From an optimization exercise on the open Yosys and OpenROAD flow, aimed at small area; shortcuts taken in it are not production practice. In this exercise RTL edits were held to simulation tests only and were not proved equivalent to the original. Not every run is shown, and edits may drop behaviour that the tests do not exercise. No driver is modelled on the clock port, so clock power and skew are understated where the tree is cut down; a real chip needs a root buffer or a tree.

--- flow/config.mk ---
export PLATFORM = sky130hd
export DESIGN_NAME = MusicBox
export DESIGN_NICKNAME = MusicBox
export VERILOG_FILES = /design/flow/design.v
export SDC_FILE = /design/flow/constraint.sdc
export NUM_CORES = 4
export LEC_CHECK = 0
export CAP_MARGIN = 20
export CORE_MARGIN = 2
export CORE_UTILIZATION = 40
export SLEW_MARGIN = 20
--- flow/constraint.sdc ---
create_clock -name core_clock -period 10.0 [get_ports {clk}]
set_input_delay 2.0000 -clock core_clock [delete_from_list [all_inputs] [get_ports {clk}]]
set_output_delay 2.0000 -clock core_clock [all_outputs]
set_load 0.01 [all_outputs]
--- flow/design.v ---
module MusicBox(clk,rst,out,debug,control);
input  clk,rst;
input  [7:0] control;
output out;
output [7:0] debug;
reg out;
reg [3:0]  clk_dur;
reg [2:0]  clk_tune;
reg [14:0] cnt;
reg [6:0]  pos;
reg [12:0] tune;
function [2:0] inc3;
  input [2:0] x;
  integer i;
  reg c;
  begin
    c = 1'b1;
    for (i = 0; i < 3; i = i + 1) begin
      inc3[i] = x[i] ^ c;
      c = c & x[i];
    end
  end
endfunction
function [3:0] inc4;
  input [3:0] x;
  integer i;
  reg c;
  begin
    c = 1'b1;
    for (i = 0; i < 4; i = i + 1) begin
      inc4[i] = x[i] ^ c;
      c = c & x[i];
    end
  end
endfunction
function [6:0] inc7;
  input [6:0] x;
  integer i;
  reg c;
  begin
    c = 1'b1;
    for (i = 0; i < 7; i = i + 1) begin
      inc7[i] = x[i] ^ c;
      c = c & x[i];
    end
  end
endfunction
function [14:0] inc15;
  input [14:0] x;
  integer i;
  reg c;
  begin
    c = 1'b1;
    for (i = 0; i < 15; i = i + 1) begin
      inc15[i] = x[i] ^ c;
      c = c & x[i];
    end
  end
endfunction
function [12:0] inc13;
  input [12:0] x;
  integer i;
  reg c;
  begin
    c = 1'b1;
    for (i = 0; i < 13; i = i + 1) begin
      inc13[i] = x[i] ^ c;
      c = c & x[i];
    end
  end
endfunction
function [1:0] inc2;
  input [1:0] x;
  inc2 = {x[1] ^ x[0], ~x[0]};
endfunction
reg [3:0] ti;
always @(*)
  case (pos)
      7'd0: ti = 4'd1;
      7'd1: ti = 4'd2;
      7'd2: ti = 4'd3;
      7'd3: ti = 4'd0;
      7'd4: ti = 4'd3;
      7'd5: ti = 4'd0;
      7'd6: ti = 4'd3;
      7'd7: ti = 4'd4;
      7'd8: ti = 4'd5;
      7'd9: ti = 4'd0;
      7'd10: ti = 4'd5;
      7'd11: ti = 4'd0;
      7'd12: ti = 4'd5;
      7'd13: ti = 4'd6;
      7'd14: ti = 4'd4;
      7'd15: ti = 4'd0;
      7'd16: ti = 4'd4;
      7'd17: ti = 4'd0;
      7'd18: ti = 4'd3;
      7'd19: ti = 4'd2;
      7'd20: ti = 4'd2;
      7'd21: ti = 4'd3;
      7'd22: ti = 4'd0;
      7'd23: ti = 4'd0;
      7'd32: ti = 4'd1;
      7'd33: ti = 4'd2;
      7'd34: ti = 4'd3;
      7'd35: ti = 4'd0;
      7'd36: ti = 4'd3;
      7'd37: ti = 4'd0;
      7'd38: ti = 4'd3;
      7'd39: ti = 4'd4;
      7'd40: ti = 4'd5;
      7'd41: ti = 4'd0;
      7'd42: ti = 4'd5;
      7'd43: ti = 4'd0;
      7'd44: ti = 4'd5;
      7'd45: ti = 4'd6;
      7'd46: ti = 4'd4;
      7'd47: ti = 4'd0;
      7'd48: ti = 4'd4;
      7'd49: ti = 4'd0;
      7'd50: ti = 4'd3;
      7'd51: ti = 4'd2;
      7'd52: ti = 4'd2;
      7'd53: ti = 4'd3;
      7'd54: ti = 4'd0;
      7'd55: ti = 4'd0;
      7'd64: ti = 4'd1;
      7'd65: ti = 4'd2;
      7'd66: ti = 4'd3;
      7'd67: ti = 4'd0;
      7'd68: ti = 4'd3;
      7'd69: ti = 4'd0;
      7'd70: ti = 4'd3;
      7'd71: ti = 4'd5;
      7'd72: ti = 4'd6;
      7'd73: ti = 4'd0;
      7'd74: ti = 4'd6;
      7'd75: ti = 4'd0;
      7'd76: ti = 4'd6;
      7'd77: ti = 4'd7;
      7'd78: ti = 4'd8;
      7'd79: ti = 4'd0;
      7'd80: ti = 4'd8;
      7'd81: ti = 4'd0;
      7'd82: ti = 4'd7;
      7'd83: ti = 4'd6;
      7'd84: ti = 4'd7;
      7'd85: ti = 4'd3;
      7'd86: ti = 4'd0;
      7'd87: ti = 4'd0;
      7'd96: ti = 4'd3;
      7'd97: ti = 4'd4;
      7'd98: ti = 4'd5;
      7'd99: ti = 4'd0;
      7'd100: ti = 4'd5;
      7'd101: ti = 4'd0;
      7'd102: ti = 4'd6;
      7'd103: ti = 4'd0;
      7'd104: ti = 4'd7;
      7'd105: ti = 4'd3;
      7'd106: ti = 4'd0;
      7'd107: ti = 4'd0;
      7'd108: ti = 4'd3;
      7'd109: ti = 4'd5;
      7'd110: ti = 4'd4;
      7'd111: ti = 4'd0;
      7'd112: ti = 4'd4;
      7'd113: ti = 4'd0;
      7'd114: ti = 4'd3;
      7'd115: ti = 4'd2;
      7'd116: ti = 4'd3;
    default: ti = 4'd0;
  endcase
reg [12:0] tone;
always @(*)
  case (ti)
      4'd1: tone = 13'd4584;
      4'd2: tone = 13'd3822;
      4'd3: tone = 13'd3405;
      4'd4: tone = 13'd3034;
      4'd5: tone = 13'd2865;
      4'd6: tone = 13'd2551;
      4'd7: tone = 13'd2273;
      4'd8: tone = 13'd2148;
    default: tone = 13'd0;
  endcase
assign debug = tone[7:0];
wire fin   = (pos == 7'd117);
wire split = (pos == 7'd22) | (pos == 7'd54) | (pos == 7'd86) | (pos == 7'd106);
wire rest  = (ti == 4'd0);
wire ge3   = clk_dur[3] | clk_dur[2] | (clk_dur[1] & clk_dur[0]);
wire ge4   = clk_dur[3] | clk_dur[2];
wire ge6   = clk_dur[3] | (clk_dur[2] & clk_dur[1]);
wire ge12  = clk_dur[3] & clk_dur[2];
reg  tick;
always @(*)
  case (control[7:4])
    4'b1110: tick = ge3;
    4'b1101: tick = ge4;
    4'b1011: tick = ge6;
    4'b0111: tick = ge12;
    default: tick = ge4;
  endcase
wire ev    = (clk_tune == 3'd4);
wire last  = cnt[14] & cnt[13];
wire eq    = &(tune | ~tone);
always @(posedge clk or negedge rst)
  if (!rst) begin
    clk_dur <= 0; clk_tune <= 0;
  end else begin
    clk_dur <= tick ? 4'd0 : inc4(clk_dur);
    clk_tune <= ev ? 3'd0 : inc3(clk_tune);
  end
always @(posedge clk or negedge rst)
  if (!rst) begin
    cnt <= 0; pos <= 0;
  end else if (tick) begin
    cnt <= last ? {14'd0, split} : inc15(cnt);
    if (last) if (!fin) pos <= (pos[4:0] == 5'd23) ? {inc2(pos[6:5]), 5'd0} : inc7(pos);
  end
always @(posedge clk or negedge rst)
  if (!rst) begin
    tune <= 0; out <= 1'b1;
  end else begin
    if (last | (ev & eq)) tune <= 0;
    else if (ev) tune <= inc13(tune);
    if (rest) out <= 1'b1;
    else if (!last & ev & eq) out <= ~out;
  end
endmodule
--- flow/run.sh ---
#!/bin/bash
# synth_recipe.tcl (not shown) runs the flow's synth.tcl, then flattens the netlist and writes it again
# the make line also repeats each setting of config.mk as NAME=value (left out here)
make -C /OpenROAD-flow-scripts/flow DESIGN_CONFIG=/design/flow/config.mk WORK_HOME=/design/flow/orfs CLKGATE_MAP_FILE= SYNTH_SCRIPT=/design/flow/synth_recipe.tcl finish
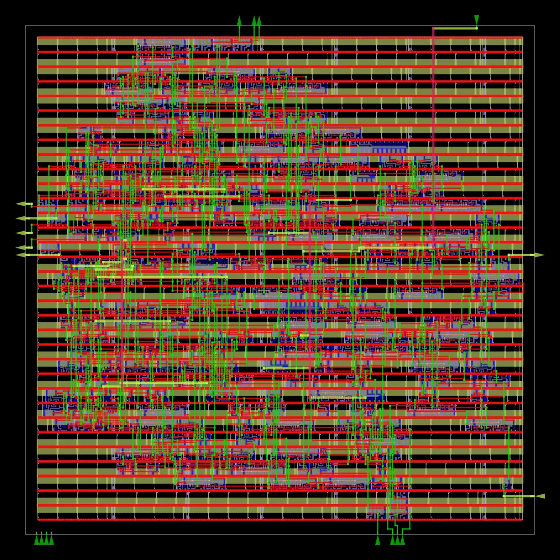
run_1/final_routing.png
DR top layer: met4
final wirelength: 6.49 mm
Tot GR Track Use: 0.158
Routed WL per cell: 13.9 µm

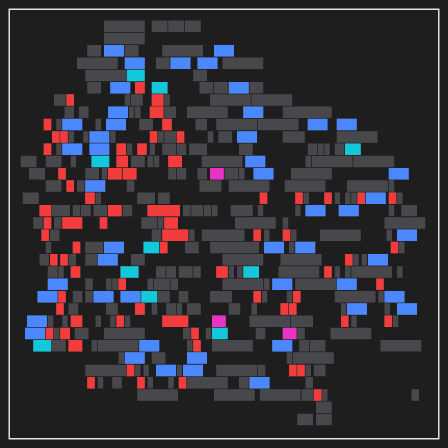
run_1/gate_families.png
- XOR/XNOR gates: magenta (cells 3)
- adder and majority cells: blue (cells 48; where all over the die)
- multiplexers: cyan (cells 10)
- inverting AOI/OAI gates: red (cells 71)

==> flow_summary.yaml, run 1 <==
status:
  status: "finished clean"
worst_setup_path:
  path_cells: "inv_1 > ha_1 > inv_1 > o21ai_0 > nand3_1 > a31oi_2 > inv_1 > ha_1 > or2b_1 > a21oi_1 > clkdlybuf4s50_1"
  crit_arrival_ns: 4.00
  cp-end-kind: "primary output"
  critPathTopFamily: "buffers and inverters"
  critPathMaxStageDelay_ns: 0.78
  reg2regPathDepth: 15
  crit_fanout: 22
  critPathLaunchType: "flip-flop"
  path_buf_inv: 4
  path_common_cell: "inv_1"
  crit_type: "reg -> out"
  critical_path_required_ns: 8.00
  crit_cells: 11
  crit_slowest_cell: "dfrtp_1"
global_routing:
  grt_max_degree: 44
  gr-total-overflow: 0
  grt_first_pass_wirelength_mm: 11.5
  antenna_found_initial: 0
  grt_pass1_vias: 2373
timing:
  slew_headroom: 0.358
  rsz0062_at_grt: "false"
  worst_pin_slew_ns: 0.963
  period_needed_ns: 6.00
  clock-skew-final_ns: 0.0128
  min_period_over_period: 0.600
  slew_viol_final: 0
  tns_ns: 0
  finalSetupViolCount: 0
  whs_ns: 0.441
  hold_viol_final: 0
  worst_slack_ns: 4.00
  clock.fmax_mhz: 167
floorplanning:
  fp.dieH_um: 94.7
  ios: 19
  die_w_um: 94.7
  rows: 33
  design.core.area_um2: 8090
  initial_core_util: 0.407
  die_area_um2: 8970
cts:
  clkLatencyLatePin_ns: 0.30
  cts_tree: "built"
  post_cts_resized: 0
  cts_buffer_depth: 2
  postCtsSetupBuffers: 0
  root_buffer: "clkbuf_8"
  numCtsBuffers: 5
  clkSinkCount: 43
  htreeDepth: 2
  cts.hold.buffers_added: 0
  clk_pin_slew_ns: 0.08
yosys:
  synth_edf_count: 0
  synth-seq-cells: 43
  yosys.area_share.adder: 0.182
  syn_area_per_cell_um2: 9.22
  yosys_warnings: 1
  seq_area_frac_synth: 0.327
  synthTopCellsByArea: "dfrtp_1 (32%), ha_1 (18%), nand2_1 (6.2%), o21ai_0 (5.2%), a22o_1 (2.9%)"
  synth_area_leader_cell: "dfrtp_1"
  ys_async_sr_fraction: 1.00
  ys_types: 67
  netlist.area_leader.share: 0.319
  yosysMostFrequentCell: "nand2_1"
  synthXorXnorAreaFrac: 0.00798
  synth_mux_area_frac: 0.0319
  synth_simple_gate_area_frac: 0.195
  yosys_most_used_dff: "dfrtp_1"
  synth_top_family_by_area: "compound AO/OA/AOI/OAI gates"
  synthTopCellsByCount: "nand2_1 (54), ha_1 (48), dfrtp_1 (42)"
  synth.net_count: 415
  syn_inst: 357
  synth_area_um2: 3290
  synth_compound_area_frac: 0.195
detailed_routing:
  drtIter0Drc: 80
  drc_errors: 0
  vias_per_cell: 5.40
  dr_total_vias: 2516
  final_antenna_net_count: 0
  dr.pass1.iters: 4
finish:
  post-route-util: 0.440
  drive_gt1_frac: 0.0776
  design_area_um2: 3560
  fin_nets: 418
  area_growth_pct: 8.13
  diodes: 0
  final_cells: 466
  final_common_cell: "nand2_1"
  layout_common_cells: "nand2_1 (54), ha_1 (48), dfrtp_1 (42)"
placement:
  post_dp_cell_area_um2: 3420
  pre_cts_slack_ns: 4.34
  hpwl_mm: 4.63
  numPortBuffers: 14
  gp_congestion: 0.848
  dpl.cell_count: 458
worst_hold_path:
  hold_class: "reg -> reg"
  holdPathStages: 1
flow_run:
  maxCapViolCount: 0
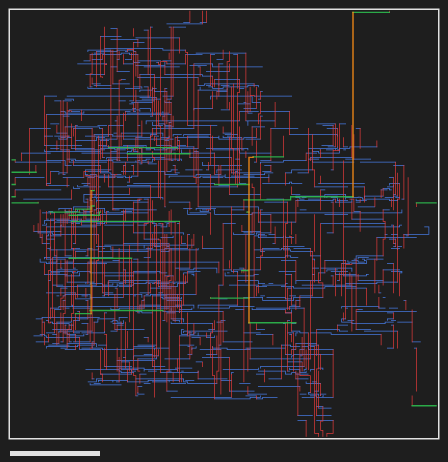
run_1/metal_stack.png
Bar = 20 µm.
- met1: blue (wire length 3,310 µm)
- met4: orange (wire length 106 µm)
- met2: red (wire length 2,880 µm)
- met3: green (wire length 196 µm)

==> run 1: area by class of cell <==
type                            instances  area, µm²
Clock buffer                            5       68.8
Clock inverter                          3       67.6
Fill cell                             814       4530
Inverter                               15       56.3
Multi-Input combinational cell        280       2020
Sequential cell                        43       1080
Tap cell                              105        131
Timing Repair Buffer                   15        143
==> run 1: sequential cells by signal, summed over array words and instances (netlist names) <==
signal / flops
tune: 13
cnt: 15
clk_tune: 3
out: 1
clk_dur: 4
pos: 7
==> run 1: layer usage <==
metal,share of wire,GRT usage
met5,0,0
met4,0.016,0.0447
met3,0.030,0.0239
met2,0.44,0.241
met1,0.51,0.231
==> run 1: path summary, 6_finish.rpt <==
| check | startpoint | end | slack [ns] |
|---|---|---|---|
| setup / recovery | pos[2] | debug[3] | 4.00 |
| hold / removal | clk_dur[0] | clk_dur[0] | 0.44 |
| setup reg to reg | pos[2] | tune[0] | 5.63 |
| hold reg to reg | clk_dur[0] | clk_dur[0] | 0.44 |
| max in group asynchronous | rst | tune[1] | 7.55 |
| min in group asynchronous | rst | cnt[10] | 1.84 |
==> run 1: cells by family after synthesis <==
family,count (synthesis)
buf+inv,34
xor+xnor,3
flops,43
mux,10
simple gates,126
compound gates,93
fa+ha+maj,48
==> run 1 -> run 2 <==
==> flow/flow/run.sh (new file) <==
#!/bin/bash
# Own layout flow: the standard flow (standard.sh) with three changes:
#  - synthesis maps logic with an area-oriented ABC script (flow/synth.tcl, flow/area.abc);
#  - port buffers use the smallest buffer cell;
#  - the clock tree uses small clock buffers and no dummy loads.
set -euo pipefail
W=$(pwd)
sed "s#SYNTH_SCRIPT=[^ ]*#SYNTH_SCRIPT=$W/flow/synth.tcl#" standard.sh > own_standard.sh
bash own_standard.sh \
  "BUFFER_PORTS_ARGS=-buffer_cell sky130_fd_sc_hd__buf_1" \
  finish > own_flow.log 2>&1
==> flow/flow/area.abc (new file) <==
strash
&get -n
&fraig -x
&put
scorr
dc2
strash
&get -n
&dch -f
&nf -R 1000
&put
==> flow/flow/synth.tcl (new file) <==
# The standard synthesis (synth_recipe.tcl), except for the technology mapping:
# no half/full adder extraction, and ABC maps with the area-oriented script area.abc.
set own_dir [file dirname [file normalize [info script]]]
proc synth {args} { yosys synth -nofsm -noshare {*}$args }
proc abc {args} {
  set i [lsearch -exact $args -script]
  if {$i >= 0} { lset args [expr {$i + 1}] [file join $::own_dir area.abc] }
  yosys abc {*}$args
}
set ::env(ADDER_MAP_FILE) ""
source $::env(SCRIPTS_DIR)/synth.tcl
# left out here: clear keep_hierarchy, flatten, clean up, hide names made inside functions, write 1_2_yosys.v
==> flow/standard.sh (new file) <==
#!/bin/bash
# synth_recipe.tcl (not shown) runs the flow's synth.tcl, then flattens the netlist and writes it again
# the make line also repeats each setting of config.mk as NAME=value (left out here)
make -C /OpenROAD-flow-scripts/flow DESIGN_CONFIG=/design/flow/config.mk WORK_HOME=/design/flow/orfs CLKGATE_MAP_FILE= SYNTH_SCRIPT=/design/flow/synth_recipe.tcl "${@:-finish}"
removed: flow/run.sh
==> run 2 against run 1 <==
  * Count of clock-buffer cells in the layout increased by 1
  * Cell area fell by 29%
  * Maximum frequency increased by 19%
  * Via count down 23%
  * Non-clock buffer count unchanged
  * Core utilization increased by 2.1 points
  * Cell count decreased by 23%
  * Clock skew is 0.0056 ns lower
  * Sequential share of layout area is 12 points higher
  * Largest cell class unchanged
  * Still clean on timing, DRC and antenna
==> flow_summary.yaml, run 2 <==
detailed_routing:
  routed_wl_mm: 4.64
  routed.top_layer: "met4"
  drc_errors: 0
  drt-met1-wl_mm: 2.26
  dr_total_vias: 1936
  wire_per_inst_um: 13.0
  wl_met3_um: 143
  drtIter0Drc: 133
  wl_met2_mm: 2.16
  final_antenna_net_count: 0
  dr.pass1.iters: 4
  vias_per_cell: 5.41
placement:
  hpwl_mm: 3.31
  gp_congestion: 0.843
  dpl.cell_count: 351
  post_dp_cell_area_um2: 2430
  numPortBuffers: 14
  pre_cts_slack_ns: 4.69
status:
  status: "finished clean"
yosys:
  yosysMostFrequentCell: "dfrtp_1"
  synth_edf_count: 0
  synth_area_leader_cell: "dfrtp_1"
  seq_area_frac_synth: 0.472
  netlist.area_leader.share: 0.461
  synthTopCellsByArea: "dfrtp_1 (46%), nor2_1 (6.7%), a21oi_1 (5.7%), nor3_1 (4.6%), xnor2_1 (4.6%)"
  synth.net_count: 274
  synthTopCellsByCount: "dfrtp_1 (42), nor2_1 (41), a21oi_1 (26)"
  syn_inst: 264
  synth_area_um2: 2280
  yosys_most_used_dff: "dfrtp_1"
  synth-seq-cells: 43
  ys_types: 38
  syn_area_per_cell_um2: 8.64
  yosys_warnings: 1
  ys_async_sr_fraction: 1.00
worst_setup_path:
  critPathLaunchType: "flip-flop"
  cp-end-kind: "primary output"
  critPathTopFamily: "compound AO/OA/AOI/OAI gates"
  crit_slowest_cell: "dfrtp_1"
  critical_path_required_ns: 8.00
  crit_type: "reg -> out"
  crit_fanout: 13
  critPathMaxStageDelay_ns: 0.60
  crit_arrival_ns: 3.03
  path_buf_inv: 2
  path_cells: "and2_0 > o21ai_0 > a21o_1 > a32oi_1 > and2_0 > nor2_1 > o21ai_0 > clkinv_1 > buf_1"
timing:
  finalSetupViolCount: 0
  hold_viol_final: 0
  slew_headroom: 0.381
  rsz0062_at_grt: "false"
  worst_slack_ns: 4.97
  clock-skew-final_ns: 0.00726
  slew_viol_final: 0
  clock.fmax_mhz: 199
  worst_pin_slew_ns: 0.928
  tns_ns: 0
  whs_ns: 0.452
  min_period_over_period: 0.503
  period_needed_ns: 5.03
finish:
  post-route-util: 0.461
  reg_top3: "cnt (15), tune (13), pos (7)"
  largest_reg_flops: 15
  diodes: 0
  nFillCells: 544
  drive_gt1_frac: 0.0315
  layout_common_cells: "dfrtp_1 (42), nor2_1 (41), a21oi_1 (26)"
  final_common_cell: "dfrtp_1"
  area_growth_pct: 11.1
  largest-register: "cnt"
  final_cells: 358
  fin_nets: 296
  design_area_um2: 2540
cts:
  cts_buffer_depth: 2
  postCtsSetupBuffers: 0
  clk_pin_slew_ns: 0.08
  cts.hold.buffers_added: 0
  cts_tree: "built"
  clkLatencyLatePin_ns: 0.29
  numCtsBuffers: 5
  root_buffer: "clkbuf_8"
  clkSinkCount: 43
  post_cts_resized: 0
global_routing:
  gr-total-overflow: 0
  grt_first_pass_wirelength_mm: 8.45
  grt_pass1_vias: 1804
  grt_usage: 0.168
  antenna_found_initial: 0
  use_met2: 0.271
  use_met3: 0.0339
  grtUsageMet1: 0.226
  grt_max_degree: 44
  top_usage_layer: "met2"
floorplanning:
  ios: 19
  design.core.area_um2: 5510
  rows: 27
  initial_core_util: 0.414
  fp.dieH_um: 79.5
  die_area_um2: 6330
  die_w_um: 79.5
flow_run:
  maxCapViolCount: 0
worst_hold_path:
  hold_class: "reg -> reg"
run 2: final timing paths:
| path | start | endpoint | slack (ns) | depth (start not counted) |
|---|---|---|---|---|
| setup / recovery | pos[1] | debug[7] | 4.97 | 9 |
| hold / removal | clk_dur[0] | clk_dur[0] | 0.45 | 1 |
| setup reg to reg | clk_dur[1] | cnt[14] | 6.19 | 16 |
| hold reg to reg | clk_dur[0] | clk_dur[0] | 0.45 | 1 |
| max in group asynchronous | rst | cnt[14] | 7.58 | 1 |
| min in group asynchronous | rst | clk_tune[1] | 1.85 | 1 |
run 2: cell families (layout without fill, tap and decap cells):
kind of cell	after synthesis	count (layout)	share of synthesized area
DFF	43	43	0.472
muxes	2	2	0.00932
buffers and inverters	10	32	0.0164
xor gates and xnor gates	14	14	0.0537
and+or+nand+nor	129	129	0.272
AOI/OAI and AO/OA	66	66	0.176
run 2: cell type report:
cell class                      count  area (µm²)  share of cell area
Clock buffer                        6        72.6              0.0286
Clock inverter                      1        30.0              0.0118
Inverter                           10        37.5              0.0148
Multi-Input combinational cell    211        1170               0.460
Sequential cell                    43        1080               0.425
Tap cell                           72        90.1              0.0355
Timing Repair Buffer               15        61.3              0.0242
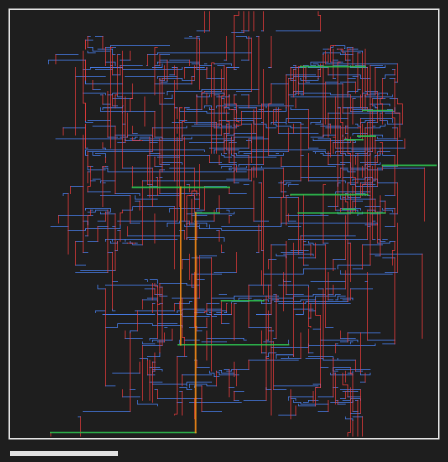
run_2/metal_stack.png
Bar = 20 µm.
- met3: green (wire length 144 µm)
- met4: orange (wire length 70.0 µm)
- met2: red (wire length 2,160 µm)
- met1: blue (wire length 2,260 µm)

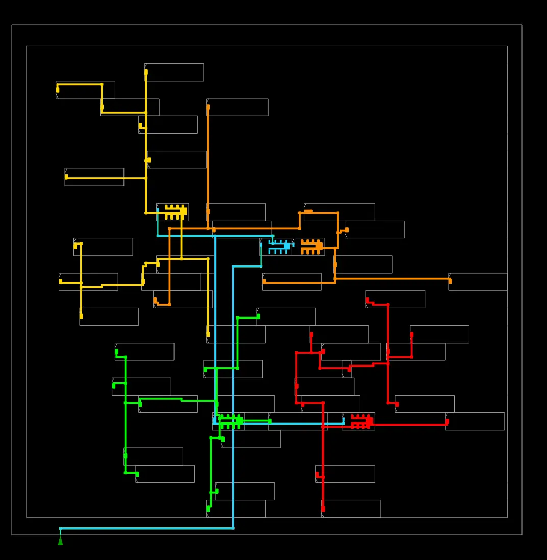
run_2/cts_layout.png
H-tree levels: 2
count of flip-flops and latches: 43

==> run 2 -> run 3 <==
--- a/flow/flow/run.sh
+++ b/flow/flow/run.sh
@@ -8,4 +8,5 @@
 sed "s#SYNTH_SCRIPT=[^ ]*#SYNTH_SCRIPT=$W/flow/synth.tcl#" standard.sh > own_standard.sh
 bash own_standard.sh \
   "BUFFER_PORTS_ARGS=-buffer_cell sky130_fd_sc_hd__buf_1" \
+  "CTS_ARGS=-sink_clustering_enable -repair_clock_nets -dont_use_dummy_load -buf_list sky130_fd_sc_hd__clkbuf_4" \
   finish > own_flow.log 2>&1
==> run 3 against run 2 <==
  * Global-route usage decreased by 0.14 points
  * Routed wire length down 0.35%
  * Register-to-register slack about the same
  * Worst hold slack improved by 0.0038 ns
  * Non-clock buffer count unchanged
  * Sequential share of layout area up 1.1 points
  * Clock skew grew 0.0090 ns
  * Highest routed layer unchanged
==> flow_summary.yaml, run 3 <==
global_routing:
  use_met3: 0.0339
  use_met2: 0.269
  grt_pass1_vias: 1812
  grt_first_pass_wirelength_mm: 8.42
  top_usage_layer: "met2"
  gr-total-overflow: 0
  antenna_found_initial: 0
  grtUsageMet1: 0.223
  grt_max_degree: 44
worst_setup_path:
  crit_slowest_cell: "dfrtp_1"
  critical_path_required_ns: 8.00
  critPathTopFamily: "simple AND/OR/NAND/NOR gates"
  rrSetupSlack_ns: 6.20
  r2r_end: "cnt[14]"
  critPathLaunchType: "flip-flop"
  crit_cells: 11
  cp-end-kind: "primary output"
  path_buf_inv: 2
  crit_arrival_ns: 3.09
  crit_type: "reg -> out"
  critPathMaxStageDelay_ns: 0.54
  reg2regPathDepth: 16
  crit_fanout: 13
  path_cells: "and2_0 > o31a_1 > a21oi_1 > nor2_1 > a21oi_1 > nand3_1 > and2_0 > nor2_1 > o21ai_0 > clkinv_1 > buf_1"
  worstReg2RegStart: "clk_dur[1]"
finish:
  largest-register: "cnt"
  diodes: 0
  fin_nets: 296
  layout_common_cells: "dfrtp_1 (42), nor2_1 (41), a21oi_1 (26)"
  drive_gt1_frac: 0.0282
  reg_top3: "cnt (15), tune (13), pos (7)"
  regArea_um2: 1080
  largest_reg_flops: 15
  nFillCells: 549
  area_growth_pct: 8.28
  post-route-util: 0.449
  final_cells: 356
  design_area_um2: 2470
  final_common_cell: "dfrtp_1"
  multi_input_area_um2: 1170
cts:
  cts_tree: "built"
  cts_buffer_depth: 2
  numCtsBuffers: 5
  post_cts_resized: 0
  clkLatencyLatePin_ns: 0.35
  postCtsSetupBuffers: 0
  clk_pin_slew_ns: 0.11
  cts.hold.buffers_added: 0
  clkSinkCount: 43
  root_buffer: "clkbuf_4"
  htreeDepth: 2
yosys:
  syn_area_per_cell_um2: 8.64
  synthTopCellsByArea: "dfrtp_1 (46%), nor2_1 (6.7%), a21oi_1 (5.7%), nor3_1 (4.6%), xnor2_1 (4.6%)"
  synth.net_count: 274
  yosysMostFrequentCell: "dfrtp_1"
  synth_edf_count: 0
  synth_area_um2: 2280
  netlist.area_leader.share: 0.461
  syn_inst: 264
  seq_area_frac_synth: 0.472
  synthTopCellsByCount: "dfrtp_1 (42), nor2_1 (41), a21oi_1 (26)"
  ys_types: 38
  synth-seq-cells: 43
  yosys_warnings: 1
  yosys_most_used_dff: "dfrtp_1"
  ys_async_sr_fraction: 1.00
timing:
  clock-skew-final_ns: 0.0162
  tns_ns: 0
  worst_slack_ns: 4.91
  clock.fmax_mhz: 197
  rsz0062_at_grt: "false"
  worst_pin_slew_ns: 0.935
  whs_ns: 0.456
  slew_viol_final: 0
  min_period_over_period: 0.509
  finalSetupViolCount: 0
  slew_headroom: 0.377
  period_needed_ns: 5.09
  hold_viol_final: 0
worst_hold_path:
  holdPathStages: 1
  hold_start: "clk_dur[0]"
  hold_class: "reg -> reg"
  worstHoldEndpoint: "clk_dur[0]"
detailed_routing:
  wl_met3_um: 109
  vias_per_cell: 5.45
  wl_met2_mm: 2.14
  routed_wl_mm: 4.62
  wire_per_inst_um: 13.0
  drtIter0Drc: 134
  routed.top_layer: "met4"
  drc_errors: 0
  final_antenna_net_count: 0
  dr_total_vias: 1940
  drt-met1-wl_mm: 2.31
floorplanning:
  fp.dieH_um: 79.5
  design.core.area_um2: 5510
  die_w_um: 79.5
  ios: 19
  rows: 27
  die_area_um2: 6330
  initial_core_util: 0.414
placement:
  gp_congestion: 0.843
  post_dp_cell_area_um2: 2430
  hpwl_mm: 3.31
  dpl.cell_count: 351
  numPortBuffers: 14
  pre_cts_slack_ns: 4.69
status:
  status: "finished clean"
-- run 3: cell counts after synthesis --
Identical to the previous run, type by type.
-- run 3: how the worst max path moves through the flow --
stage | startpoint | to | slack, ns
detailed placement | control[6] | cnt[14] | 4.69
CTS | pos[1] | debug[7] | 4.94
floorplan | control[7] | cnt[14] | 5.29
global route | pos[1] | debug[7] | 4.57
finish | pos[1] | debug[7] | 4.91
global placement | control[6] | cnt[14] | 4.73
-- run 3: logic make-up (layout without fill, tap and decap cells) --
family          count (synthesis)  count (layout)  share of synthesized area
simple gates                  129             129                      0.272
compound gates                 66              66                      0.176
flops                          43              43                      0.472
xor+xnor                       14              14                     0.0537
buf+inv                        10              30                     0.0164
mux                             2               2                    0.00932
-- run 3: layout make-up --
class	instances	share of cell area
Clock buffer	5	0.0152
Inverter	10	0.0152
Multi-Input combinational cell	211	0.472
Sequential cell	43	0.436
Tap cell	72	0.0365
Timing Repair Buffer	15	0.0248
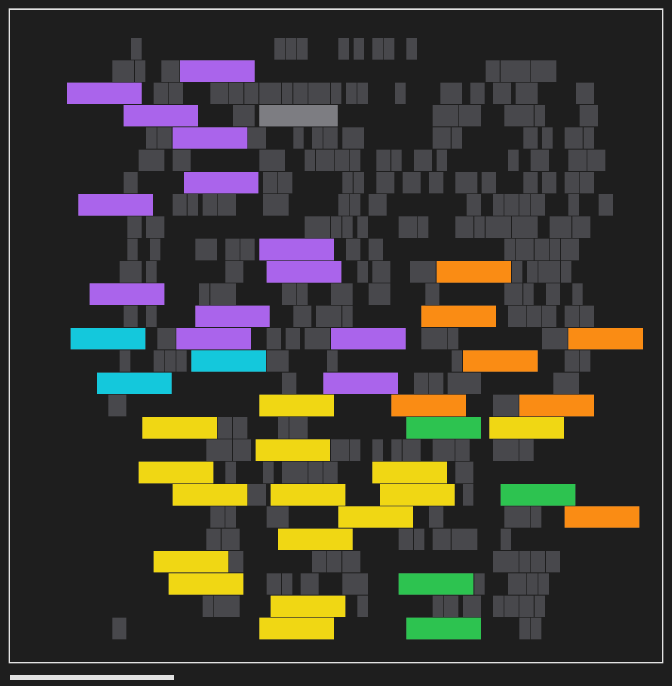
run_3/registers.png
Bar = 20 µm.
- clk_tune: cyan (sequential cells 3)
- tune: purple (sequential cells 13)
- clk_dur: green (sequential cells 4)
- pos: orange (sequential cells 7; where east)
- cnt: yellow (sequential cells 15; where south)

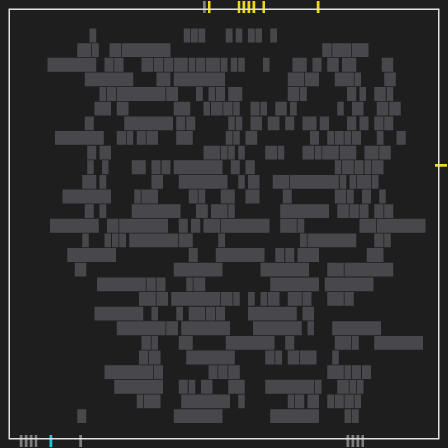
run_3/pins.png
Pins as bars across the die edge, other pins in grey.
- clk: cyan (pins 1; direction input; edge south)
- debug: yellow (pins 8; direction output; edge 7 north, 1 east)
- all pins by edge: 10 south, 8 north, 1 east

run_3/gate_families.png
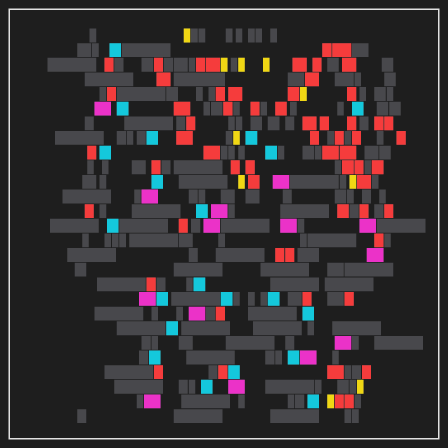

==> run 3 -> run 4 <==
--- a/flow/config.mk
+++ b/flow/config.mk
@@ -7,5 +7,5 @@
 export LEC_CHECK = 0
 export CAP_MARGIN = 20
 export CORE_MARGIN = 2
-export CORE_UTILIZATION = 40
+export CORE_UTILIZATION = 60
 export SLEW_MARGIN = 20
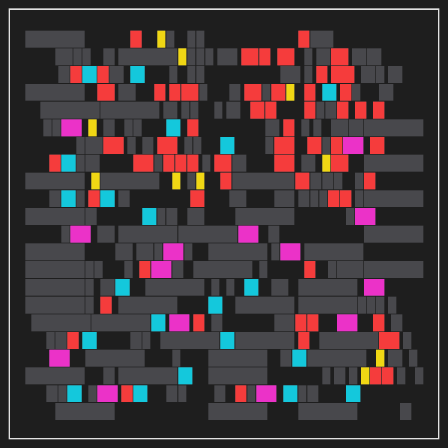
run_4/gate_families.png
- XOR/XNOR gates: magenta (cells 14)
- inverters: yellow (cells 10; where all over the die)
- inverting AOI/OAI gates: red (cells 61; where all over the die)
- AND and OR gates: cyan (cells 21)
fin cells: 332
multi-input logic portion of the cell area: 0.478
most common cell after layout, fill and taps aside: dfrtp_1

==> run 4 against run 3 <==
  * Worst hold slack got worse by 0.0012 ns
  * First-iteration DRC count is 45% higher
  * Cell area decreased by 1.2%
  * Synthesized area unchanged
  * Register-to-register slack worse by 0.27 ns
  * Cell count is 6.7% lower
==> flow_summary.yaml, run 4 <==
yosys:
  netlist.area_leader.share: 0.461
  synth_top_family_by_area: "simple AND/OR/NAND/NOR gates"
  yosys.area_share.adder: 0
  synth_compound_area_frac: 0.176
  synthTopCellsByCount: "dfrtp_1 (42), nor2_1 (41), a21oi_1 (26)"
  synth_edf_count: 0
  synth_simple_gate_area_frac: 0.272
  synthTopCellsByArea: "dfrtp_1 (46%), nor2_1 (6.7%), a21oi_1 (5.7%), nor3_1 (4.6%), xnor2_1 (4.6%)"
  synth_area_um2: 2280
  synth_mux_area_frac: 0.00932
  synth-seq-cells: 43
  synth.net_count: 274
  ys_types: 38
  syn_area_per_cell_um2: 8.64
  yosys_warnings: 1
  synth_area_leader_cell: "dfrtp_1"
  synthXorXnorAreaFrac: 0.0537
  ys_async_sr_fraction: 1.00
  yosysMostFrequentCell: "dfrtp_1"
  yosys_most_used_dff: "dfrtp_1"
  seq_area_frac_synth: 0.472
  syn_inst: 264
worst_setup_path:
  critPathTopFamily: "compound AO/OA/AOI/OAI gates"
  crit_start: "pos[0]"
  crit_fanout: 15
  crit_arrival_ns: 3.11
  crit_cells: 12
  cp-end-kind: "primary output"
  reg2regPathDepth: 16
  r2r_end: "tune[0]"
  critPathMaxStageDelay_ns: 0.65
  crit_slowest_cell: "dfrtp_1"
  critPathLaunchType: "flip-flop"
  crit_type: "reg -> out"
  path_buf_inv: 2
  rrSetupSlack_ns: 5.93
  critPathCapture: "debug[7]"
  path_cells: "nor2b_1 > mux2i_1 > o21ai_0 > a31oi_1 > nor2_1 > o22ai_1 > a32oi_1 > and2_0 > nor2_1 > o21ai_0 > clkinv_1 > buf_1"
  critical_path_required_ns: 8.00
  worstReg2RegStart: "pos[1]"
cts:
  htreeDepth: 2
  clk_pin_slew_ns: 0.12
  clkSinkCount: 43
  clkLatencyLatePin_ns: 0.34
  cts_tree: "built"
  postCtsSetupBuffers: 0
  post_cts_resized: 0
  cts.hold.buffers_added: 0
  cts_buffer_depth: 2
timing:
  whs_ns: 0.454
  clock.fmax_mhz: 196
  slew_viol_final: 0
  min_period_over_period: 0.511
  finalSetupViolCount: 0
  tns_ns: 0
  slew_headroom: 0.400
  period_needed_ns: 5.11
  hold_viol_final: 0
  worst_pin_slew_ns: 0.900
  rsz0062_at_grt: "false"
  worst_slack_ns: 4.89
  clock-skew-final_ns: 0.0315
finish:
  reg_top3: "cnt (15), tune (13), pos (7)"
  area_growth_pct: 6.96
  fin_nets: 296
  largest-register: "cnt"
  drive_gt1_frac: 0.0282
  diodes: 0
  design_area_um2: 2440
  post-route-util: 0.667
  layout_common_cells: "dfrtp_1 (42), nor2_1 (41), a21oi_1 (26)"
  largest_reg_flops: 15
detailed_routing:
  routed.top_layer: "met4"
  final_antenna_net_count: 0
  drc_errors: 0
  wire_per_inst_um: 12.9
  wl_met2_mm: 1.96
  routed_wl_mm: 4.30
  wl_met3_um: 133
  dr_total_vias: 1870
  drt-met1-wl_mm: 2.18
  dr.pass1.iters: 4
  vias_per_cell: 5.63
  drtIter0Drc: 194
floorplanning:
  die_area_um2: 4310
  ios: 19
  rows: 22
  fp.dieH_um: 65.7
  initial_core_util: 0.623
  design.core.area_um2: 3660
  die_w_um: 65.7
global_routing:
  top_usage_layer: "met2"
  gr-total-overflow: 0
  antenna_found_initial: 0
  grt_pass1_vias: 1791
  grt_max_degree: 44
  use_met2: 0.364
  grtUsageMet1: 0.302
  grt_usage: 0.228
  grt_first_pass_wirelength_mm: 7.70
  use_met3: 0.0497
placement:
  gp_congestion: 0.839
  dpl.cell_count: 327
  pre_cts_slack_ns: 4.68
  hpwl_mm: 3.09
  post_dp_cell_area_um2: 2400
  numPortBuffers: 14
worst_hold_path:
  hold_class: "reg -> reg"
status:
  status: "finished clean"
flow_run:
  maxCapViolCount: 0
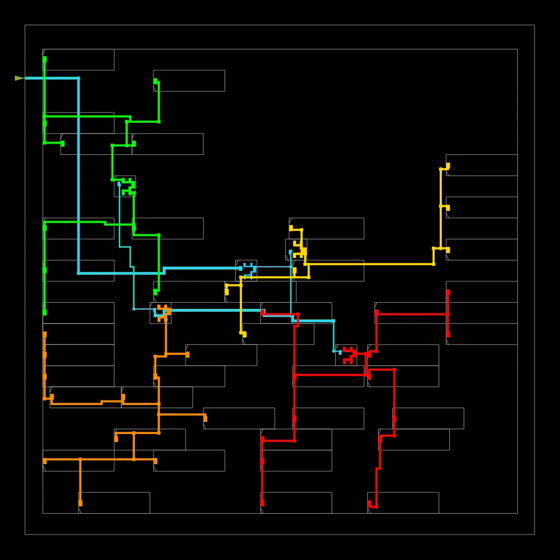
run_4/cts_layout.png
Clock Tree Root: clkbuf_4
Num CTS Buffers: 5

-- run 4: cell counts after synthesis --
No cell type changed its count.
-- run 4: final cells by class --
type	instances	area (µm²)
fill	288	1220
multi-input combinational	211	1170
sequential	43	1080
tap	48	60.1
inverter	10	37.5
clock buffer	5	37.5
timing repair buffer	15	61.3
-- run 4: worst min-delay path by stage --
stage	startpoint	endpoint	slack (ns)	cells past startpoint
floorplan	clk_dur[0]	clk_dur[0]	0.42	1
global placement	clk_tune[0]	clk_tune[0]	0.44	1
detailed placement	clk_dur[0]	clk_dur[0]	0.44	1
CTS	clk_tune[0]	clk_tune[0]	0.46	1
global route	clk_tune[0]	clk_tune[0]	0.47	1
finish	clk_tune[0]	clk_tune[0]	0.45	1
-- run 4: kinds of logic (layout without fill, tap and decap cells) --
| logic type | after synthesis | after routing |
|---|---|---|
| AOI/OAI and AO/OA | 66 | 66 |
| muxes | 2 | 2 |
| buffers and inverters | 10 | 30 |
| and+or+nand+nor | 129 | 129 |
| DFF | 43 | 43 |
| xor gates and xnor gates | 14 | 14 |
==> run 4 -> run 5 <==
--- a/flow/config.mk
+++ b/flow/config.mk
@@ -7,5 +7,5 @@
 export LEC_CHECK = 0
 export CAP_MARGIN = 20
 export CORE_MARGIN = 2
-export CORE_UTILIZATION = 60
+export CORE_UTILIZATION = 75
 export SLEW_MARGIN = 20
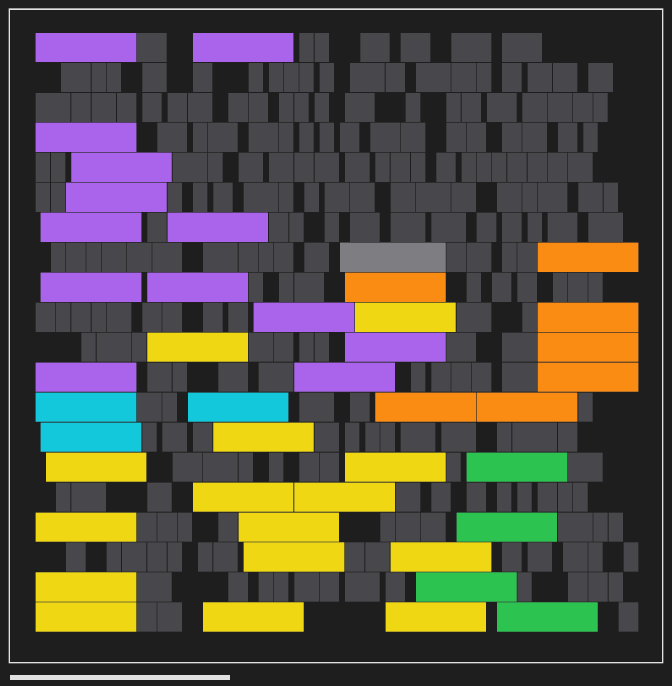
run_5/registers.png
Bar = 20 µm.
- clk_tune: cyan (sequential cells 3)
- tune: purple (sequential cells 13)
- clk_dur: green (sequential cells 4; where south-east)
- cnt: yellow (sequential cells 15)
- pos: orange (sequential cells 7; where east)

==> run 5 against run 4 <==
  * Highest routed layer unchanged
  * Still clean
  * Critical path type unchanged
  * Synthesized cell count is the same
  * Maximum frequency up 0.12%
==> flow_summary.yaml, run 5 <==
status:
  status: "finished clean"
detailed_routing:
  drtIter0Drc: 176
  wire_per_inst_um: 14.0
  vias_per_cell: 6.17
  wl_met2_mm: 2.11
  drt-met1-wl_mm: 2.08
  final_antenna_net_count: 0
  dr_total_vias: 1957
  drc_errors: 0
  wl_met3_um: 174
  dr.pass1.iters: 4
  routed_wl_mm: 4.43
  routed.top_layer: "met4"
yosys:
  synthTopCellsByCount: "dfrtp_1 (42), nor2_1 (41), a21oi_1 (26)"
  yosys.area_share.adder: 0
  ys_async_sr_fraction: 1.00
  synthXorXnorAreaFrac: 0.0537
  syn_area_per_cell_um2: 8.64
  synth-seq-cells: 43
  synth_simple_gate_area_frac: 0.272
  synthTopCellsByArea: "dfrtp_1 (46%), nor2_1 (6.7%), a21oi_1 (5.7%), nor3_1 (4.6%), xnor2_1 (4.6%)"
  netlist.area_leader.share: 0.461
  syn_inst: 264
  yosys_most_used_dff: "dfrtp_1"
  ys_types: 38
  yosysMostFrequentCell: "dfrtp_1"
  synth_edf_count: 0
  synth_area_um2: 2280
  synth_compound_area_frac: 0.176
  synth.net_count: 274
  yosys_warnings: 1
  synth_area_leader_cell: "dfrtp_1"
  seq_area_frac_synth: 0.472
  synth_top_family_by_area: "simple AND/OR/NAND/NOR gates"
  synth_mux_area_frac: 0.00932
floorplanning:
  design.core.area_um2: 2980
  die_area_um2: 3500
  taps: 33
  rows: 20
  die_w_um: 59.2
  ios: 19
  initial_core_util: 0.766
  fp.dieH_um: 59.2
cts:
  cts_buffer_depth: 2
  numCtsBuffers: 5
  cts.hold.buffers_added: 0
  root_buffer: "clkbuf_4"
  htreeDepth: 2
  postCtsSetupBuffers: 0
  clkLatencyLatePin_ns: 0.36
  post_cts_resized: 0
  clk_pin_slew_ns: 0.13
  cts_tree: "built"
  clkSinkCount: 43
worst_setup_path:
  crit_fanout: 15
  critPathLaunchType: "flip-flop"
  critical_path_required_ns: 8.00
  crit_arrival_ns: 3.11
  reg2regPathDepth: 16
  rrSetupSlack_ns: 5.94
  cp-end-kind: "primary output"
  crit_type: "reg -> out"
finish:
  drive_gt1_frac: 0.0282
  reg_top3: "cnt (15), tune (13), pos (7)"
  clkbuf_count: 5
  fin_nets: 296
  final_common_cell: "dfrtp_1"
  largest_class: "multi-input gates"
  layout_common_cells: "dfrtp_1 (42), nor2_1 (41), a21oi_1 (26)"
  largest_reg_flops: 15
  nFillCells: 209
  inv_count: 10
  area_growth_pct: 6.14
  multi_input_area_um2: 1170
  flops_and_latches: 43
  clk_share: 0.0155
  multi_input_cells: 211
  buf_share: 0.0253
  num-nonclk-buffers: 15
  diodes: 0
  sh_seq_area: 0.445
  largest-register: "cnt"
  multi_input_area_share: 0.482
  regArea_um2: 1080
timing:
  finalSetupViolCount: 0
  hold_viol_final: 0
  worst_slack_ns: 4.89
  slew_viol_final: 0
  worst_pin_slew_ns: 0.899
  min_period_over_period: 0.511
  period_needed_ns: 5.11
  tns_ns: 0
  clock-skew-final_ns: 0.0297
  clock.fmax_mhz: 196
  rsz0062_at_grt: "false"
  slew_headroom: 0.401
global_routing:
  use_met2: 0.467
  grtUsageMet1: 0.399
  grt_max_degree: 44
  gr-total-overflow: 0
  top_usage_layer: "met2"
  grt_usage: 0.293
  grt_pass1_vias: 1803
  use_met3: 0.0677
  grt_first_pass_wirelength_mm: 7.71
  antenna_found_initial: 0
flow_run:
  maxCapViolCount: 0
placement:
  gp_congestion: 0.915
  pre_cts_slack_ns: 4.71
  hpwl_mm: 3.28
  numPortBuffers: 14
worst_hold_path:
  hold_class: "reg -> reg"
  holdPathStages: 1
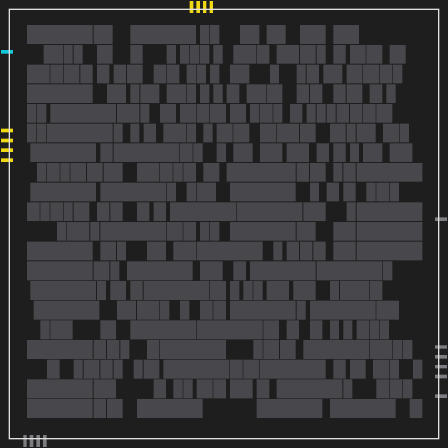
run_5/pins.png
Pins as bars across the die edge, other pins in grey.
- clk: cyan (pins 1; direction input; edge west)
- debug: yellow (pins 8; direction output; edge 4 north, 4 west)
- all pins by edge: 6 east, 5 west, 4 south, 4 north

-- run 5: cell counts after synthesis --
Identical to the previous run, type by type.
-- run 5: path summary, 6_finish.rpt --
check,startpoint,end
min in group asynchronous,rst,clk_dur[1]
hold / removal,clk_dur[0],clk_dur[0]
hold reg to reg,clk_dur[0],clk_dur[0]
setup reg to reg,pos[1],tune[0]
max in group asynchronous,rst,cnt[6]
setup / recovery,pos[0],debug[6]
-- run 5: worst max-delay path, stage by stage (launching register included) --
cell	delay [ns]
dfrtp_1	0.66
nor2b_1	0.23
mux2i_1	0.14
o21ai_0	0.11
a31oi_1	0.06
nor2_1	0.12
o22ai_1	0.10
a32oi_1	0.37
and2_0	0.30
nand2_1	0.10
a21oi_1	0.30
clkinv_1	0.12
buf_1	0.14
-- run 5: through the flow --
stage	instances	util	hold slack, ns	instance area (µm²)
finish	317	0.813	0.474	2420
global route	317	0.813	0.509	2420
CTS	317	0.813	0.483	2420
detailed placement	312	0.801	0.465	2380
global placement	312	0.801	0.431	2380
floorplan	264	-	0.420	2280
run_5/final_routing.png
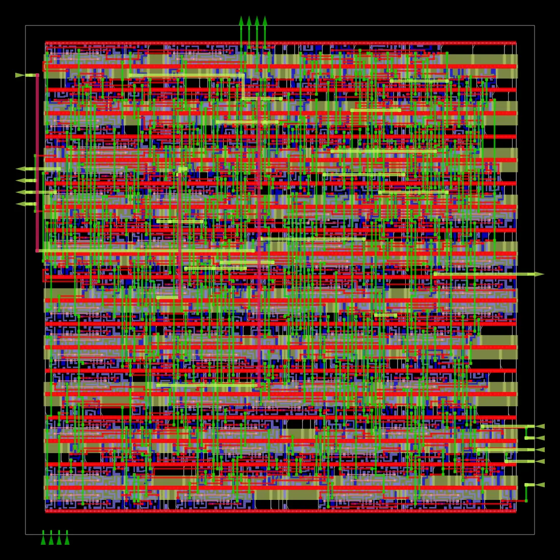

==> run 5 -> run 6 <==
--- a/flow/flow/run.sh
+++ b/flow/flow/run.sh
@@ -8,5 +8,5 @@
 sed "s#SYNTH_SCRIPT=[^ ]*#SYNTH_SCRIPT=$W/flow/synth.tcl#" standard.sh > own_standard.sh
 bash own_standard.sh \
   "BUFFER_PORTS_ARGS=-buffer_cell sky130_fd_sc_hd__buf_1" \
-  "CTS_ARGS=-sink_clustering_enable -repair_clock_nets -dont_use_dummy_load -buf_list sky130_fd_sc_hd__clkbuf_4" \
+  "CTS_ARGS=-sink_clustering_enable -repair_clock_nets -dont_use_dummy_load -buf_list sky130_fd_sc_hd__clkbuf_8 -sink_clustering_size 50 -sink_clustering_max_diameter 200" \
   finish > own_flow.log 2>&1
--- a/flow/config.mk
+++ b/flow/config.mk
@@ -7,5 +7,5 @@
 export LEC_CHECK = 0
 export CAP_MARGIN = 20
 export CORE_MARGIN = 2
-export CORE_UTILIZATION = 75
+export CORE_UTILIZATION = 40
 export SLEW_MARGIN = 20
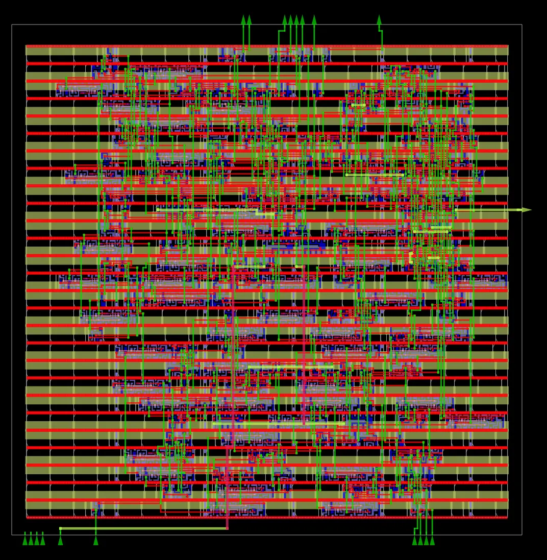
run_6/final_routing.png
routed length on met3: 115 µm
Routed WL per cell: 12.9 µm
Vias: 1,933
Tot GR Track Use: 0.166
final wirelength: 4.61 mm

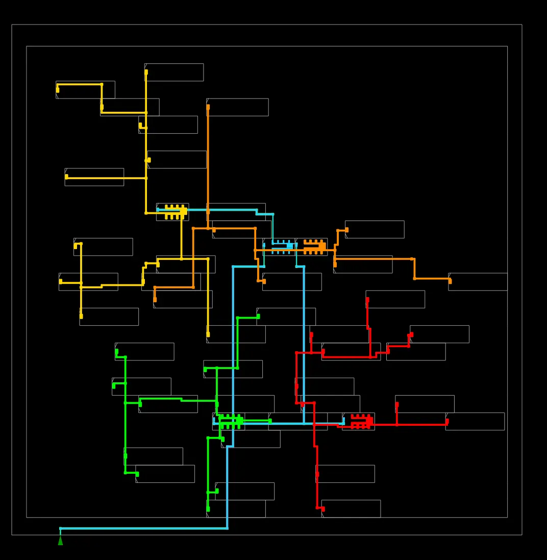
run_6/cts_layout.png
clk sinks: 43
Clock Tree Root: clkbuf_8

==> run 6 against run 5 <==
  * Still clean
  * Register-to-register slack improved by 0.28 ns
  * Global-route usage decreased by 13 points
  * Cell count increased by 12%
  * Count of clock-buffer cells in the layout unchanged
  * Sequential share of layout area decreased by 1.4 points
  * Critical path depth decreased by 3
  * Worst hold slack got worse by 0.024 ns
  * Via count decreased by 1.2%
  * Clock skew decreased by 0.016 ns
  * Setup slack improved by 0.091 ns
  * Non-clock buffer count unchanged
  * Largest cell class unchanged
==> flow_summary.yaml, run 6 <==
finish:
  multi_input_area_um2: 1170
  final_common_cell: "dfrtp_1"
  drive_gt1_frac: 0.0282
  layout_common_cells: "dfrtp_1 (42), nor2_1 (41), a21oi_1 (26)"
  regArea_um2: 1080
  nFillCells: 546
  largest-register: "cnt"
  post-route-util: 0.454
  largest_reg_flops: 15
  area_growth_pct: 9.65
  diodes: 0
  reg_top3: "cnt (15), tune (13), pos (7)"
  design_area_um2: 2500
  fin_nets: 296
detailed_routing:
  vias_per_cell: 5.43
  final_antenna_net_count: 0
  drtIter0Drc: 87
  drt-met1-wl_mm: 2.27
  wl_met2_mm: 2.15
  routed.top_layer: "met4"
  dr.pass1.iters: 4
  drc_errors: 0
cts:
  htreeDepth: 2
  clk_pin_slew_ns: 0.07
  numCtsBuffers: 5
  cts_buffer_depth: 2
  clkLatencyLatePin_ns: 0.29
  postCtsSetupBuffers: 0
  post_cts_resized: 0
  cts.hold.buffers_added: 0
  cts_tree: "built"
yosys:
  synth_mux_area_frac: 0.00932
  synth_area_leader_cell: "dfrtp_1"
  ys_types: 38
  synth-seq-cells: 43
  synthXorXnorAreaFrac: 0.0537
  synth_compound_area_frac: 0.176
  synth_edf_count: 0
  synthTopCellsByArea: "dfrtp_1 (46%), nor2_1 (6.7%), a21oi_1 (5.7%), nor3_1 (4.6%), xnor2_1 (4.6%)"
  syn_inst: 264
  ys_async_sr_fraction: 1.00
  yosysMostFrequentCell: "dfrtp_1"
  yosys_warnings: 1
  synth_area_um2: 2280
  synth_simple_gate_area_frac: 0.272
  synth_top_family_by_area: "simple AND/OR/NAND/NOR gates"
  yosys.area_share.adder: 0
  synth.net_count: 274
  netlist.area_leader.share: 0.461
  synthTopCellsByCount: "dfrtp_1 (42), nor2_1 (41), a21oi_1 (26)"
  seq_area_frac_synth: 0.472
  syn_area_per_cell_um2: 8.64
  yosys_most_used_dff: "dfrtp_1"
global_routing:
  use_met3: 0.0339
  grtUsageMet1: 0.221
  grt_pass1_vias: 1801
  top_usage_layer: "met2"
  gr-total-overflow: 0
  grt_max_degree: 44
  use_met2: 0.267
  grt_first_pass_wirelength_mm: 8.34
  antenna_found_initial: 0
flow_run:
  maxCapViolCount: 0
worst_setup_path:
  crit_fanout: 13
  critPathLaunchType: "flip-flop"
  crit_arrival_ns: 3.02
  r2r_end: "cnt[14]"
  reg2regPathDepth: 16
  critical_path_required_ns: 8.00
  rrSetupSlack_ns: 6.22
  worstReg2RegStart: "clk_dur[1]"
  crit_start: "pos[1]"
  critPathCapture: "debug[7]"
  crit_type: "reg -> out"
  cp-end-kind: "primary output"
timing:
  slew_headroom: 0.380
  worst_pin_slew_ns: 0.930
  finalSetupViolCount: 0
  slew_viol_final: 0
  min_period_over_period: 0.502
  whs_ns: 0.450
  rsz0062_at_grt: "false"
  tns_ns: 0
  clock.fmax_mhz: 199
  hold_viol_final: 0
  period_needed_ns: 5.02
  clock-skew-final_ns: 0.0132
floorplanning:
  design.core.area_um2: 5510
  rows: 27
  die_w_um: 79.5
  ios: 19
  fp.dieH_um: 79.5
  initial_core_util: 0.414
  die_area_um2: 6330
worst_hold_path:
  holdPathStages: 1
  hold_start: "clk_dur[0]"
  worstHoldEndpoint: "clk_dur[0]"
  hold_class: "reg -> reg"
placement:
  post_dp_cell_area_um2: 2430
  numPortBuffers: 14
  gp_congestion: 0.843
  hpwl_mm: 3.31
status:
  status: "finished clean"
==> run 6: final cells by class <==
class,count,area share
Inverter,10,0.0150
Clock buffer,5,0.0275
Sequential cell,43,0.430
Timing Repair Buffer,15,0.0245
Multi-Input combinational cell,211,0.467
Tap cell,72,0.0360
==> run 6: per-stage QoR <==
| stage | instances | setup slack [ns] |
|---|---|---|
| after global routing | 356 | 4.50 |
| final | 356 | 4.98 |
| after CTS | 356 | 4.98 |
| after detailed placement | 351 | 4.69 |
| after floorplan | 264 | 5.29 |
| after global placement | 351 | 4.73 |
==> run 6: worst max-delay path: stages, from the launching register on <==
cell and delay, ns:
dfrtp_1 0.59, and2_0 0.42, o21ai_0 0.20, a21o_1 0.21, a32oi_1 0.37, and2_0 0.31
nor2_1 0.10, o21ai_0 0.28, clkinv_1 0.11, buf_1 0.14
==> run 6 -> run 7 <==
--- a/flow/flow/run.sh
+++ b/flow/flow/run.sh
@@ -8,5 +8,5 @@
 sed "s#SYNTH_SCRIPT=[^ ]*#SYNTH_SCRIPT=$W/flow/synth.tcl#" standard.sh > own_standard.sh
 bash own_standard.sh \
   "BUFFER_PORTS_ARGS=-buffer_cell sky130_fd_sc_hd__buf_1" \
-  "CTS_ARGS=-sink_clustering_enable -repair_clock_nets -dont_use_dummy_load -buf_list sky130_fd_sc_hd__clkbuf_8 -sink_clustering_size 50 -sink_clustering_max_diameter 200" \
+  "CTS_ARGS=-sink_clustering_enable -repair_clock_nets -dont_use_dummy_load -root_buf sky130_fd_sc_hd__clkbuf_8 -buf_list sky130_fd_sc_hd__clkbuf_4" \
   finish > own_flow.log 2>&1
==> run 7 against run 6 <==
  * Sequential cell count is the same
  * Register-to-register slack is essentially flat
  * Critical path type unchanged
  * Global-route usage is the same
  * Clock skew is the same
  * Synthesized cell count is the same
  * Count of clock-buffer cells in the layout is the same
  * Setup slack is the same
  * Largest cell class unchanged
  * Critical endpoint unchanged
  * Via count is the same
==> flow_summary.yaml, run 7 <==
status:
  status: "finished clean"
worst_setup_path:
  critPathCapture: "debug[7]"
  crit_cells: 9
  r2r_end: "cnt[14]"
  critical_path_required_ns: 8.00
  crit_type: "reg -> out"
  worstReg2RegStart: "clk_dur[1]"
  reg2regPathDepth: 16
  crit_slowest_cell: "dfrtp_1"
  path_cells: "and2_0 > o21ai_0 > a21o_1 > a32oi_1 > and2_0 > nor2_1 > o21ai_0 > clkinv_1 > buf_1"
  path_buf_inv: 2
  crit_start: "pos[1]"
  critPathLaunchType: "flip-flop"
  critPathMaxStageDelay_ns: 0.59
  cp-end-kind: "primary output"
  rrSetupSlack_ns: 6.22
timing:
  slew_viol_final: 0
  slew_headroom: 0.380
  clock.fmax_mhz: 199
  tns_ns: 0
  worst_slack_ns: 4.98
  min_period_over_period: 0.502
  finalSetupViolCount: 0
  hold_viol_final: 0
  period_needed_ns: 5.02
  worst_pin_slew_ns: 0.930
yosys:
  yosys_warnings: 1
  ys_async_sr_fraction: 1.00
  synth.net_count: 274
  synthTopCellsByArea: "dfrtp_1 (46%), nor2_1 (6.7%), a21oi_1 (5.7%), nor3_1 (4.6%), xnor2_1 (4.6%)"
  synth_edf_count: 0
  syn_area_per_cell_um2: 8.64
  yosysMostFrequentCell: "dfrtp_1"
  seq_area_frac_synth: 0.472
  syn_inst: 264
  ys_types: 38
  synth_area_um2: 2280
  synthTopCellsByCount: "dfrtp_1 (42), nor2_1 (41), a21oi_1 (26)"
global_routing:
  grt_pass1_vias: 1801
  antenna_found_initial: 0
  grt_usage: 0.166
  grt_first_pass_wirelength_mm: 8.34
  grt_max_degree: 44
worst_hold_path:
  holdPathStages: 1
  worstHoldEndpoint: "clk_dur[0]"
  hold_start: "clk_dur[0]"
  hold_class: "reg -> reg"
placement:
  pre_cts_slack_ns: 4.69
  hpwl_mm: 3.31
finish:
  largest-register: "cnt"
  area_growth_pct: 9.65
  fin_nets: 296
  flops_and_latches: 43
  multi_input_area_um2: 1170
  final_common_cell: "dfrtp_1"
  layout_common_cells: "dfrtp_1 (42), nor2_1 (41), a21oi_1 (26)"
  drive_gt1_frac: 0.0282
  clkbuf_count: 5
  largest_class: "multi-input gates"
  nFillCells: 546
  reg_top3: "cnt (15), tune (13), pos (7)"
  multi_input_area_share: 0.467
  largest_reg_flops: 15
  buf_share: 0.0245
  num-nonclk-buffers: 15
detailed_routing:
  routed_wl_mm: 4.61
  wire_per_inst_um: 12.9
  dr_total_vias: 1933
  final_antenna_net_count: 0
  drtIter0Drc: 87
  vias_per_cell: 5.43
  dr.pass1.iters: 4
cts:
  postCtsSetupBuffers: 0
  post_cts_resized: 0
  root_buffer: "clkbuf_8"
  cts_buffer_depth: 2
  htreeDepth: 2
  clkSinkCount: 43
  cts_tree: "built"
  cts.hold.buffers_added: 0
  clkLatencyLatePin_ns: 0.29
floorplanning:
  taps: 72
  ios: 19
  initial_core_util: 0.414
  rows: 27
run 7: cell counts after synthesis:
No cell type changed its count.
run 7: cells by family after synthesis:
logic type             count (synthesis)  share of synthesized area
AO/OA/AOI/OAI                         66                      0.176
XOR/XNOR                              14                     0.0537
buffers and inverters                 10                     0.0164
flip-flops                            43                      0.472
multiplexers                           2                    0.00932
AND/OR/NAND/NOR                      129                      0.272
run 7: routing by layer:
layer | global-route usage | vias to the layer above | share of wire | wire length [µm]
met5 | 0 | - | 0 | 0
met4 | 0.0569 | 0 | 0.014 | 66
met3 | 0.0339 | 4 | 0.025 | 115
met2 | 0.267 | 23 | 0.47 | 2150
met1 | 0.221 | 920 | 0.49 | 2270
li1 | - | 986 | - | -
run 7: per-stage QoR:
stage / hold WS, ns / instances / cell area [µm²]
2_1_floorplan: 0.420 / 264 / 2280
3_3_place_gp: 0.432 / 351 / 2430
3_5_place_dp: 0.441 / 351 / 2430
4_1_cts: 0.451 / 356 / 2500
5_1_grt: 0.483 / 356 / 2500
6_report: 0.450 / 356 / 2500
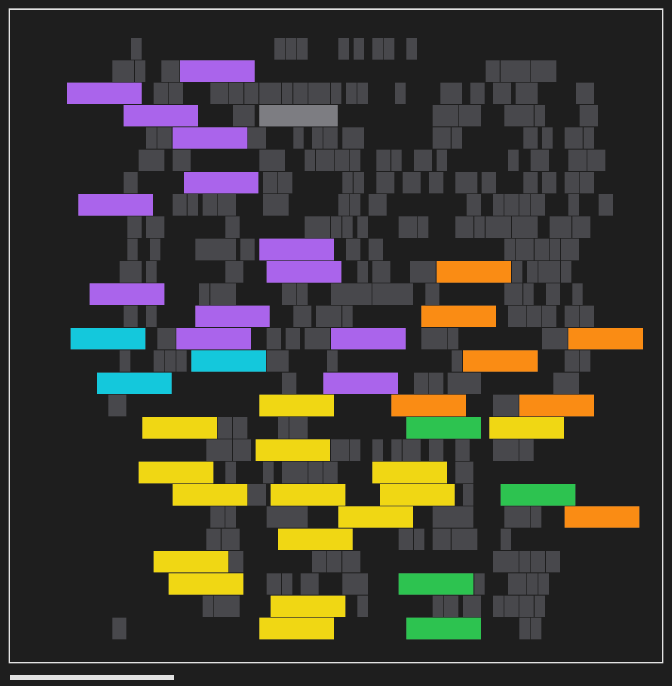
run_7/registers.png
Bar = 20 µm.
- pos: orange (sequential cells 7; where east)
- clk_dur: green (sequential cells 4)
- tune: purple (sequential cells 13)
- cnt: yellow (sequential cells 15; where south)
- clk_tune: cyan (sequential cells 3)
register area: 1080 µm²
fin util: 0.454
sequential cell area share: 0.430

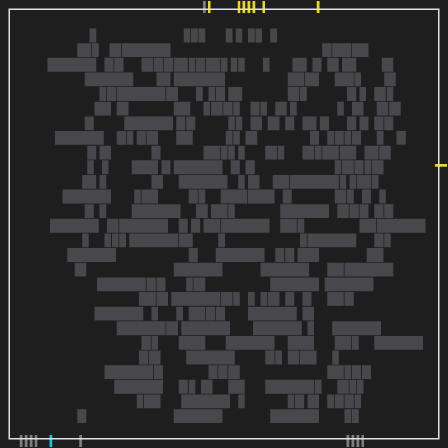
run_7/pins.png
Pins as bars across the die edge, other pins in grey.
die width: 79.5 µm
port bufs: 14
Vert. Die Dim: 79.5 µm

==> run 7 -> run 8 <==
--- a/flow/flow/run.sh
+++ b/flow/flow/run.sh
@@ -8,5 +8,5 @@
 sed "s#SYNTH_SCRIPT=[^ ]*#SYNTH_SCRIPT=$W/flow/synth.tcl#" standard.sh > own_standard.sh
 bash own_standard.sh \
   "BUFFER_PORTS_ARGS=-buffer_cell sky130_fd_sc_hd__buf_1" \
-  "CTS_ARGS=-sink_clustering_enable -repair_clock_nets -dont_use_dummy_load -root_buf sky130_fd_sc_hd__clkbuf_8 -buf_list sky130_fd_sc_hd__clkbuf_4" \
+  "CTS_ARGS=-repair_clock_nets -dont_use_dummy_load -buf_list sky130_fd_sc_hd__clkbuf_8" \
   finish > own_flow.log 2>&1
==> run 8 against run 7 <==
  * Via count stayed put
  * Die area stayed put
  * Count of clock-buffer cells in the layout is the same
  * Critical path type unchanged
  * Setup slack stayed put
  * Worst hold slack is the same
  * Global-route usage did not move
==> flow_summary.yaml, run 8 <==
global_routing:
  grt_usage: 0.166
  grt_first_pass_wirelength_mm: 8.34
  grt_max_degree: 44
worst_setup_path:
  worstReg2RegStart: "clk_dur[1]"
  crit_type: "reg -> out"
  reg2regPathDepth: 16
  critPathMaxStageDelay_ns: 0.59
  critPathLaunchType: "flip-flop"
  path_buf_inv: 2
  critical_path_required_ns: 8.00
  rrSetupSlack_ns: 6.22
  crit_start: "pos[1]"
  r2r_end: "cnt[14]"
  crit_slowest_cell: "dfrtp_1"
  path_cells: "and2_0 > o21ai_0 > a21o_1 > a32oi_1 > and2_0 > nor2_1 > o21ai_0 > clkinv_1 > buf_1"
detailed_routing:
  routed.top_layer: "met4"
  vias_per_cell: 5.43
  wl_met3_um: 115
  dr.pass1.iters: 4
  dr_total_vias: 1933
  drtIter0Drc: 87
worst_hold_path:
  holdPathStages: 1
timing:
  slew_headroom: 0.380
  period_needed_ns: 5.02
  tns_ns: 0
  min_period_over_period: 0.502
  finalSetupViolCount: 0
finish:
  design_area_um2: 2500
  fin_nets: 296
  area_growth_pct: 9.65
  flops_and_latches: 43
  largest-register: "cnt"
  post-route-util: 0.454
  regArea_um2: 1080
  sh_seq_area: 0.430
  drive_gt1_frac: 0.0282
  num-nonclk-buffers: 15
  layout_common_cells: "dfrtp_1 (42), nor2_1 (41), a21oi_1 (26)"
  clkbuf_count: 5
placement:
  hpwl_mm: 3.31
  dpl.cell_count: 351
floorplanning:
  rows: 27
  die_w_um: 79.5
  initial_core_util: 0.414
status:
  status: "finished clean"
yosys:
  synthTopCellsByCount: "dfrtp_1 (42), nor2_1 (41), a21oi_1 (26)"
  yosys_warnings: 1
  seq_area_frac_synth: 0.472
  synthTopCellsByArea: "dfrtp_1 (46%), nor2_1 (6.7%), a21oi_1 (5.7%), nor3_1 (4.6%), xnor2_1 (4.6%)"
  synth.net_count: 274
  syn_area_per_cell_um2: 8.64
  synth_edf_count: 0
  syn_inst: 264
cts:
  clkSinkCount: 43
  root_buffer: "clkbuf_8"
  cts.hold.buffers_added: 0
  clkLatencyLatePin_ns: 0.29
  htreeDepth: 2
-- run 8: cell counts in the layout (fill, tap and decap cells not counted) --
No cell type changed its count.
-- run 8: kinds of logic after synthesis --
logic type	Yosys count	synth area share
buffers and inverters	10	0.0164
AND/OR/NAND/NOR	129	0.272
multiplexers	2	0.00932
XOR/XNOR	14	0.0537
AO/OA/AOI/OAI	66	0.176
flip-flops	43	0.472
-- run 8: routing by layer --
layer  track usage  vias to the layer above
met2         0.267                       23
met3        0.0339                        4
met1         0.221                      920
met5             0                        -
met4        0.0569                        0
li1              -                      986
-- run 8: stage by stage --
step / setup slack, ns / hold WS (ns)
2_1_floorplan: 5.29 / 0.420
3_3_place_gp: 4.73 / 0.432
3_5_place_dp: 4.69 / 0.441
4_1_cts: 4.98 / 0.451
5_1_grt: 4.50 / 0.483
6_report: 4.98 / 0.450
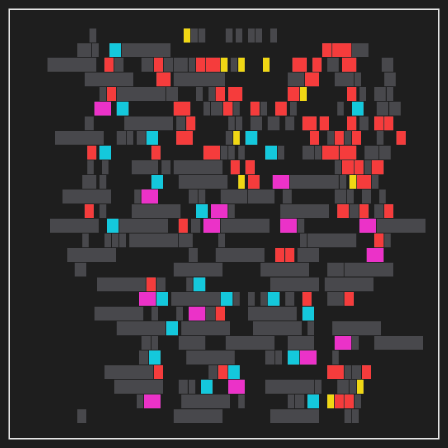
run_8/gate_families.png
- XOR/XNOR gates: magenta (cells 14)
- AND and OR gates: cyan (cells 21)
- inverting AOI/OAI gates: red (cells 61)
- inverters: yellow (cells 10)
multi-input logic portion of the cell area: 0.467
fin cells: 356

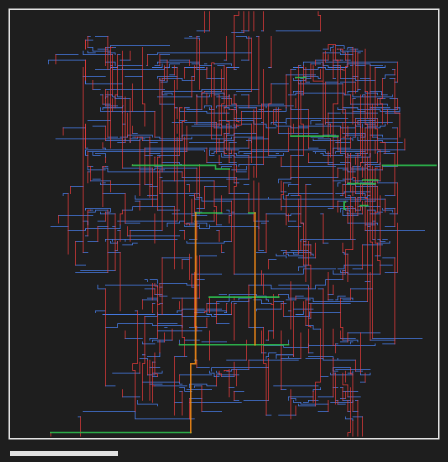
run_8/metal_stack.png
Bar = 20 µm.

==> run 8 -> run 9 <==
--- a/flow/flow/run.sh
+++ b/flow/flow/run.sh
@@ -8,5 +8,5 @@
 sed "s#SYNTH_SCRIPT=[^ ]*#SYNTH_SCRIPT=$W/flow/synth.tcl#" standard.sh > own_standard.sh
 bash own_standard.sh \
   "BUFFER_PORTS_ARGS=-buffer_cell sky130_fd_sc_hd__buf_1" \
-  "CTS_ARGS=-repair_clock_nets -dont_use_dummy_load -buf_list sky130_fd_sc_hd__clkbuf_8" \
+  "CTS_ARGS=-sink_clustering_enable -repair_clock_nets -dont_use_dummy_load -buf_list {sky130_fd_sc_hd__clkbuf_2 sky130_fd_sc_hd__clkbuf_4 sky130_fd_sc_hd__clkbuf_8}" \
   finish > own_flow.log 2>&1
==> run 9 against run 8 <==
  * Still clean
  * Die area unchanged
  * Synthesized area unchanged
  * Global-route usage unchanged
  * Largest cell class unchanged
==> flow_summary.yaml, run 9 <==
detailed_routing:
  final_antenna_net_count: 0
  drtIter0Drc: 87
  routed_wl_mm: 4.61
  dr_total_vias: 1933
  drc_errors: 0
  dr.pass1.iters: 4
  vias_per_cell: 5.43
  wire_per_inst_um: 12.9
yosys:
  synth.net_count: 274
  synth_area_leader_cell: "dfrtp_1"
  yosys_most_used_dff: "dfrtp_1"
  seq_area_frac_synth: 0.472
  yosys.area_share.adder: 0
  yosys_warnings: 1
  ys_types: 38
  syn_area_per_cell_um2: 8.64
  syn_inst: 264
  synthXorXnorAreaFrac: 0.0537
  ys_async_sr_fraction: 1.00
  synth_edf_count: 0
  synth_compound_area_frac: 0.176
  synth_simple_gate_area_frac: 0.272
  netlist.area_leader.share: 0.461
  synth_top_family_by_area: "simple AND/OR/NAND/NOR gates"
  synth_area_um2: 2280
  synth-seq-cells: 43
  synthTopCellsByArea: "dfrtp_1 (46%), nor2_1 (6.7%), a21oi_1 (5.7%), nor3_1 (4.6%), xnor2_1 (4.6%)"
  synth_mux_area_frac: 0.00932
  yosysMostFrequentCell: "dfrtp_1"
  synthTopCellsByCount: "dfrtp_1 (42), nor2_1 (41), a21oi_1 (26)"
floorplanning:
  rows: 27
  design.core.area_um2: 5510
  die_w_um: 79.5
  initial_core_util: 0.414
  fp.dieH_um: 79.5
  die_area_um2: 6330
  ios: 19
finish:
  final_common_cell: "dfrtp_1"
  fin_nets: 296
  drive_gt1_frac: 0.0282
  area_growth_pct: 9.65
  largest-register: "cnt"
  layout_common_cells: "dfrtp_1 (42), nor2_1 (41), a21oi_1 (26)"
  design_area_um2: 2500
  diodes: 0
  reg_top3: "cnt (15), tune (13), pos (7)"
  post-route-util: 0.454
  final_cells: 356
  nFillCells: 546
  largest_reg_flops: 15
worst_setup_path:
  path_buf_inv: 2
  path_cells: "and2_0 > o21ai_0 > a21o_1 > a32oi_1 > and2_0 > nor2_1 > o21ai_0 > clkinv_1 > buf_1"
  critPathLaunchType: "flip-flop"
  crit_arrival_ns: 3.02
  critical_path_required_ns: 8.00
  worstReg2RegStart: "clk_dur[1]"
  critPathMaxStageDelay_ns: 0.59
  crit_fanout: 13
  critPathTopFamily: "compound AO/OA/AOI/OAI gates"
  crit_slowest_cell: "dfrtp_1"
  crit_start: "pos[1]"
  crit_type: "reg -> out"
  cp-end-kind: "primary output"
placement:
  numPortBuffers: 14
  gp_congestion: 0.843
  post_dp_cell_area_um2: 2430
  pre_cts_slack_ns: 4.69
  hpwl_mm: 3.31
  dpl.cell_count: 351
worst_hold_path:
  hold_class: "reg -> reg"
  hold_start: "clk_dur[0]"
global_routing:
  antenna_found_initial: 0
  grt_pass1_vias: 1801
  grt_first_pass_wirelength_mm: 8.34
  grt_usage: 0.166
  gr-total-overflow: 0
  grt_max_degree: 44
timing:
  slew_headroom: 0.380
  period_needed_ns: 5.02
  clock-skew-final_ns: 0.0132
  rsz0062_at_grt: "false"
  clock.fmax_mhz: 199
  worst_slack_ns: 4.98
  min_period_over_period: 0.502
  finalSetupViolCount: 0
  tns_ns: 0
  hold_viol_final: 0
  slew_viol_final: 0
  worst_pin_slew_ns: 0.930
  whs_ns: 0.450
cts:
  post_cts_resized: 0
  htreeDepth: 2
  cts_buffer_depth: 2
  clkSinkCount: 43
  clkLatencyLatePin_ns: 0.29
  cts_tree: "built"
  root_buffer: "clkbuf_8"
  clk_pin_slew_ns: 0.07
  cts.hold.buffers_added: 0
  numCtsBuffers: 5
  postCtsSetupBuffers: 0
status:
  status: "finished clean"
flow_run:
  maxCapViolCount: 0
-- run 9: path summary, 6_finish.rpt --
| path | depth (start not counted) | slack, ns | endpoint |
|---|---|---|---|
| min in group asynchronous | 1 | 1.85 | cnt[11] |
| hold / removal | 1 | 0.45 | clk_dur[0] |
| setup / recovery | 9 | 4.98 | debug[7] |
| setup reg to reg | 16 | 6.22 | cnt[14] |
| max in group asynchronous | 1 | 7.57 | pos[2] |
| hold reg to reg | 1 | 0.45 | clk_dur[0] |
-- run 9: final cells by class --
cell class                      instances  area, µm²  share of cell area
Clock buffer                            5       68.8              0.0275
Inverter                               10       37.5              0.0150
Multi-Input combinational cell        211       1170               0.467
Sequential cell                        43       1080               0.430
Tap cell                               72       90.1              0.0360
Timing Repair Buffer                   15       61.3              0.0245
-- run 9: routing by layer --
metal  global-route usage  share of wire  up-vias
met2                0.267           0.47       23
met3               0.0339          0.025        4
li1                     -              -      986
met5                    0              0        -
met4               0.0569          0.014        0
met1                0.221           0.49      920
==> run 9 -> run 10 <==
--- a/flow/flow/run.sh
+++ b/flow/flow/run.sh
@@ -8,5 +8,5 @@
 sed "s#SYNTH_SCRIPT=[^ ]*#SYNTH_SCRIPT=$W/flow/synth.tcl#" standard.sh > own_standard.sh
 bash own_standard.sh \
   "BUFFER_PORTS_ARGS=-buffer_cell sky130_fd_sc_hd__buf_1" \
-  "CTS_ARGS=-sink_clustering_enable -repair_clock_nets -dont_use_dummy_load -buf_list {sky130_fd_sc_hd__clkbuf_2 sky130_fd_sc_hd__clkbuf_4 sky130_fd_sc_hd__clkbuf_8}" \
+  "CTS_ARGS=-sink_clustering_enable -repair_clock_nets -dont_use_dummy_load -root_buf sky130_fd_sc_hd__clkbuf_16 -buf_list sky130_fd_sc_hd__clkbuf_16 -sink_clustering_size 64 -sink_clustering_max_diameter 400 -sink_clustering_levels 1" \
   finish > own_flow.log 2>&1
==> run 10 against run 9 <==
  * Still clean on timing, DRC and antenna
  * First-iteration DRC count up 33%
  * Core utilization grew 1.0 points
  * Non-clock buffer count unchanged
  * Clock skew fell by 0.0065 ns
  * Count of clock-buffer cells in the layout stayed put
  * Sequential share of layout area down 0.95 points
  * Critical endpoint is now cnt[14]
  * Largest cell class unchanged
==> flow_summary.yaml, run 10 <==
worst_setup_path:
  rrSetupSlack_ns: 6.21
  crit_type: "in -> reg"
  worstReg2RegStart: "clk_dur[1]"
  critPathLaunchType: "input pin"
  crit_slowest_cell: "a41oi_1"
  path_common_cell: "and3_1"
  critPathMaxStageDelay_ns: 0.55
  r2r_end: "cnt[14]"
  critical_path_required_ns: 10.20
  critPathCapture: "cnt[14]"
  reg2regPathDepth: 16
  crit_fanout: 9
  crit_start: "control[6]"
  crit_arrival_ns: 5.23
  path_cells: "buf_1 > nand4_1 > nor2_1 > nor3_1 > a41oi_1 > and3_1 > and2_0 > and3_1 > and2_0 > and3_1 > and2_0 > and3_1 > and2_0 > and3_1 > nor2_1 > nor2_1"
  cp-end-kind: "flip-flop"
detailed_routing:
  wl_met3_um: 120
  drc_errors: 0
  final_antenna_net_count: 0
  drtIter0Drc: 116
  routed_wl_mm: 4.62
  dr.pass1.iters: 4
  dr_total_vias: 1966
  wl_met2_mm: 2.16
  drt-met1-wl_mm: 2.27
  vias_per_cell: 5.52
  wire_per_inst_um: 13.0
  routed.top_layer: "met4"
timing:
  slew_viol_final: 0
  period_needed_ns: 5.03
  whs_ns: 0.447
  clock-skew-final_ns: 0.00675
  slew_headroom: 0.378
  finalSetupViolCount: 0
  rsz0062_at_grt: "false"
  worst_pin_slew_ns: 0.933
  min_period_over_period: 0.503
  hold_viol_final: 0
  worst_slack_ns: 4.97
  tns_ns: 0
  clock.fmax_mhz: 199
global_routing:
  gr-total-overflow: 0
  top_usage_layer: "met2"
  grt_max_degree: 44
  use_met3: 0.0339
  grt_pass1_vias: 1830
  grt_usage: 0.166
  use_met2: 0.268
  grtUsageMet1: 0.222
  grt_first_pass_wirelength_mm: 8.40
  antenna_found_initial: 0
yosys:
  synth_mux_area_frac: 0.00932
  ys_types: 38
  synth_area_leader_cell: "dfrtp_1"
  yosys_warnings: 1
  syn_area_per_cell_um2: 8.64
  netlist.area_leader.share: 0.461
  syn_inst: 264
  yosys_most_used_dff: "dfrtp_1"
  synth-seq-cells: 43
  synthTopCellsByArea: "dfrtp_1 (46%), nor2_1 (6.7%), a21oi_1 (5.7%), nor3_1 (4.6%), xnor2_1 (4.6%)"
  yosysMostFrequentCell: "dfrtp_1"
  yosys.area_share.adder: 0
  synth_compound_area_frac: 0.176
  synth_edf_count: 0
  synthXorXnorAreaFrac: 0.0537
  seq_area_frac_synth: 0.472
  synth.net_count: 274
  ys_async_sr_fraction: 1.00
  synth_top_family_by_area: "simple AND/OR/NAND/NOR gates"
  synth_simple_gate_area_frac: 0.272
  synthTopCellsByCount: "dfrtp_1 (42), nor2_1 (41), a21oi_1 (26)"
  synth_area_um2: 2280
finish:
  final_cells: 356
  layout_common_cells: "dfrtp_1 (42), nor2_1 (41), a21oi_1 (26)"
  design_area_um2: 2560
  drive_gt1_frac: 0.0282
  fin_nets: 296
  reg_top3: "cnt (15), tune (13), pos (7)"
  area_growth_pct: 12.1
  largest_reg_flops: 15
  diodes: 0
  final_common_cell: "dfrtp_1"
  nFillCells: 542
  largest-register: "cnt"
floorplanning:
  die_w_um: 79.5
  fp.dieH_um: 79.5
  initial_core_util: 0.414
  design.core.area_um2: 5510
  ios: 19
  rows: 27
  die_area_um2: 6330
cts:
  numCtsBuffers: 5
  root_buffer: "clkbuf_16"
  postCtsSetupBuffers: 0
  htreeDepth: 2
  clk_pin_slew_ns: 0.05
  cts.hold.buffers_added: 0
  cts_buffer_depth: 2
  post_cts_resized: 0
  clkLatencyLatePin_ns: 0.28
  clkSinkCount: 43
  cts_tree: "built"
placement:
  numPortBuffers: 14
  gp_congestion: 0.843
  pre_cts_slack_ns: 4.69
  hpwl_mm: 3.31
  post_dp_cell_area_um2: 2430
  dpl.cell_count: 351
worst_hold_path:
  hold_class: "reg -> reg"
  hold_start: "clk_dur[0]"
status:
  status: "finished clean"
flow_run:
  maxCapViolCount: 0
-- run 10: area by class of cell --
class	instances	area [µm²]	area share
multi-input combinational	211	1170	0.456
tap	72	90.1	0.0352
clock buffer	5	125	0.0489
inverter	10	37.5	0.0147
timing repair buffer	15	61.3	0.0240
sequential	43	1080	0.421
-- run 10: worst min-delay path by stage --
stage,endpoint,cells after the start
CTS,clk_dur[0],1
global route,clk_tune[0],1
global placement,clk_dur[0],1
floorplan,clk_dur[0],1
detailed placement,clk_tune[0],1
finish,clk_dur[0],1
-- run 10: critical path: cells and delay by family --
| kind | cells | cell delay, ns |
|---|---|---|
| buf+inv | 1 | 0.14 |
| compound gates | 1 | 0.55 |
| simple gates | 14 | 2.52 |
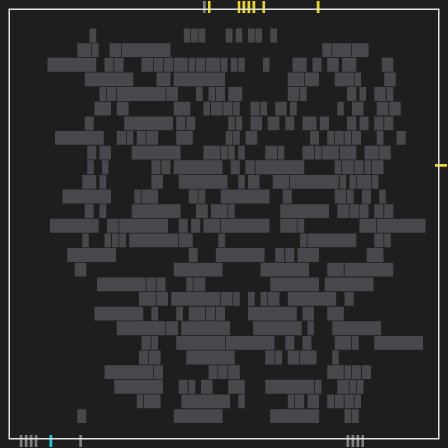
run_10/pins.png
Pins as bars across the die edge, other pins in grey.
- debug: yellow (pins 8; direction output; edge 7 north, 1 east)
- clk: cyan (pins 1; direction input; edge south)
- all pins by edge: 10 south, 8 north, 1 east

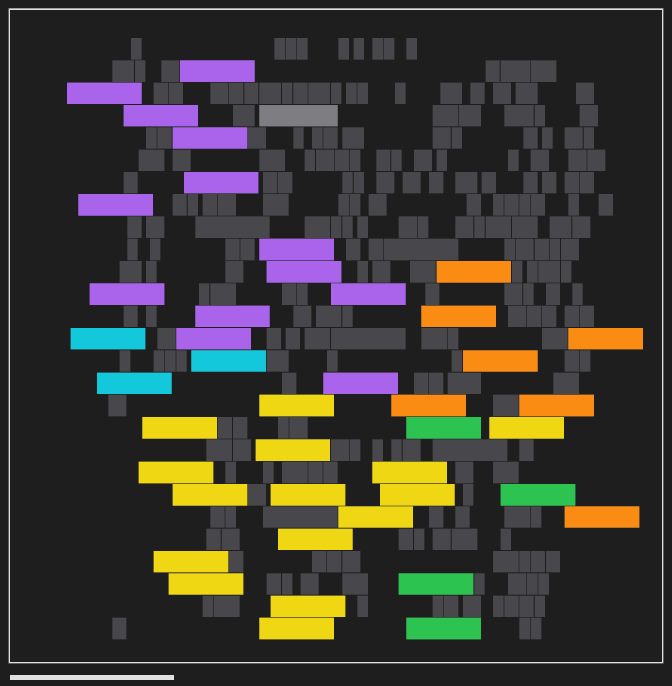
run_10/registers.png
Bar = 20 µm.
- cnt: yellow (sequential cells 15; where south)
- pos: orange (sequential cells 7; where east)
- clk_dur: green (sequential cells 4)
- clk_tune: cyan (sequential cells 3)
- tune: purple (sequential cells 13)
- not coloured: 1
sequential cell area share: 0.421
fin util: 0.465

==> run 10 -> run 11 <==
==> flow/flow/run.sh (replaced) <==
#!/bin/bash
# Own layout flow: the standard flow (standard.sh) with three changes:
#  - synthesis maps logic with an area-oriented ABC script (flow/synth.tcl, flow/area.abc)
#    and without the half/full adder extraction;
#  - port buffers use the smallest buffer cell;
#  - the clock tree has no dummy loads.
# make's full output goes to own_flow.log; each ORFS step keeps its own log under orfs/logs.
set -euo pipefail
W=$(pwd)
sed "s#SYNTH_SCRIPT=[^ ]*#SYNTH_SCRIPT=$W/flow/synth.tcl#" standard.sh > own_standard.sh
bash own_standard.sh \
  "BUFFER_PORTS_ARGS=-buffer_cell sky130_fd_sc_hd__buf_1" \
  "CTS_ARGS=-sink_clustering_enable -repair_clock_nets -dont_use_dummy_load -buf_list sky130_fd_sc_hd__clkbuf_8" \
  finish > own_flow.log 2>&1
==> flow/flow/area.abc (replaced) <==
strash
&get -n
&deepsyn -T 60
&put
strash
&get -n
&dch -f
&nf -R 1000
&put
==> run 11 against run 10 <==
  * First-iteration DRC count decreased by 56%
  * Sequential cell count is the same
  * Setup slack worse by 0.40 ns
==> flow_summary.yaml, run 11 <==
cts:
  clkLatencyLatePin_ns: 0.30
  numCtsBuffers: 5
  root_buffer: "clkbuf_8"
  postCtsSetupBuffers: 0
  cts_tree: "built"
  clk_pin_slew_ns: 0.09
  cts.hold.buffers_added: 0
  cts_buffer_depth: 2
  clkSinkCount: 43
  post_cts_resized: 0
  htreeDepth: 2
detailed_routing:
  wire_per_inst_um: 12.7
  drtIter0Drc: 51
  final_antenna_net_count: 0
  vias_per_cell: 5.44
  drc_errors: 0
  dr.pass1.iters: 4
finish:
  largest_reg_flops: 15
  layout_common_cells: "dfrtp_1 (42), nor2_1 (33), a21oi_1 (32)"
  clk_share: 0.0288
  largest_class: "multi-input gates"
  area_growth_pct: 9.64
  sh_seq_area: 0.451
  nFillCells: 508
  fin_nets: 278
  clkbuf_count: 5
  regArea_um2: 1080
  diodes: 0
  multi_input_cells: 198
  inv_count: 6
  final_common_cell: "dfrtp_1"
  drive_gt1_frac: 0.0263
  multi_input_area_um2: 1080
  buf_share: 0.0225
  largest-register: "cnt"
  multi_input_area_share: 0.452
  flops_and_latches: 43
  num-nonclk-buffers: 14
  reg_top3: "cnt (15), tune (13), pos (7)"
global_routing:
  grt_usage: 0.157
  grt_first_pass_wirelength_mm: 7.60
  gr-total-overflow: 0
  grt_max_degree: 44
  antenna_found_initial: 0
  grt_pass1_vias: 1738
worst_setup_path:
  path_common_cell: "o21ai_0"
  cp-end-kind: "primary output"
  critPathLaunchType: "flip-flop"
  crit_fanout: 13
  path_buf_inv: 1
  critPathMaxStageDelay_ns: 0.60
  crit_type: "reg -> out"
  path_cells: "xor2_1 > nand2b_1 > o21ai_0 > a21oi_1 > a211o_1 > o21ai_0 > mux2_1 > nand3_1 > nand3b_1 > nand2_1 > and2_0 > o22ai_1 > buf_1"
  crit_slowest_cell: "dfrtp_1"
  crit_arrival_ns: 3.43
  critical_path_required_ns: 8.00
  critPathTopFamily: "compound AO/OA/AOI/OAI gates"
timing:
  finalSetupViolCount: 0
  slew_viol_final: 0
  worst_pin_slew_ns: 0.925
  clock.fmax_mhz: 184
  tns_ns: 0
  min_period_over_period: 0.543
  hold_viol_final: 0
  rsz0062_at_grt: "false"
  period_needed_ns: 5.43
  slew_headroom: 0.384
  clock-skew-final_ns: 0.0254
yosys:
  synth_area_um2: 2180
  synth_edf_count: 0
  synth_compound_area_frac: 0.177
  yosysMostFrequentCell: "dfrtp_1"
  synth_top_family_by_area: "simple AND/OR/NAND/NOR gates"
  netlist.area_leader.share: 0.482
  yosys_warnings: 1
  synthTopCellsByCount: "dfrtp_1 (42), nor2_1 (33), a21oi_1 (32)"
  ys_types: 33
  ys_async_sr_fraction: 1.00
  synthTopCellsByArea: "dfrtp_1 (48%), a21oi_1 (7.3%), nor2_1 (5.7%), nand2_1 (4.6%), nor3_1 (4.1%)"
  synth_area_leader_cell: "dfrtp_1"
  seq_area_frac_synth: 0.494
  synth-seq-cells: 43
  syn_area_per_cell_um2: 8.83
  synth_mux_area_frac: 0.00516
  synthXorXnorAreaFrac: 0.0482
  yosys_most_used_dff: "dfrtp_1"
  synth_simple_gate_area_frac: 0.265
  yosys.area_share.adder: 0
  syn_inst: 247
  synth.net_count: 257
status:
  status: "finished clean"
floorplanning:
  taps: 70
  design.core.area_um2: 5170
  ios: 19
  rows: 26
  die_w_um: 77.8
  initial_core_util: 0.422
  fp.dieH_um: 77.8
  die_area_um2: 6060
placement:
  gp_congestion: 0.843
  hpwl_mm: 3.11
  numPortBuffers: 14
worst_hold_path:
  hold_class: "reg -> reg"
flow_run:
  maxCapViolCount: 0
-- run 11: cell types whose count changed after synthesis, moves of 4 or more --
cell and delta:
nor2_1 -8, a21oi_1 +6, nor2b_1 -6, nand2_1 +5, and2_0 -4, and3_1 +4
clkinv_1 -4, xnor2_1 -4
-- run 11: per-stage QoR --
stage	std cells	worst slack, ns	hold WS, ns	instance area [µm²]	utilization
after floorplan	247	5.35	0.449	2180	-
after global placement	331	4.88	0.470	2320	0.449
after detailed placement	331	4.89	0.494	2320	0.449
after CTS	336	4.56	0.504	2390	0.462
after global routing	336	4.25	0.531	2390	0.462
final	336	4.57	0.502	2390	0.462
-- run 11: path summary, 6_finish.rpt --
check	start	to	slack [ns]	depth (start not counted)
worst min register to register	clk_tune[2]	clk_tune[2]	0.50	1
worst min-delay path	clk_tune[2]	clk_tune[2]	0.50	1
worst max register to register	pos[2]	tune[3]	5.85	16
worst max-delay path	pos[2]	debug[0]	4.57	13
max in group asynchronous	rst	clk_dur[3]	7.57	1
min in group asynchronous	rst	clk_tune[1]	1.84	1
-- run 11: layer usage --
layer	vias up	wire, µm	GRT usage
met4	0	52	0.0536
met5	-	0	0
met3	5	130	0.0419
met1	859	2050	0.195
met2	33	2050	0.265
li1	930	-	-
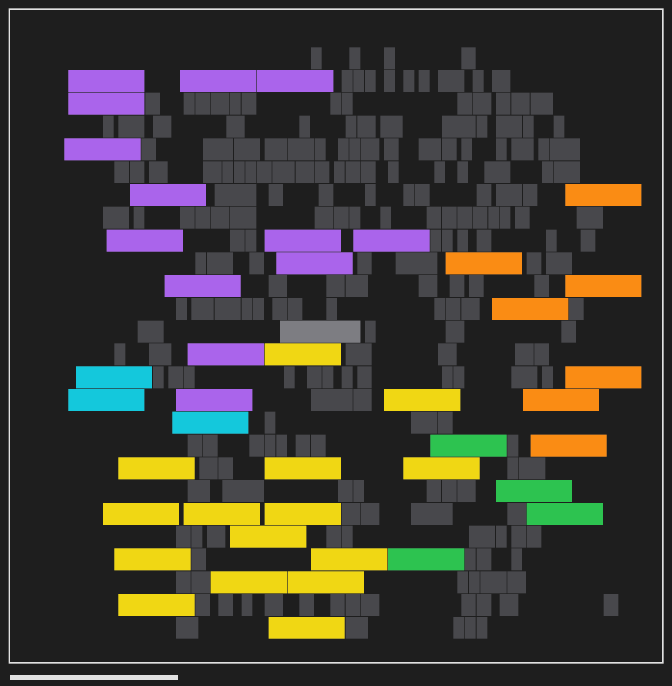
run_11/registers.png
Bar = 20 µm.
- cnt: yellow (sequential cells 15; where south)
- tune: purple (sequential cells 13)
- pos: orange (sequential cells 7; where east)
- clk_dur: green (sequential cells 4; where south-east)
- clk_tune: cyan (sequential cells 3)
- not coloured: 1

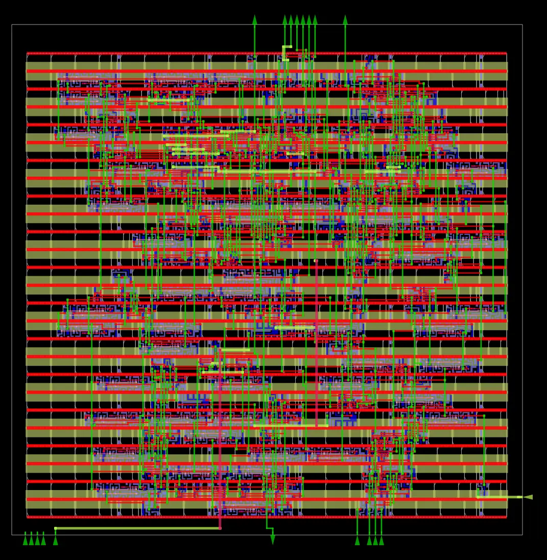
run_11/final_routing.png
Vias: 1,827
final wirelength: 4.28 mm
routed length on met3: 130 µm

==> run 11 -> run 12 <==
--- a/flow/flow/run.sh
+++ b/flow/flow/run.sh
@@ -3,7 +3,8 @@
 #  - synthesis maps logic with an area-oriented ABC script (flow/synth.tcl, flow/area.abc)
 #    and without the half/full adder extraction;
 #  - port buffers use the smallest buffer cell;
-#  - the clock tree has no dummy loads.
+#  - the clock tree has no dummy loads, and after CTS flow/post_cts.tcl feeds the leaf clock
+#    buffers straight from the clock port and sizes them down where slew allows.
 # make's full output goes to own_flow.log; each ORFS step keeps its own log under orfs/logs.
 set -euo pipefail
 W=$(pwd)
@@ -11,4 +12,5 @@
 bash own_standard.sh \
   "BUFFER_PORTS_ARGS=-buffer_cell sky130_fd_sc_hd__buf_1" \
   "CTS_ARGS=-sink_clustering_enable -repair_clock_nets -dont_use_dummy_load -buf_list sky130_fd_sc_hd__clkbuf_8" \
+  "POST_CTS_TCL=$W/flow/post_cts.tcl" \
   finish > own_flow.log 2>&1
==> flow/flow/post_cts.tcl (new file) <==
set root [get_cells -quiet clkbuf_0_clk]
if {[llength $root] == 1} {
  set in_net [get_nets -of_objects [get_pins clkbuf_0_clk/A]]
  set out_net [get_nets -of_objects [get_pins clkbuf_0_clk/X]]
  set loads [get_pins -quiet -of_objects $out_net -filter "direction==input"]
  set leaves_only 1
  foreach pin $loads {
    if {![string match clkbuf_* [get_name [get_cells -of_objects $pin]]]} { set leaves_only 0 }
  }
  if {[llength $loads] <= 4 && $leaves_only} {
    foreach pin $loads {
      disconnect_pin $out_net $pin
      connect_pin $in_net $pin
    }
    disconnect_pin $in_net [get_pins clkbuf_0_clk/A]
    delete_instance $root
    delete_net $out_net
  }
}

proc leaf_slew {leaf} {
  set net [get_nets -of_objects [get_pins [get_name $leaf]/X]]
  set worst 0.0
  foreach p [get_pins -of_objects $net -filter "direction==input"] {
    set s [get_property $p slew_max]
    if {$s > $worst} { set worst $s }
  }
  return $worst
}

set slew_target 0.095
estimate_parasitics -placement
foreach leaf [get_cells -quiet clkbuf_*] {
  set orig [get_property $leaf ref_name]
  foreach size {sky130_fd_sc_hd__clkbuf_2 sky130_fd_sc_hd__clkbuf_4} {
    replace_cell $leaf $size
    estimate_parasitics -placement
    if {[leaf_slew $leaf] <= $slew_target} { break }
    replace_cell $leaf $orig
    estimate_parasitics -placement
  }
  puts "clock leaf [get_name $leaf]: [get_property $leaf ref_name], slew [leaf_slew $leaf]"
}
--- a/flow/config.mk
+++ b/flow/config.mk
@@ -7,5 +7,5 @@
 export LEC_CHECK = 0
 export CAP_MARGIN = 20
 export CORE_MARGIN = 2
-export CORE_UTILIZATION = 40
+export CORE_UTILIZATION = 60
 export SLEW_MARGIN = 20
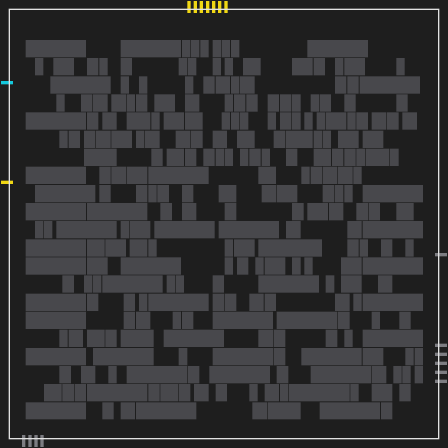
run_12/pins.png
Pins as bars across the die edge, other pins in grey.
- debug: yellow (pins 8; direction output; edge 7 north, 1 west)
- clk: cyan (pins 1; direction input; edge west)
- all pins by edge: 7 north, 6 east, 4 south, 2 west
die width: 64.3 µm
Vert. Die Dim: 64.3 µm

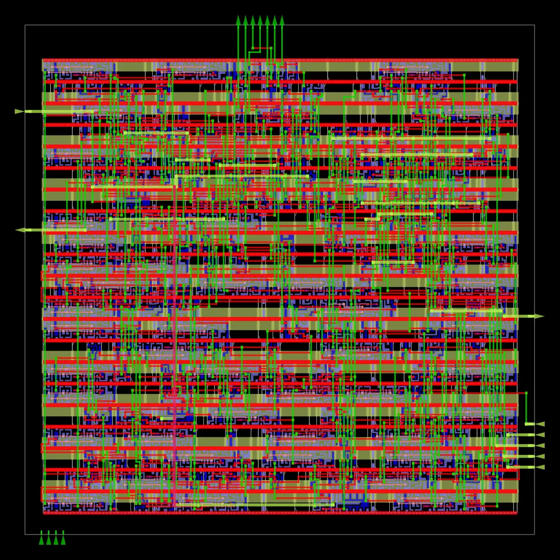
run_12/final_routing.png
Vias: 1,839
Tot GR Track Use: 0.240
Routed WL per cell: 13.9 µm
routed length on met3: 193 µm
final wirelength: 4.33 mm

==> run 12 against run 11 <==
  * Critical endpoint unchanged
  * Still clean on timing, DRC and antenna
  * Sequential share of layout area grew 0.96 points
  * Setup slack gained 0.074 ns
  * Count of clock-buffer cells in the layout shrank 1
  * Register-to-register slack lost 0.05 ns
  * Cell count shrank 7.4%
  * Critical path type unchanged
  * Synthesized area is the same
  * Worst hold slack lost 0.011 ns
  * Highest routed layer unchanged
  * Synthesized cell count is the same
==> flow_summary.yaml, run 12 <==
floorplanning:
  rows: 21
  design.core.area_um2: 3420
  ios: 19
  initial_core_util: 0.638
  die_area_um2: 4130
yosys:
  yosys_warnings: 1
  synth_area_leader_cell: "dfrtp_1"
  synth.net_count: 257
  syn_inst: 247
  synthTopCellsByArea: "dfrtp_1 (48%), a21oi_1 (7.3%), nor2_1 (5.7%), nand2_1 (4.6%), nor3_1 (4.1%)"
  ys_types: 33
  yosys_most_used_dff: "dfrtp_1"
  ys_async_sr_fraction: 1.00
  syn_area_per_cell_um2: 8.83
  yosysMostFrequentCell: "dfrtp_1"
  synth_edf_count: 0
  synth-seq-cells: 43
  netlist.area_leader.share: 0.482
worst_setup_path:
  crit_fanout: 13
  critPathLaunchType: "flip-flop"
  crit_type: "reg -> out"
  path_common_cell: "o21ai_0"
  path_cells: "xor2_1 > nand2b_1 > o21ai_0 > a21oi_1 > a211o_1 > o21ai_0 > mux2_1 > nand3_1 > nand3b_1 > nand2_1 > and2_0 > o22ai_1 > buf_1"
  cp-end-kind: "primary output"
  critPathMaxStageDelay_ns: 0.62
  rrSetupSlack_ns: 5.80
  critical_path_required_ns: 8.00
  crit_slowest_cell: "dfrtp_1"
  crit_arrival_ns: 3.35
  critPathTopFamily: "compound AO/OA/AOI/OAI gates"
  path_buf_inv: 1
placement:
  numPortBuffers: 14
  dpl.cell_count: 307
  pre_cts_slack_ns: 4.84
  gp_congestion: 0.805
  hpwl_mm: 3.05
global_routing:
  grt_max_degree: 44
  grt_pass1_vias: 1795
  grt_first_pass_wirelength_mm: 7.87
  antenna_found_initial: 0
finish:
  final_cells: 311
  largest-register: "cnt"
  post-route-util: 0.685
  design_area_um2: 2340
  drive_gt1_frac: 0.0226
  area_growth_pct: 7.34
  layout_common_cells: "dfrtp_1 (42), nor2_1 (33), a21oi_1 (32)"
  reg_top3: "cnt (15), tune (13), pos (7)"
timing:
  slew_viol_final: 0
  clock.fmax_mhz: 187
  rsz0062_at_grt: "false"
  tns_ns: 0
  hold_viol_final: 0
  worst_slack_ns: 4.65
  period_needed_ns: 5.35
  min_period_over_period: 0.535
  worst_pin_slew_ns: 0.911
  whs_ns: 0.491
  slew_headroom: 0.393
  clock-skew-final_ns: 0.0180
status:
  status: "finished clean"
detailed_routing:
  dr.pass1.iters: 5
  vias_per_cell: 5.91
  drc_errors: 0
cts:
  clkSinkCount: 43
  clk_pin_slew_ns: 0.08
worst_hold_path:
  hold_class: "reg -> reg"
flow_run:
  maxCapViolCount: 0
-- run 12: routing by layer --
layer / GRT usage / wire [µm] / up-vias
met5: 0 / 0 / -
met4: 0.0559 / 40 / 0
met3: 0.0493 / 193 / 3
met2: 0.419 / 2080 / 38
met1: 0.307 / 2010 / 869
li1: - / - / 929
-- run 12: logic make-up (layout without fill, tap and decap cells) --
group / count (synthesis) / count (layout) / synth area share
XOR/XNOR: 12 / 12 / 0.0482
flip-flops: 43 / 43 / 0.494
AO/OA/AOI/OAI: 65 / 65 / 0.177
buffers and inverters: 6 / 24 / 0.0103
AND/OR/NAND/NOR: 120 / 120 / 0.265
multiplexers: 1 / 1 / 0.00516
-- run 12: worst paths after layout --
kind                                to         from  depth (start not counted)
setup / recovery              debug[0]       pos[2]                         13
hold / removal             clk_tune[2]  clk_tune[2]                          1
setup reg to reg               tune[1]       pos[2]                         17
hold reg to reg            clk_tune[2]  clk_tune[2]                          1
max in group asynchronous     tune[10]          rst                          1
min in group asynchronous       pos[3]          rst                          1
-- run 12: area by class of cell --
cell class	instances	area (µm²)
clock buffers	4	48.8
multi-input cells	198	1080
fillers	282	1070
inverters	6	22.5
flip-flops and latches	43	1080
repair buffers	14	53.8
well taps	46	57.6
run_12/registers.png
Bar = 20 µm.
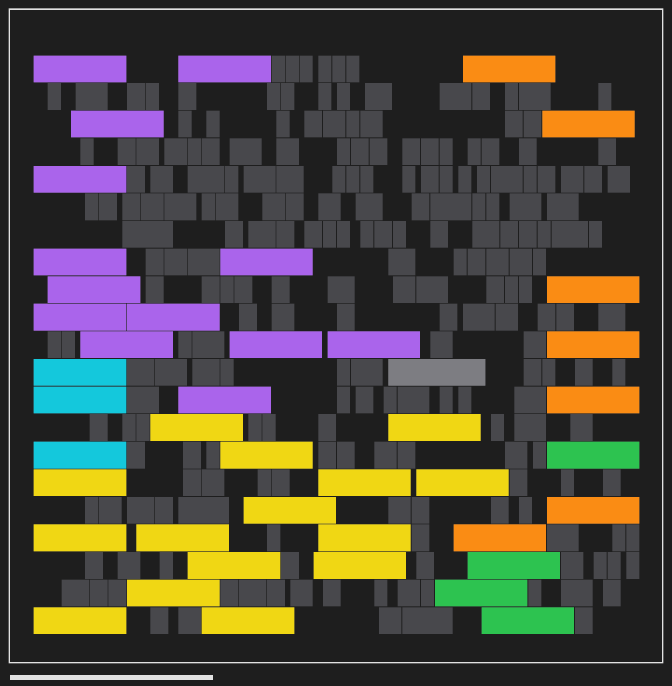

--- run 13 (changed files replaced; the others as in run 12) ---
removed: flow/flow/area.abc
==> flow/design.v <==
module MusicBox(clk,rst,out,debug,control);
input  clk,rst;
input  [7:0] control;
output out;
output [7:0] debug;
reg out;
reg [3:0]  clk_dur;
reg [2:0]  clk_tune;
reg [14:0] cnt;
reg [6:0]  pos;
localparam [6:0] POS0 = 7'd8;
reg [12:0] tune;
function [2:0] inc3;
  input [2:0] x;
  integer i;
  reg c;
  begin
    c = 1'b1;
    for (i = 0; i < 3; i = i + 1) begin
      inc3[i] = x[i] ^ c;
      c = c & x[i];
    end
  end
endfunction
function [3:0] inc4;
  input [3:0] x;
  integer i;
  reg c;
  begin
    c = 1'b1;
    for (i = 0; i < 4; i = i + 1) begin
      inc4[i] = x[i] ^ c;
      c = c & x[i];
    end
  end
endfunction
function [6:0] inc7;
  input [6:0] x;
  integer i;
  reg c;
  begin
    c = 1'b1;
    for (i = 0; i < 7; i = i + 1) begin
      inc7[i] = x[i] ^ c;
      c = c & x[i];
    end
  end
endfunction
function [14:0] inc15;
  input [14:0] x;
  integer i;
  reg c;
  begin
    c = 1'b1;
    for (i = 0; i < 15; i = i + 1) begin
      inc15[i] = x[i] ^ c;
      c = c & x[i];
    end
  end
endfunction
function [12:0] inc13;
  input [12:0] x;
  integer i;
  reg c;
  begin
    c = 1'b1;
    for (i = 0; i < 13; i = i + 1) begin
      inc13[i] = x[i] ^ c;
      c = c & x[i];
    end
  end
endfunction
reg [3:0] ti;
always @(*)
  case (pos)
      7'd0: ti = 4'd1;
      7'd1: ti = 4'd2;
      7'd2: ti = 4'd3;
      7'd3: ti = 4'd0;
      7'd4: ti = 4'd3;
      7'd5: ti = 4'd0;
      7'd6: ti = 4'd3;
      7'd7: ti = 4'd4;
      7'd8: ti = 4'd1;
      7'd9: ti = 4'd2;
      7'd10: ti = 4'd3;
      7'd11: ti = 4'd0;
      7'd12: ti = 4'd3;
      7'd13: ti = 4'd0;
      7'd14: ti = 4'd3;
      7'd15: ti = 4'd4;
      7'd16: ti = 4'd5;
      7'd17: ti = 4'd0;
      7'd18: ti = 4'd5;
      7'd19: ti = 4'd0;
      7'd20: ti = 4'd5;
      7'd21: ti = 4'd6;
      7'd22: ti = 4'd4;
      7'd23: ti = 4'd0;
      7'd24: ti = 4'd4;
      7'd25: ti = 4'd0;
      7'd26: ti = 4'd3;
      7'd27: ti = 4'd2;
      7'd28: ti = 4'd2;
      7'd29: ti = 4'd3;
      7'd30: ti = 4'd0;
      7'd31: ti = 4'd0;
      7'd32: ti = 4'd1;
      7'd33: ti = 4'd2;
      7'd34: ti = 4'd3;
      7'd35: ti = 4'd0;
      7'd36: ti = 4'd3;
      7'd37: ti = 4'd0;
      7'd38: ti = 4'd3;
      7'd39: ti = 4'd4;
      7'd40: ti = 4'd1;
      7'd41: ti = 4'd2;
      7'd42: ti = 4'd3;
      7'd43: ti = 4'd0;
      7'd44: ti = 4'd3;
      7'd45: ti = 4'd0;
      7'd46: ti = 4'd3;
      7'd47: ti = 4'd4;
      7'd48: ti = 4'd5;
      7'd49: ti = 4'd0;
      7'd50: ti = 4'd5;
      7'd51: ti = 4'd0;
      7'd52: ti = 4'd5;
      7'd53: ti = 4'd6;
      7'd54: ti = 4'd4;
      7'd55: ti = 4'd0;
      7'd56: ti = 4'd4;
      7'd57: ti = 4'd0;
      7'd58: ti = 4'd3;
      7'd59: ti = 4'd2;
      7'd60: ti = 4'd2;
      7'd61: ti = 4'd3;
      7'd62: ti = 4'd0;
      7'd63: ti = 4'd0;
      7'd64: ti = 4'd1;
      7'd65: ti = 4'd2;
      7'd66: ti = 4'd3;
      7'd67: ti = 4'd0;
      7'd68: ti = 4'd3;
      7'd69: ti = 4'd0;
      7'd70: ti = 4'd3;
      7'd71: ti = 4'd5;
      7'd72: ti = 4'd1;
      7'd73: ti = 4'd2;
      7'd74: ti = 4'd3;
      7'd75: ti = 4'd0;
      7'd76: ti = 4'd3;
      7'd77: ti = 4'd0;
      7'd78: ti = 4'd3;
      7'd79: ti = 4'd5;
      7'd80: ti = 4'd6;
      7'd81: ti = 4'd0;
      7'd82: ti = 4'd6;
      7'd83: ti = 4'd0;
      7'd84: ti = 4'd6;
      7'd85: ti = 4'd7;
      7'd86: ti = 4'd8;
      7'd87: ti = 4'd0;
      7'd88: ti = 4'd8;
      7'd89: ti = 4'd0;
      7'd90: ti = 4'd7;
      7'd91: ti = 4'd6;
      7'd92: ti = 4'd7;
      7'd93: ti = 4'd3;
      7'd94: ti = 4'd0;
      7'd95: ti = 4'd0;
      7'd96: ti = 4'd3;
      7'd97: ti = 4'd4;
      7'd98: ti = 4'd5;
      7'd99: ti = 4'd0;
      7'd100: ti = 4'd5;
      7'd101: ti = 4'd0;
      7'd102: ti = 4'd6;
      7'd103: ti = 4'd0;
      7'd104: ti = 4'd3;
      7'd105: ti = 4'd4;
      7'd106: ti = 4'd5;
      7'd107: ti = 4'd0;
      7'd108: ti = 4'd5;
      7'd109: ti = 4'd0;
      7'd110: ti = 4'd6;
      7'd111: ti = 4'd0;
      7'd112: ti = 4'd7;
      7'd113: ti = 4'd3;
      7'd114: ti = 4'd0;
      7'd115: ti = 4'd0;
      7'd116: ti = 4'd3;
      7'd117: ti = 4'd5;
      7'd118: ti = 4'd4;
      7'd119: ti = 4'd0;
      7'd120: ti = 4'd4;
      7'd121: ti = 4'd0;
      7'd122: ti = 4'd3;
      7'd123: ti = 4'd2;
      7'd124: ti = 4'd3;
      7'd125: ti = 4'd0;
      7'd126: ti = 4'd3;
      7'd127: ti = 4'd0;
  endcase
reg [12:0] tone;
always @(*)
  case (ti)
    4'd0: tone = 13'd0;
    4'd1: tone = 13'd4584;
    4'd2: tone = 13'd3822;
    4'd3: tone = 13'd3405;
    4'd4: tone = 13'd3034;
    4'd5: tone = 13'd2865;
    4'd6: tone = 13'd2551;
    4'd7: tone = 13'd2273;
    4'd8: tone = 13'd2148;
    4'd9: tone = 13'd2148;
    4'd10: tone = 13'd2148;
    4'd11: tone = 13'd2148;
    4'd12: tone = 13'd2148;
    4'd13: tone = 13'd2148;
    4'd14: tone = 13'd2148;
    4'd15: tone = 13'd2148;
  endcase
assign debug = tone[7:0];
wire [14:0] cinc = inc15(cnt);    
wire [6:0] pinc = inc7(pos);
wire fin   = pos[0] & pos[2] & pos[3] & pos[4] & pos[5] & pos[6];    
wire split = (pos == 7'd30) | (pos == 7'd62) | (pos == 7'd94) | (pos == 7'd114);
wire rest  = (ti == 4'd0);
wire ge3   = clk_dur[3] | clk_dur[2] | (clk_dur[1] & clk_dur[0]);
wire ge4   = clk_dur[3] | clk_dur[2];
wire ge6   = clk_dur[3] | (clk_dur[2] & clk_dur[1]);
wire ge12  = clk_dur[3] & clk_dur[2];
reg  tick;
always @(*)
  case (control[7:4])
    4'b1110: tick = ge3;
    4'b1101: tick = ge4;
    4'b1011: tick = ge6;
    4'b0111: tick = ge12;
    default: tick = ge4;
  endcase
wire ev    = (clk_tune == 3'd4);
wire last  = cnt[14] & cnt[13];
wire eq    = &(tune | ~tone);
always @(posedge clk or negedge rst)
  if (!rst) begin
    clk_dur <= 0; clk_tune <= 0;
  end else begin
    clk_dur <= tick ? 4'd0 : inc4(clk_dur);
    clk_tune <= ev ? 3'd0 : inc3(clk_tune);
  end
always @(posedge clk or negedge rst)
  if (!rst) begin
    cnt <= 0; pos <= POS0;
  end else if (tick) begin
    cnt <= {last ? 2'b00 : cinc[14:13], cinc[12:1], last ? split : cinc[0]};
    if (last) if (!fin) pos <= {pinc[6:4], pinc[3] | (&pos[4:0]), pinc[2:0]};
  end
always @(posedge clk or negedge rst)
  if (!rst) begin
    tune <= 0; out <= 1'b1;
  end else begin
    if (last | (ev & eq)) tune <= 0;
    else if (ev) tune <= inc13(tune);
    if (rest) out <= 1'b1;
    else if (!last & ev & eq) out <= ~out;
  end
endmodule
==> flow/flow/run.sh <==
#!/bin/bash
# Own layout flow: the standard flow (standard.sh) with three changes:
#  - synthesis maps logic with an area-oriented ABC script (flow/synth.tcl)
#    and without the half/full adder extraction;
#  - port buffers use the smallest buffer cell;
#  - the clock tree has no dummy loads, and after CTS flow/post_cts.tcl feeds the leaf clock
#    buffers straight from the clock port and sizes them down where slew allows.
# make's full output goes to own_flow.log; each ORFS step keeps its own log under orfs/logs.
set -euo pipefail
W=$(pwd)
sed "s#SYNTH_SCRIPT=[^ ]*#SYNTH_SCRIPT=$W/flow/synth.tcl#" standard.sh > own_standard.sh
bash own_standard.sh \
  "BUFFER_PORTS_ARGS=-buffer_cell sky130_fd_sc_hd__buf_1" \
  "CTS_ARGS=-sink_clustering_enable -repair_clock_nets -dont_use_dummy_load -buf_list sky130_fd_sc_hd__clkbuf_8" \
  "POST_CTS_TCL=$W/flow/post_cts.tcl" \
  finish > own_flow.log 2>&1
==> flow/flow/synth.tcl <==
# The standard synthesis (synth_recipe.tcl), except for the technology mapping: no
# half/full adder extraction, and ABC maps the logic after &deepsyn (AIG optimisation).
# &deepsyn is tried with several random seeds; the mapping with the least cell area is kept.
proc synth {args} { yosys synth -nofsm -noshare {*}$args }
set ::own_seeds {1 2 3 4}
set ::own_deepsyn_s 45
proc abc {args} {
  set i [lsearch -exact $args -script]
  set best_area ""
  set best_seed ""
  yosys design -save own_pre_abc
  foreach seed $::own_seeds {
    set script [file join $::env(OBJECTS_DIR) own_abc_$seed.script]
    set f [open $script w]
    puts $f "strash\n&get -n\n&deepsyn -T $::own_deepsyn_s -S $seed\n&put\nstrash\n&get -n\n&dch -f\n&nf -R 1000\n&put"
    close $f
    yosys design -load own_pre_abc
    if {$i >= 0} { lset args [expr {$i + 1}] $script }
    yosys abc {*}$args
    set st [tee -q -s result.string stat {*}$::lib_args]
    if {[regexp {Chip area for module '[^']*': ([0-9.]+)} $st -> area]} {
      puts "own synthesis: deepsyn seed $seed gives cell area $area"
      if {$best_area eq "" || $area < $best_area} {
        set best_area $area
        set best_seed $seed
        yosys design -save own_best
      }
    }
  }
  puts "own synthesis: keeping deepsyn seed $best_seed (cell area $best_area)"
  yosys design -load own_best
}
set ::env(ADDER_MAP_FILE) ""
source $::env(SCRIPTS_DIR)/synth.tcl
# left out here: clear keep_hierarchy, flatten, clean up, hide names made inside functions, write 1_2_yosys.v
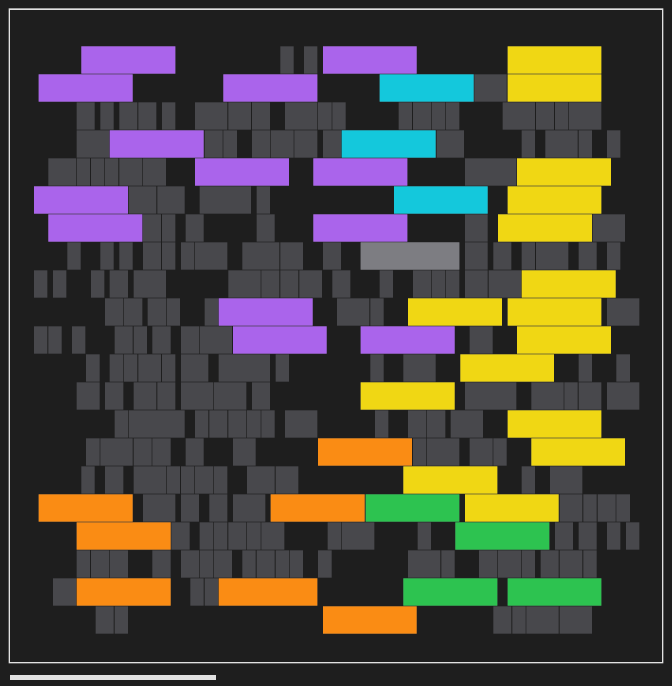
run_13/registers.png
Bar = 20 µm.
- clk_dur: green (sequential cells 4)
- cnt: yellow (sequential cells 15)
- tune: purple (sequential cells 13)
- clk_tune: cyan (sequential cells 3)
- pos: orange (sequential cells 7)
- not coloured: 1
register area: 1080 µm²
fin util: 0.680
sequential cell area share: 0.472

==> run 13 against run 12 <==
  * Maximum frequency is 11% lower
  * Synthesized area is 3.1% lower
  * Synthesized cell count is 6.1% lower
  * Largest cell class is now sequential cells
  * Cell area is 2.4% lower
  * Non-clock buffer count stayed put
  * Via count is 6.9% lower
==> flow_summary.yaml, run 13 <==
yosys:
  syn_area_per_cell_um2: 9.11
  synthXorXnorAreaFrac: 0.0870
  synth_top_family_by_area: "simple AND/OR/NAND/NOR gates"
  synthTopCellsByArea: "dfrtp_1 (49%), nor2_1 (6.2%), a21oi_1 (5.4%), xnor2_1 (5.4%), nand2_1 (5.2%)"
  synth_edf_count: 0
  synth_area_leader_cell: "dfrtp_1"
  yosys.area_share.adder: 0
  yosysMostFrequentCell: "dfrtp_1"
  yosys_most_used_dff: "dfrtp_1"
  syn_inst: 232
  netlist.area_leader.share: 0.485
  synthTopCellsByCount: "dfrtp_1 (41), nor2_1 (35), nand2_1 (29)"
  synth_simple_gate_area_frac: 0.242
  yosys_warnings: 1
  synth_compound_area_frac: 0.150
  ys_async_sr_fraction: 1.00
  synth_mux_area_frac: 0
  synth-seq-cells: 43
  synth.net_count: 242
  ys_types: 32
  synth_area_um2: 2110
timing:
  min_period_over_period: 0.604
  hold_viol_final: 0
  rsz0062_at_grt: "false"
  slew_viol_final: 0
  tns_ns: 0
  period_needed_ns: 6.04
  worst_pin_slew_ns: 0.918
  clock-skew-final_ns: 0.0111
  finalSetupViolCount: 0
  whs_ns: 0.476
  worst_slack_ns: 3.96
  clock.fmax_mhz: 166
  slew_headroom: 0.388
detailed_routing:
  routed_wl_mm: 4.00
  dr_total_vias: 1712
  drtIter0Drc: 106
  routed.top_layer: "met4"
  vias_per_cell: 5.78
  wl_met2_mm: 1.86
  drt-met1-wl_mm: 1.90
  wl_met3_um: 178
  wire_per_inst_um: 13.5
  dr.pass1.iters: 4
  final_antenna_net_count: 0
  drc_errors: 0
placement:
  pre_cts_slack_ns: 3.86
  hpwl_mm: 2.83
  dpl.cell_count: 292
  gp_congestion: 0.958
  numPortBuffers: 14
  post_dp_cell_area_um2: 2220
global_routing:
  use_met2: 0.332
  antenna_found_initial: 0
  grt_first_pass_wirelength_mm: 6.88
  grt_max_degree: 44
  grt_usage: 0.214
  grt_pass1_vias: 1552
  use_met3: 0.0339
  grtUsageMet1: 0.311
  gr-total-overflow: 0
  top_usage_layer: "met2"
floorplanning:
  ios: 19
  initial_core_util: 0.628
  rows: 21
  die_area_um2: 4010
  design.core.area_um2: 3360
finish:
  fin_nets: 262
  design_area_um2: 2290
  diodes: 0
  final_common_cell: "dfrtp_1"
  final_cells: 296
  drive_gt1_frac: 0.0320
  area_growth_pct: 8.17
  largest-register: "cnt"
  largest_reg_flops: 15
  reg_top3: "cnt (15), tune (13), pos (7)"
  layout_common_cells: "dfrtp_1 (41), nor2_1 (35), nand2_1 (29)"
worst_setup_path:
  crit_type: "reg -> out"
  crit_arrival_ns: 4.04
  critical_path_required_ns: 8.00
  critPathLaunchType: "flip-flop"
  crit_fanout: 11
  cp-end-kind: "primary output"
cts:
  clkLatencyLatePin_ns: 0.14
  clkSinkCount: 43
  clk_pin_slew_ns: 0.08
status:
  status: "finished clean"
worst_hold_path:
  hold_class: "reg -> reg"
flow_run:
  maxCapViolCount: 0
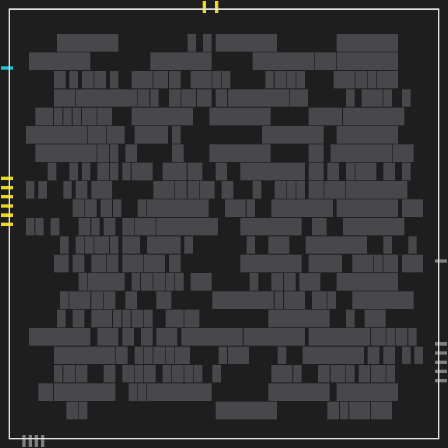
run_13/pins.png
Pins as bars across the die edge, other pins in grey.
die width: 63.3 µm
Vert. Die Dim: 63.3 µm

run 13: path summary, 6_finish.rpt:
kind	startpoint	endpoint	slack, ns	cells after the start
max in group asynchronous	rst	pos[5]	7.43	1
worst min register to register	cnt[7]	cnt[7]	0.48	1
worst max register to register	pos[1]	tune[3]	5.36	15
min in group asynchronous	rst	clk_dur[1]	1.99	1
worst min-delay path	cnt[7]	cnt[7]	0.48	1
worst max-delay path	pos[1]	debug[5]	3.96	13
run 13: area by class of cell:
| cell class | instances | area (µm²) |
|---|---|---|
| clock buffer | 4 | 55.1 |
| inverter | 6 | 22.5 |
| tap | 46 | 57.6 |
| fill | 287 | 1080 |
| timing repair buffer | 14 | 53.8 |
| multi-input combinational | 183 | 1020 |
| sequential | 43 | 1080 |
run 13: worst max-delay path, stage by stage, from the launching register on:
cell      delay [ns]
dfrtp_1         0.54
and2_0          0.38
nor2_1          0.16
o311ai_0        0.30
a21oi_1         0.12
a21oi_1         0.28
a32oi_1         0.12
nor4b_2         0.60
nor2b_1         0.26
a22oi_1         0.36
a21oi_1         0.12
o21ai_0         0.21
xor2_1          0.26
buf_1           0.18

what the ideal ports hide:
How much do the figures lean on ideal ports? The routed layouts below were timed once more, with nothing changed but the port constraints. Step 1 (the two cells are an assumption about what drives the block):
set clk [get_ports {clk}]
set_driving_cell -lib_cell sky130_fd_sc_hd__clkbuf_16 $clk
set_driving_cell -lib_cell sky130_fd_sc_hd__buf_2 [delete_from_list [all_inputs] $clk]
Step 2 times the ports against the registers' clock, not the clock port: input delays grow and output delays shrink by t, the midpoint of the rising clock arrivals with the driver on. a / b / c = no drivers / after step 1 / after step 2; a / b = the first two.
run | t (ns) | setup WS [ns] | worst hold slack (ns) | clock arrival spread, ns
run 1 | 0.323 | 4.000 / 3.970 / 4.293 | 0.441 / 0.441 / 0.441 | 0.013 / 0.013
run 2 | 0.315 | 4.969 / 4.941 / 4.658 | 0.452 / 0.452 / 0.452 | 0.007 / 0.007
run 3 | 0.366 | 4.913 / 4.886 / 4.682 | 0.456 / 0.456 / 0.456 | 0.017 / 0.016
run 4 | 0.346 | 4.888 / 4.864 / 4.637 | 0.454 / 0.454 / 0.454 | 0.032 / 0.032
run 5 | 0.363 | 4.894 / 4.871 / 4.661 | 0.474 / 0.474 / 0.474 | 0.030 / 0.030
run 6 | 0.311 | 4.985 / 4.956 / 4.682 | 0.450 / 0.450 / 0.450 | 0.013 / 0.013
run 7 | 0.311 | 4.985 / 4.956 / 4.682 | 0.450 / 0.450 / 0.450 | 0.013 / 0.013
run 8 | 0.311 | 4.985 / 4.956 / 4.682 | 0.450 / 0.450 / 0.450 | 0.013 / 0.013
run 9 | 0.311 | 4.985 / 4.956 / 4.682 | 0.450 / 0.450 / 0.450 | 0.013 / 0.013
run 10 | 0.308 | 4.973 / 4.966 / 4.670 | 0.447 / 0.447 / 0.447 | 0.007 / 0.007
run 11 | 0.314 | 4.572 / 4.547 / 4.861 | 0.502 / 0.502 / 0.502 | 0.025 / 0.026
run 12 | 0.193 | 4.646 / 4.597 / 4.789 | 0.491 / 0.491 / 0.491 | 0.018 / 0.019
run 13 | 0.183 | 3.961 / 3.910 / 4.094 | 0.476 / 0.476 / 0.476 | 0.011 / 0.011
After both steps setup and hold are still met in every run listed. The setup slack of run 2, which loses most, moves by -0.028 ns with the drivers and by -0.311 ns with both steps.
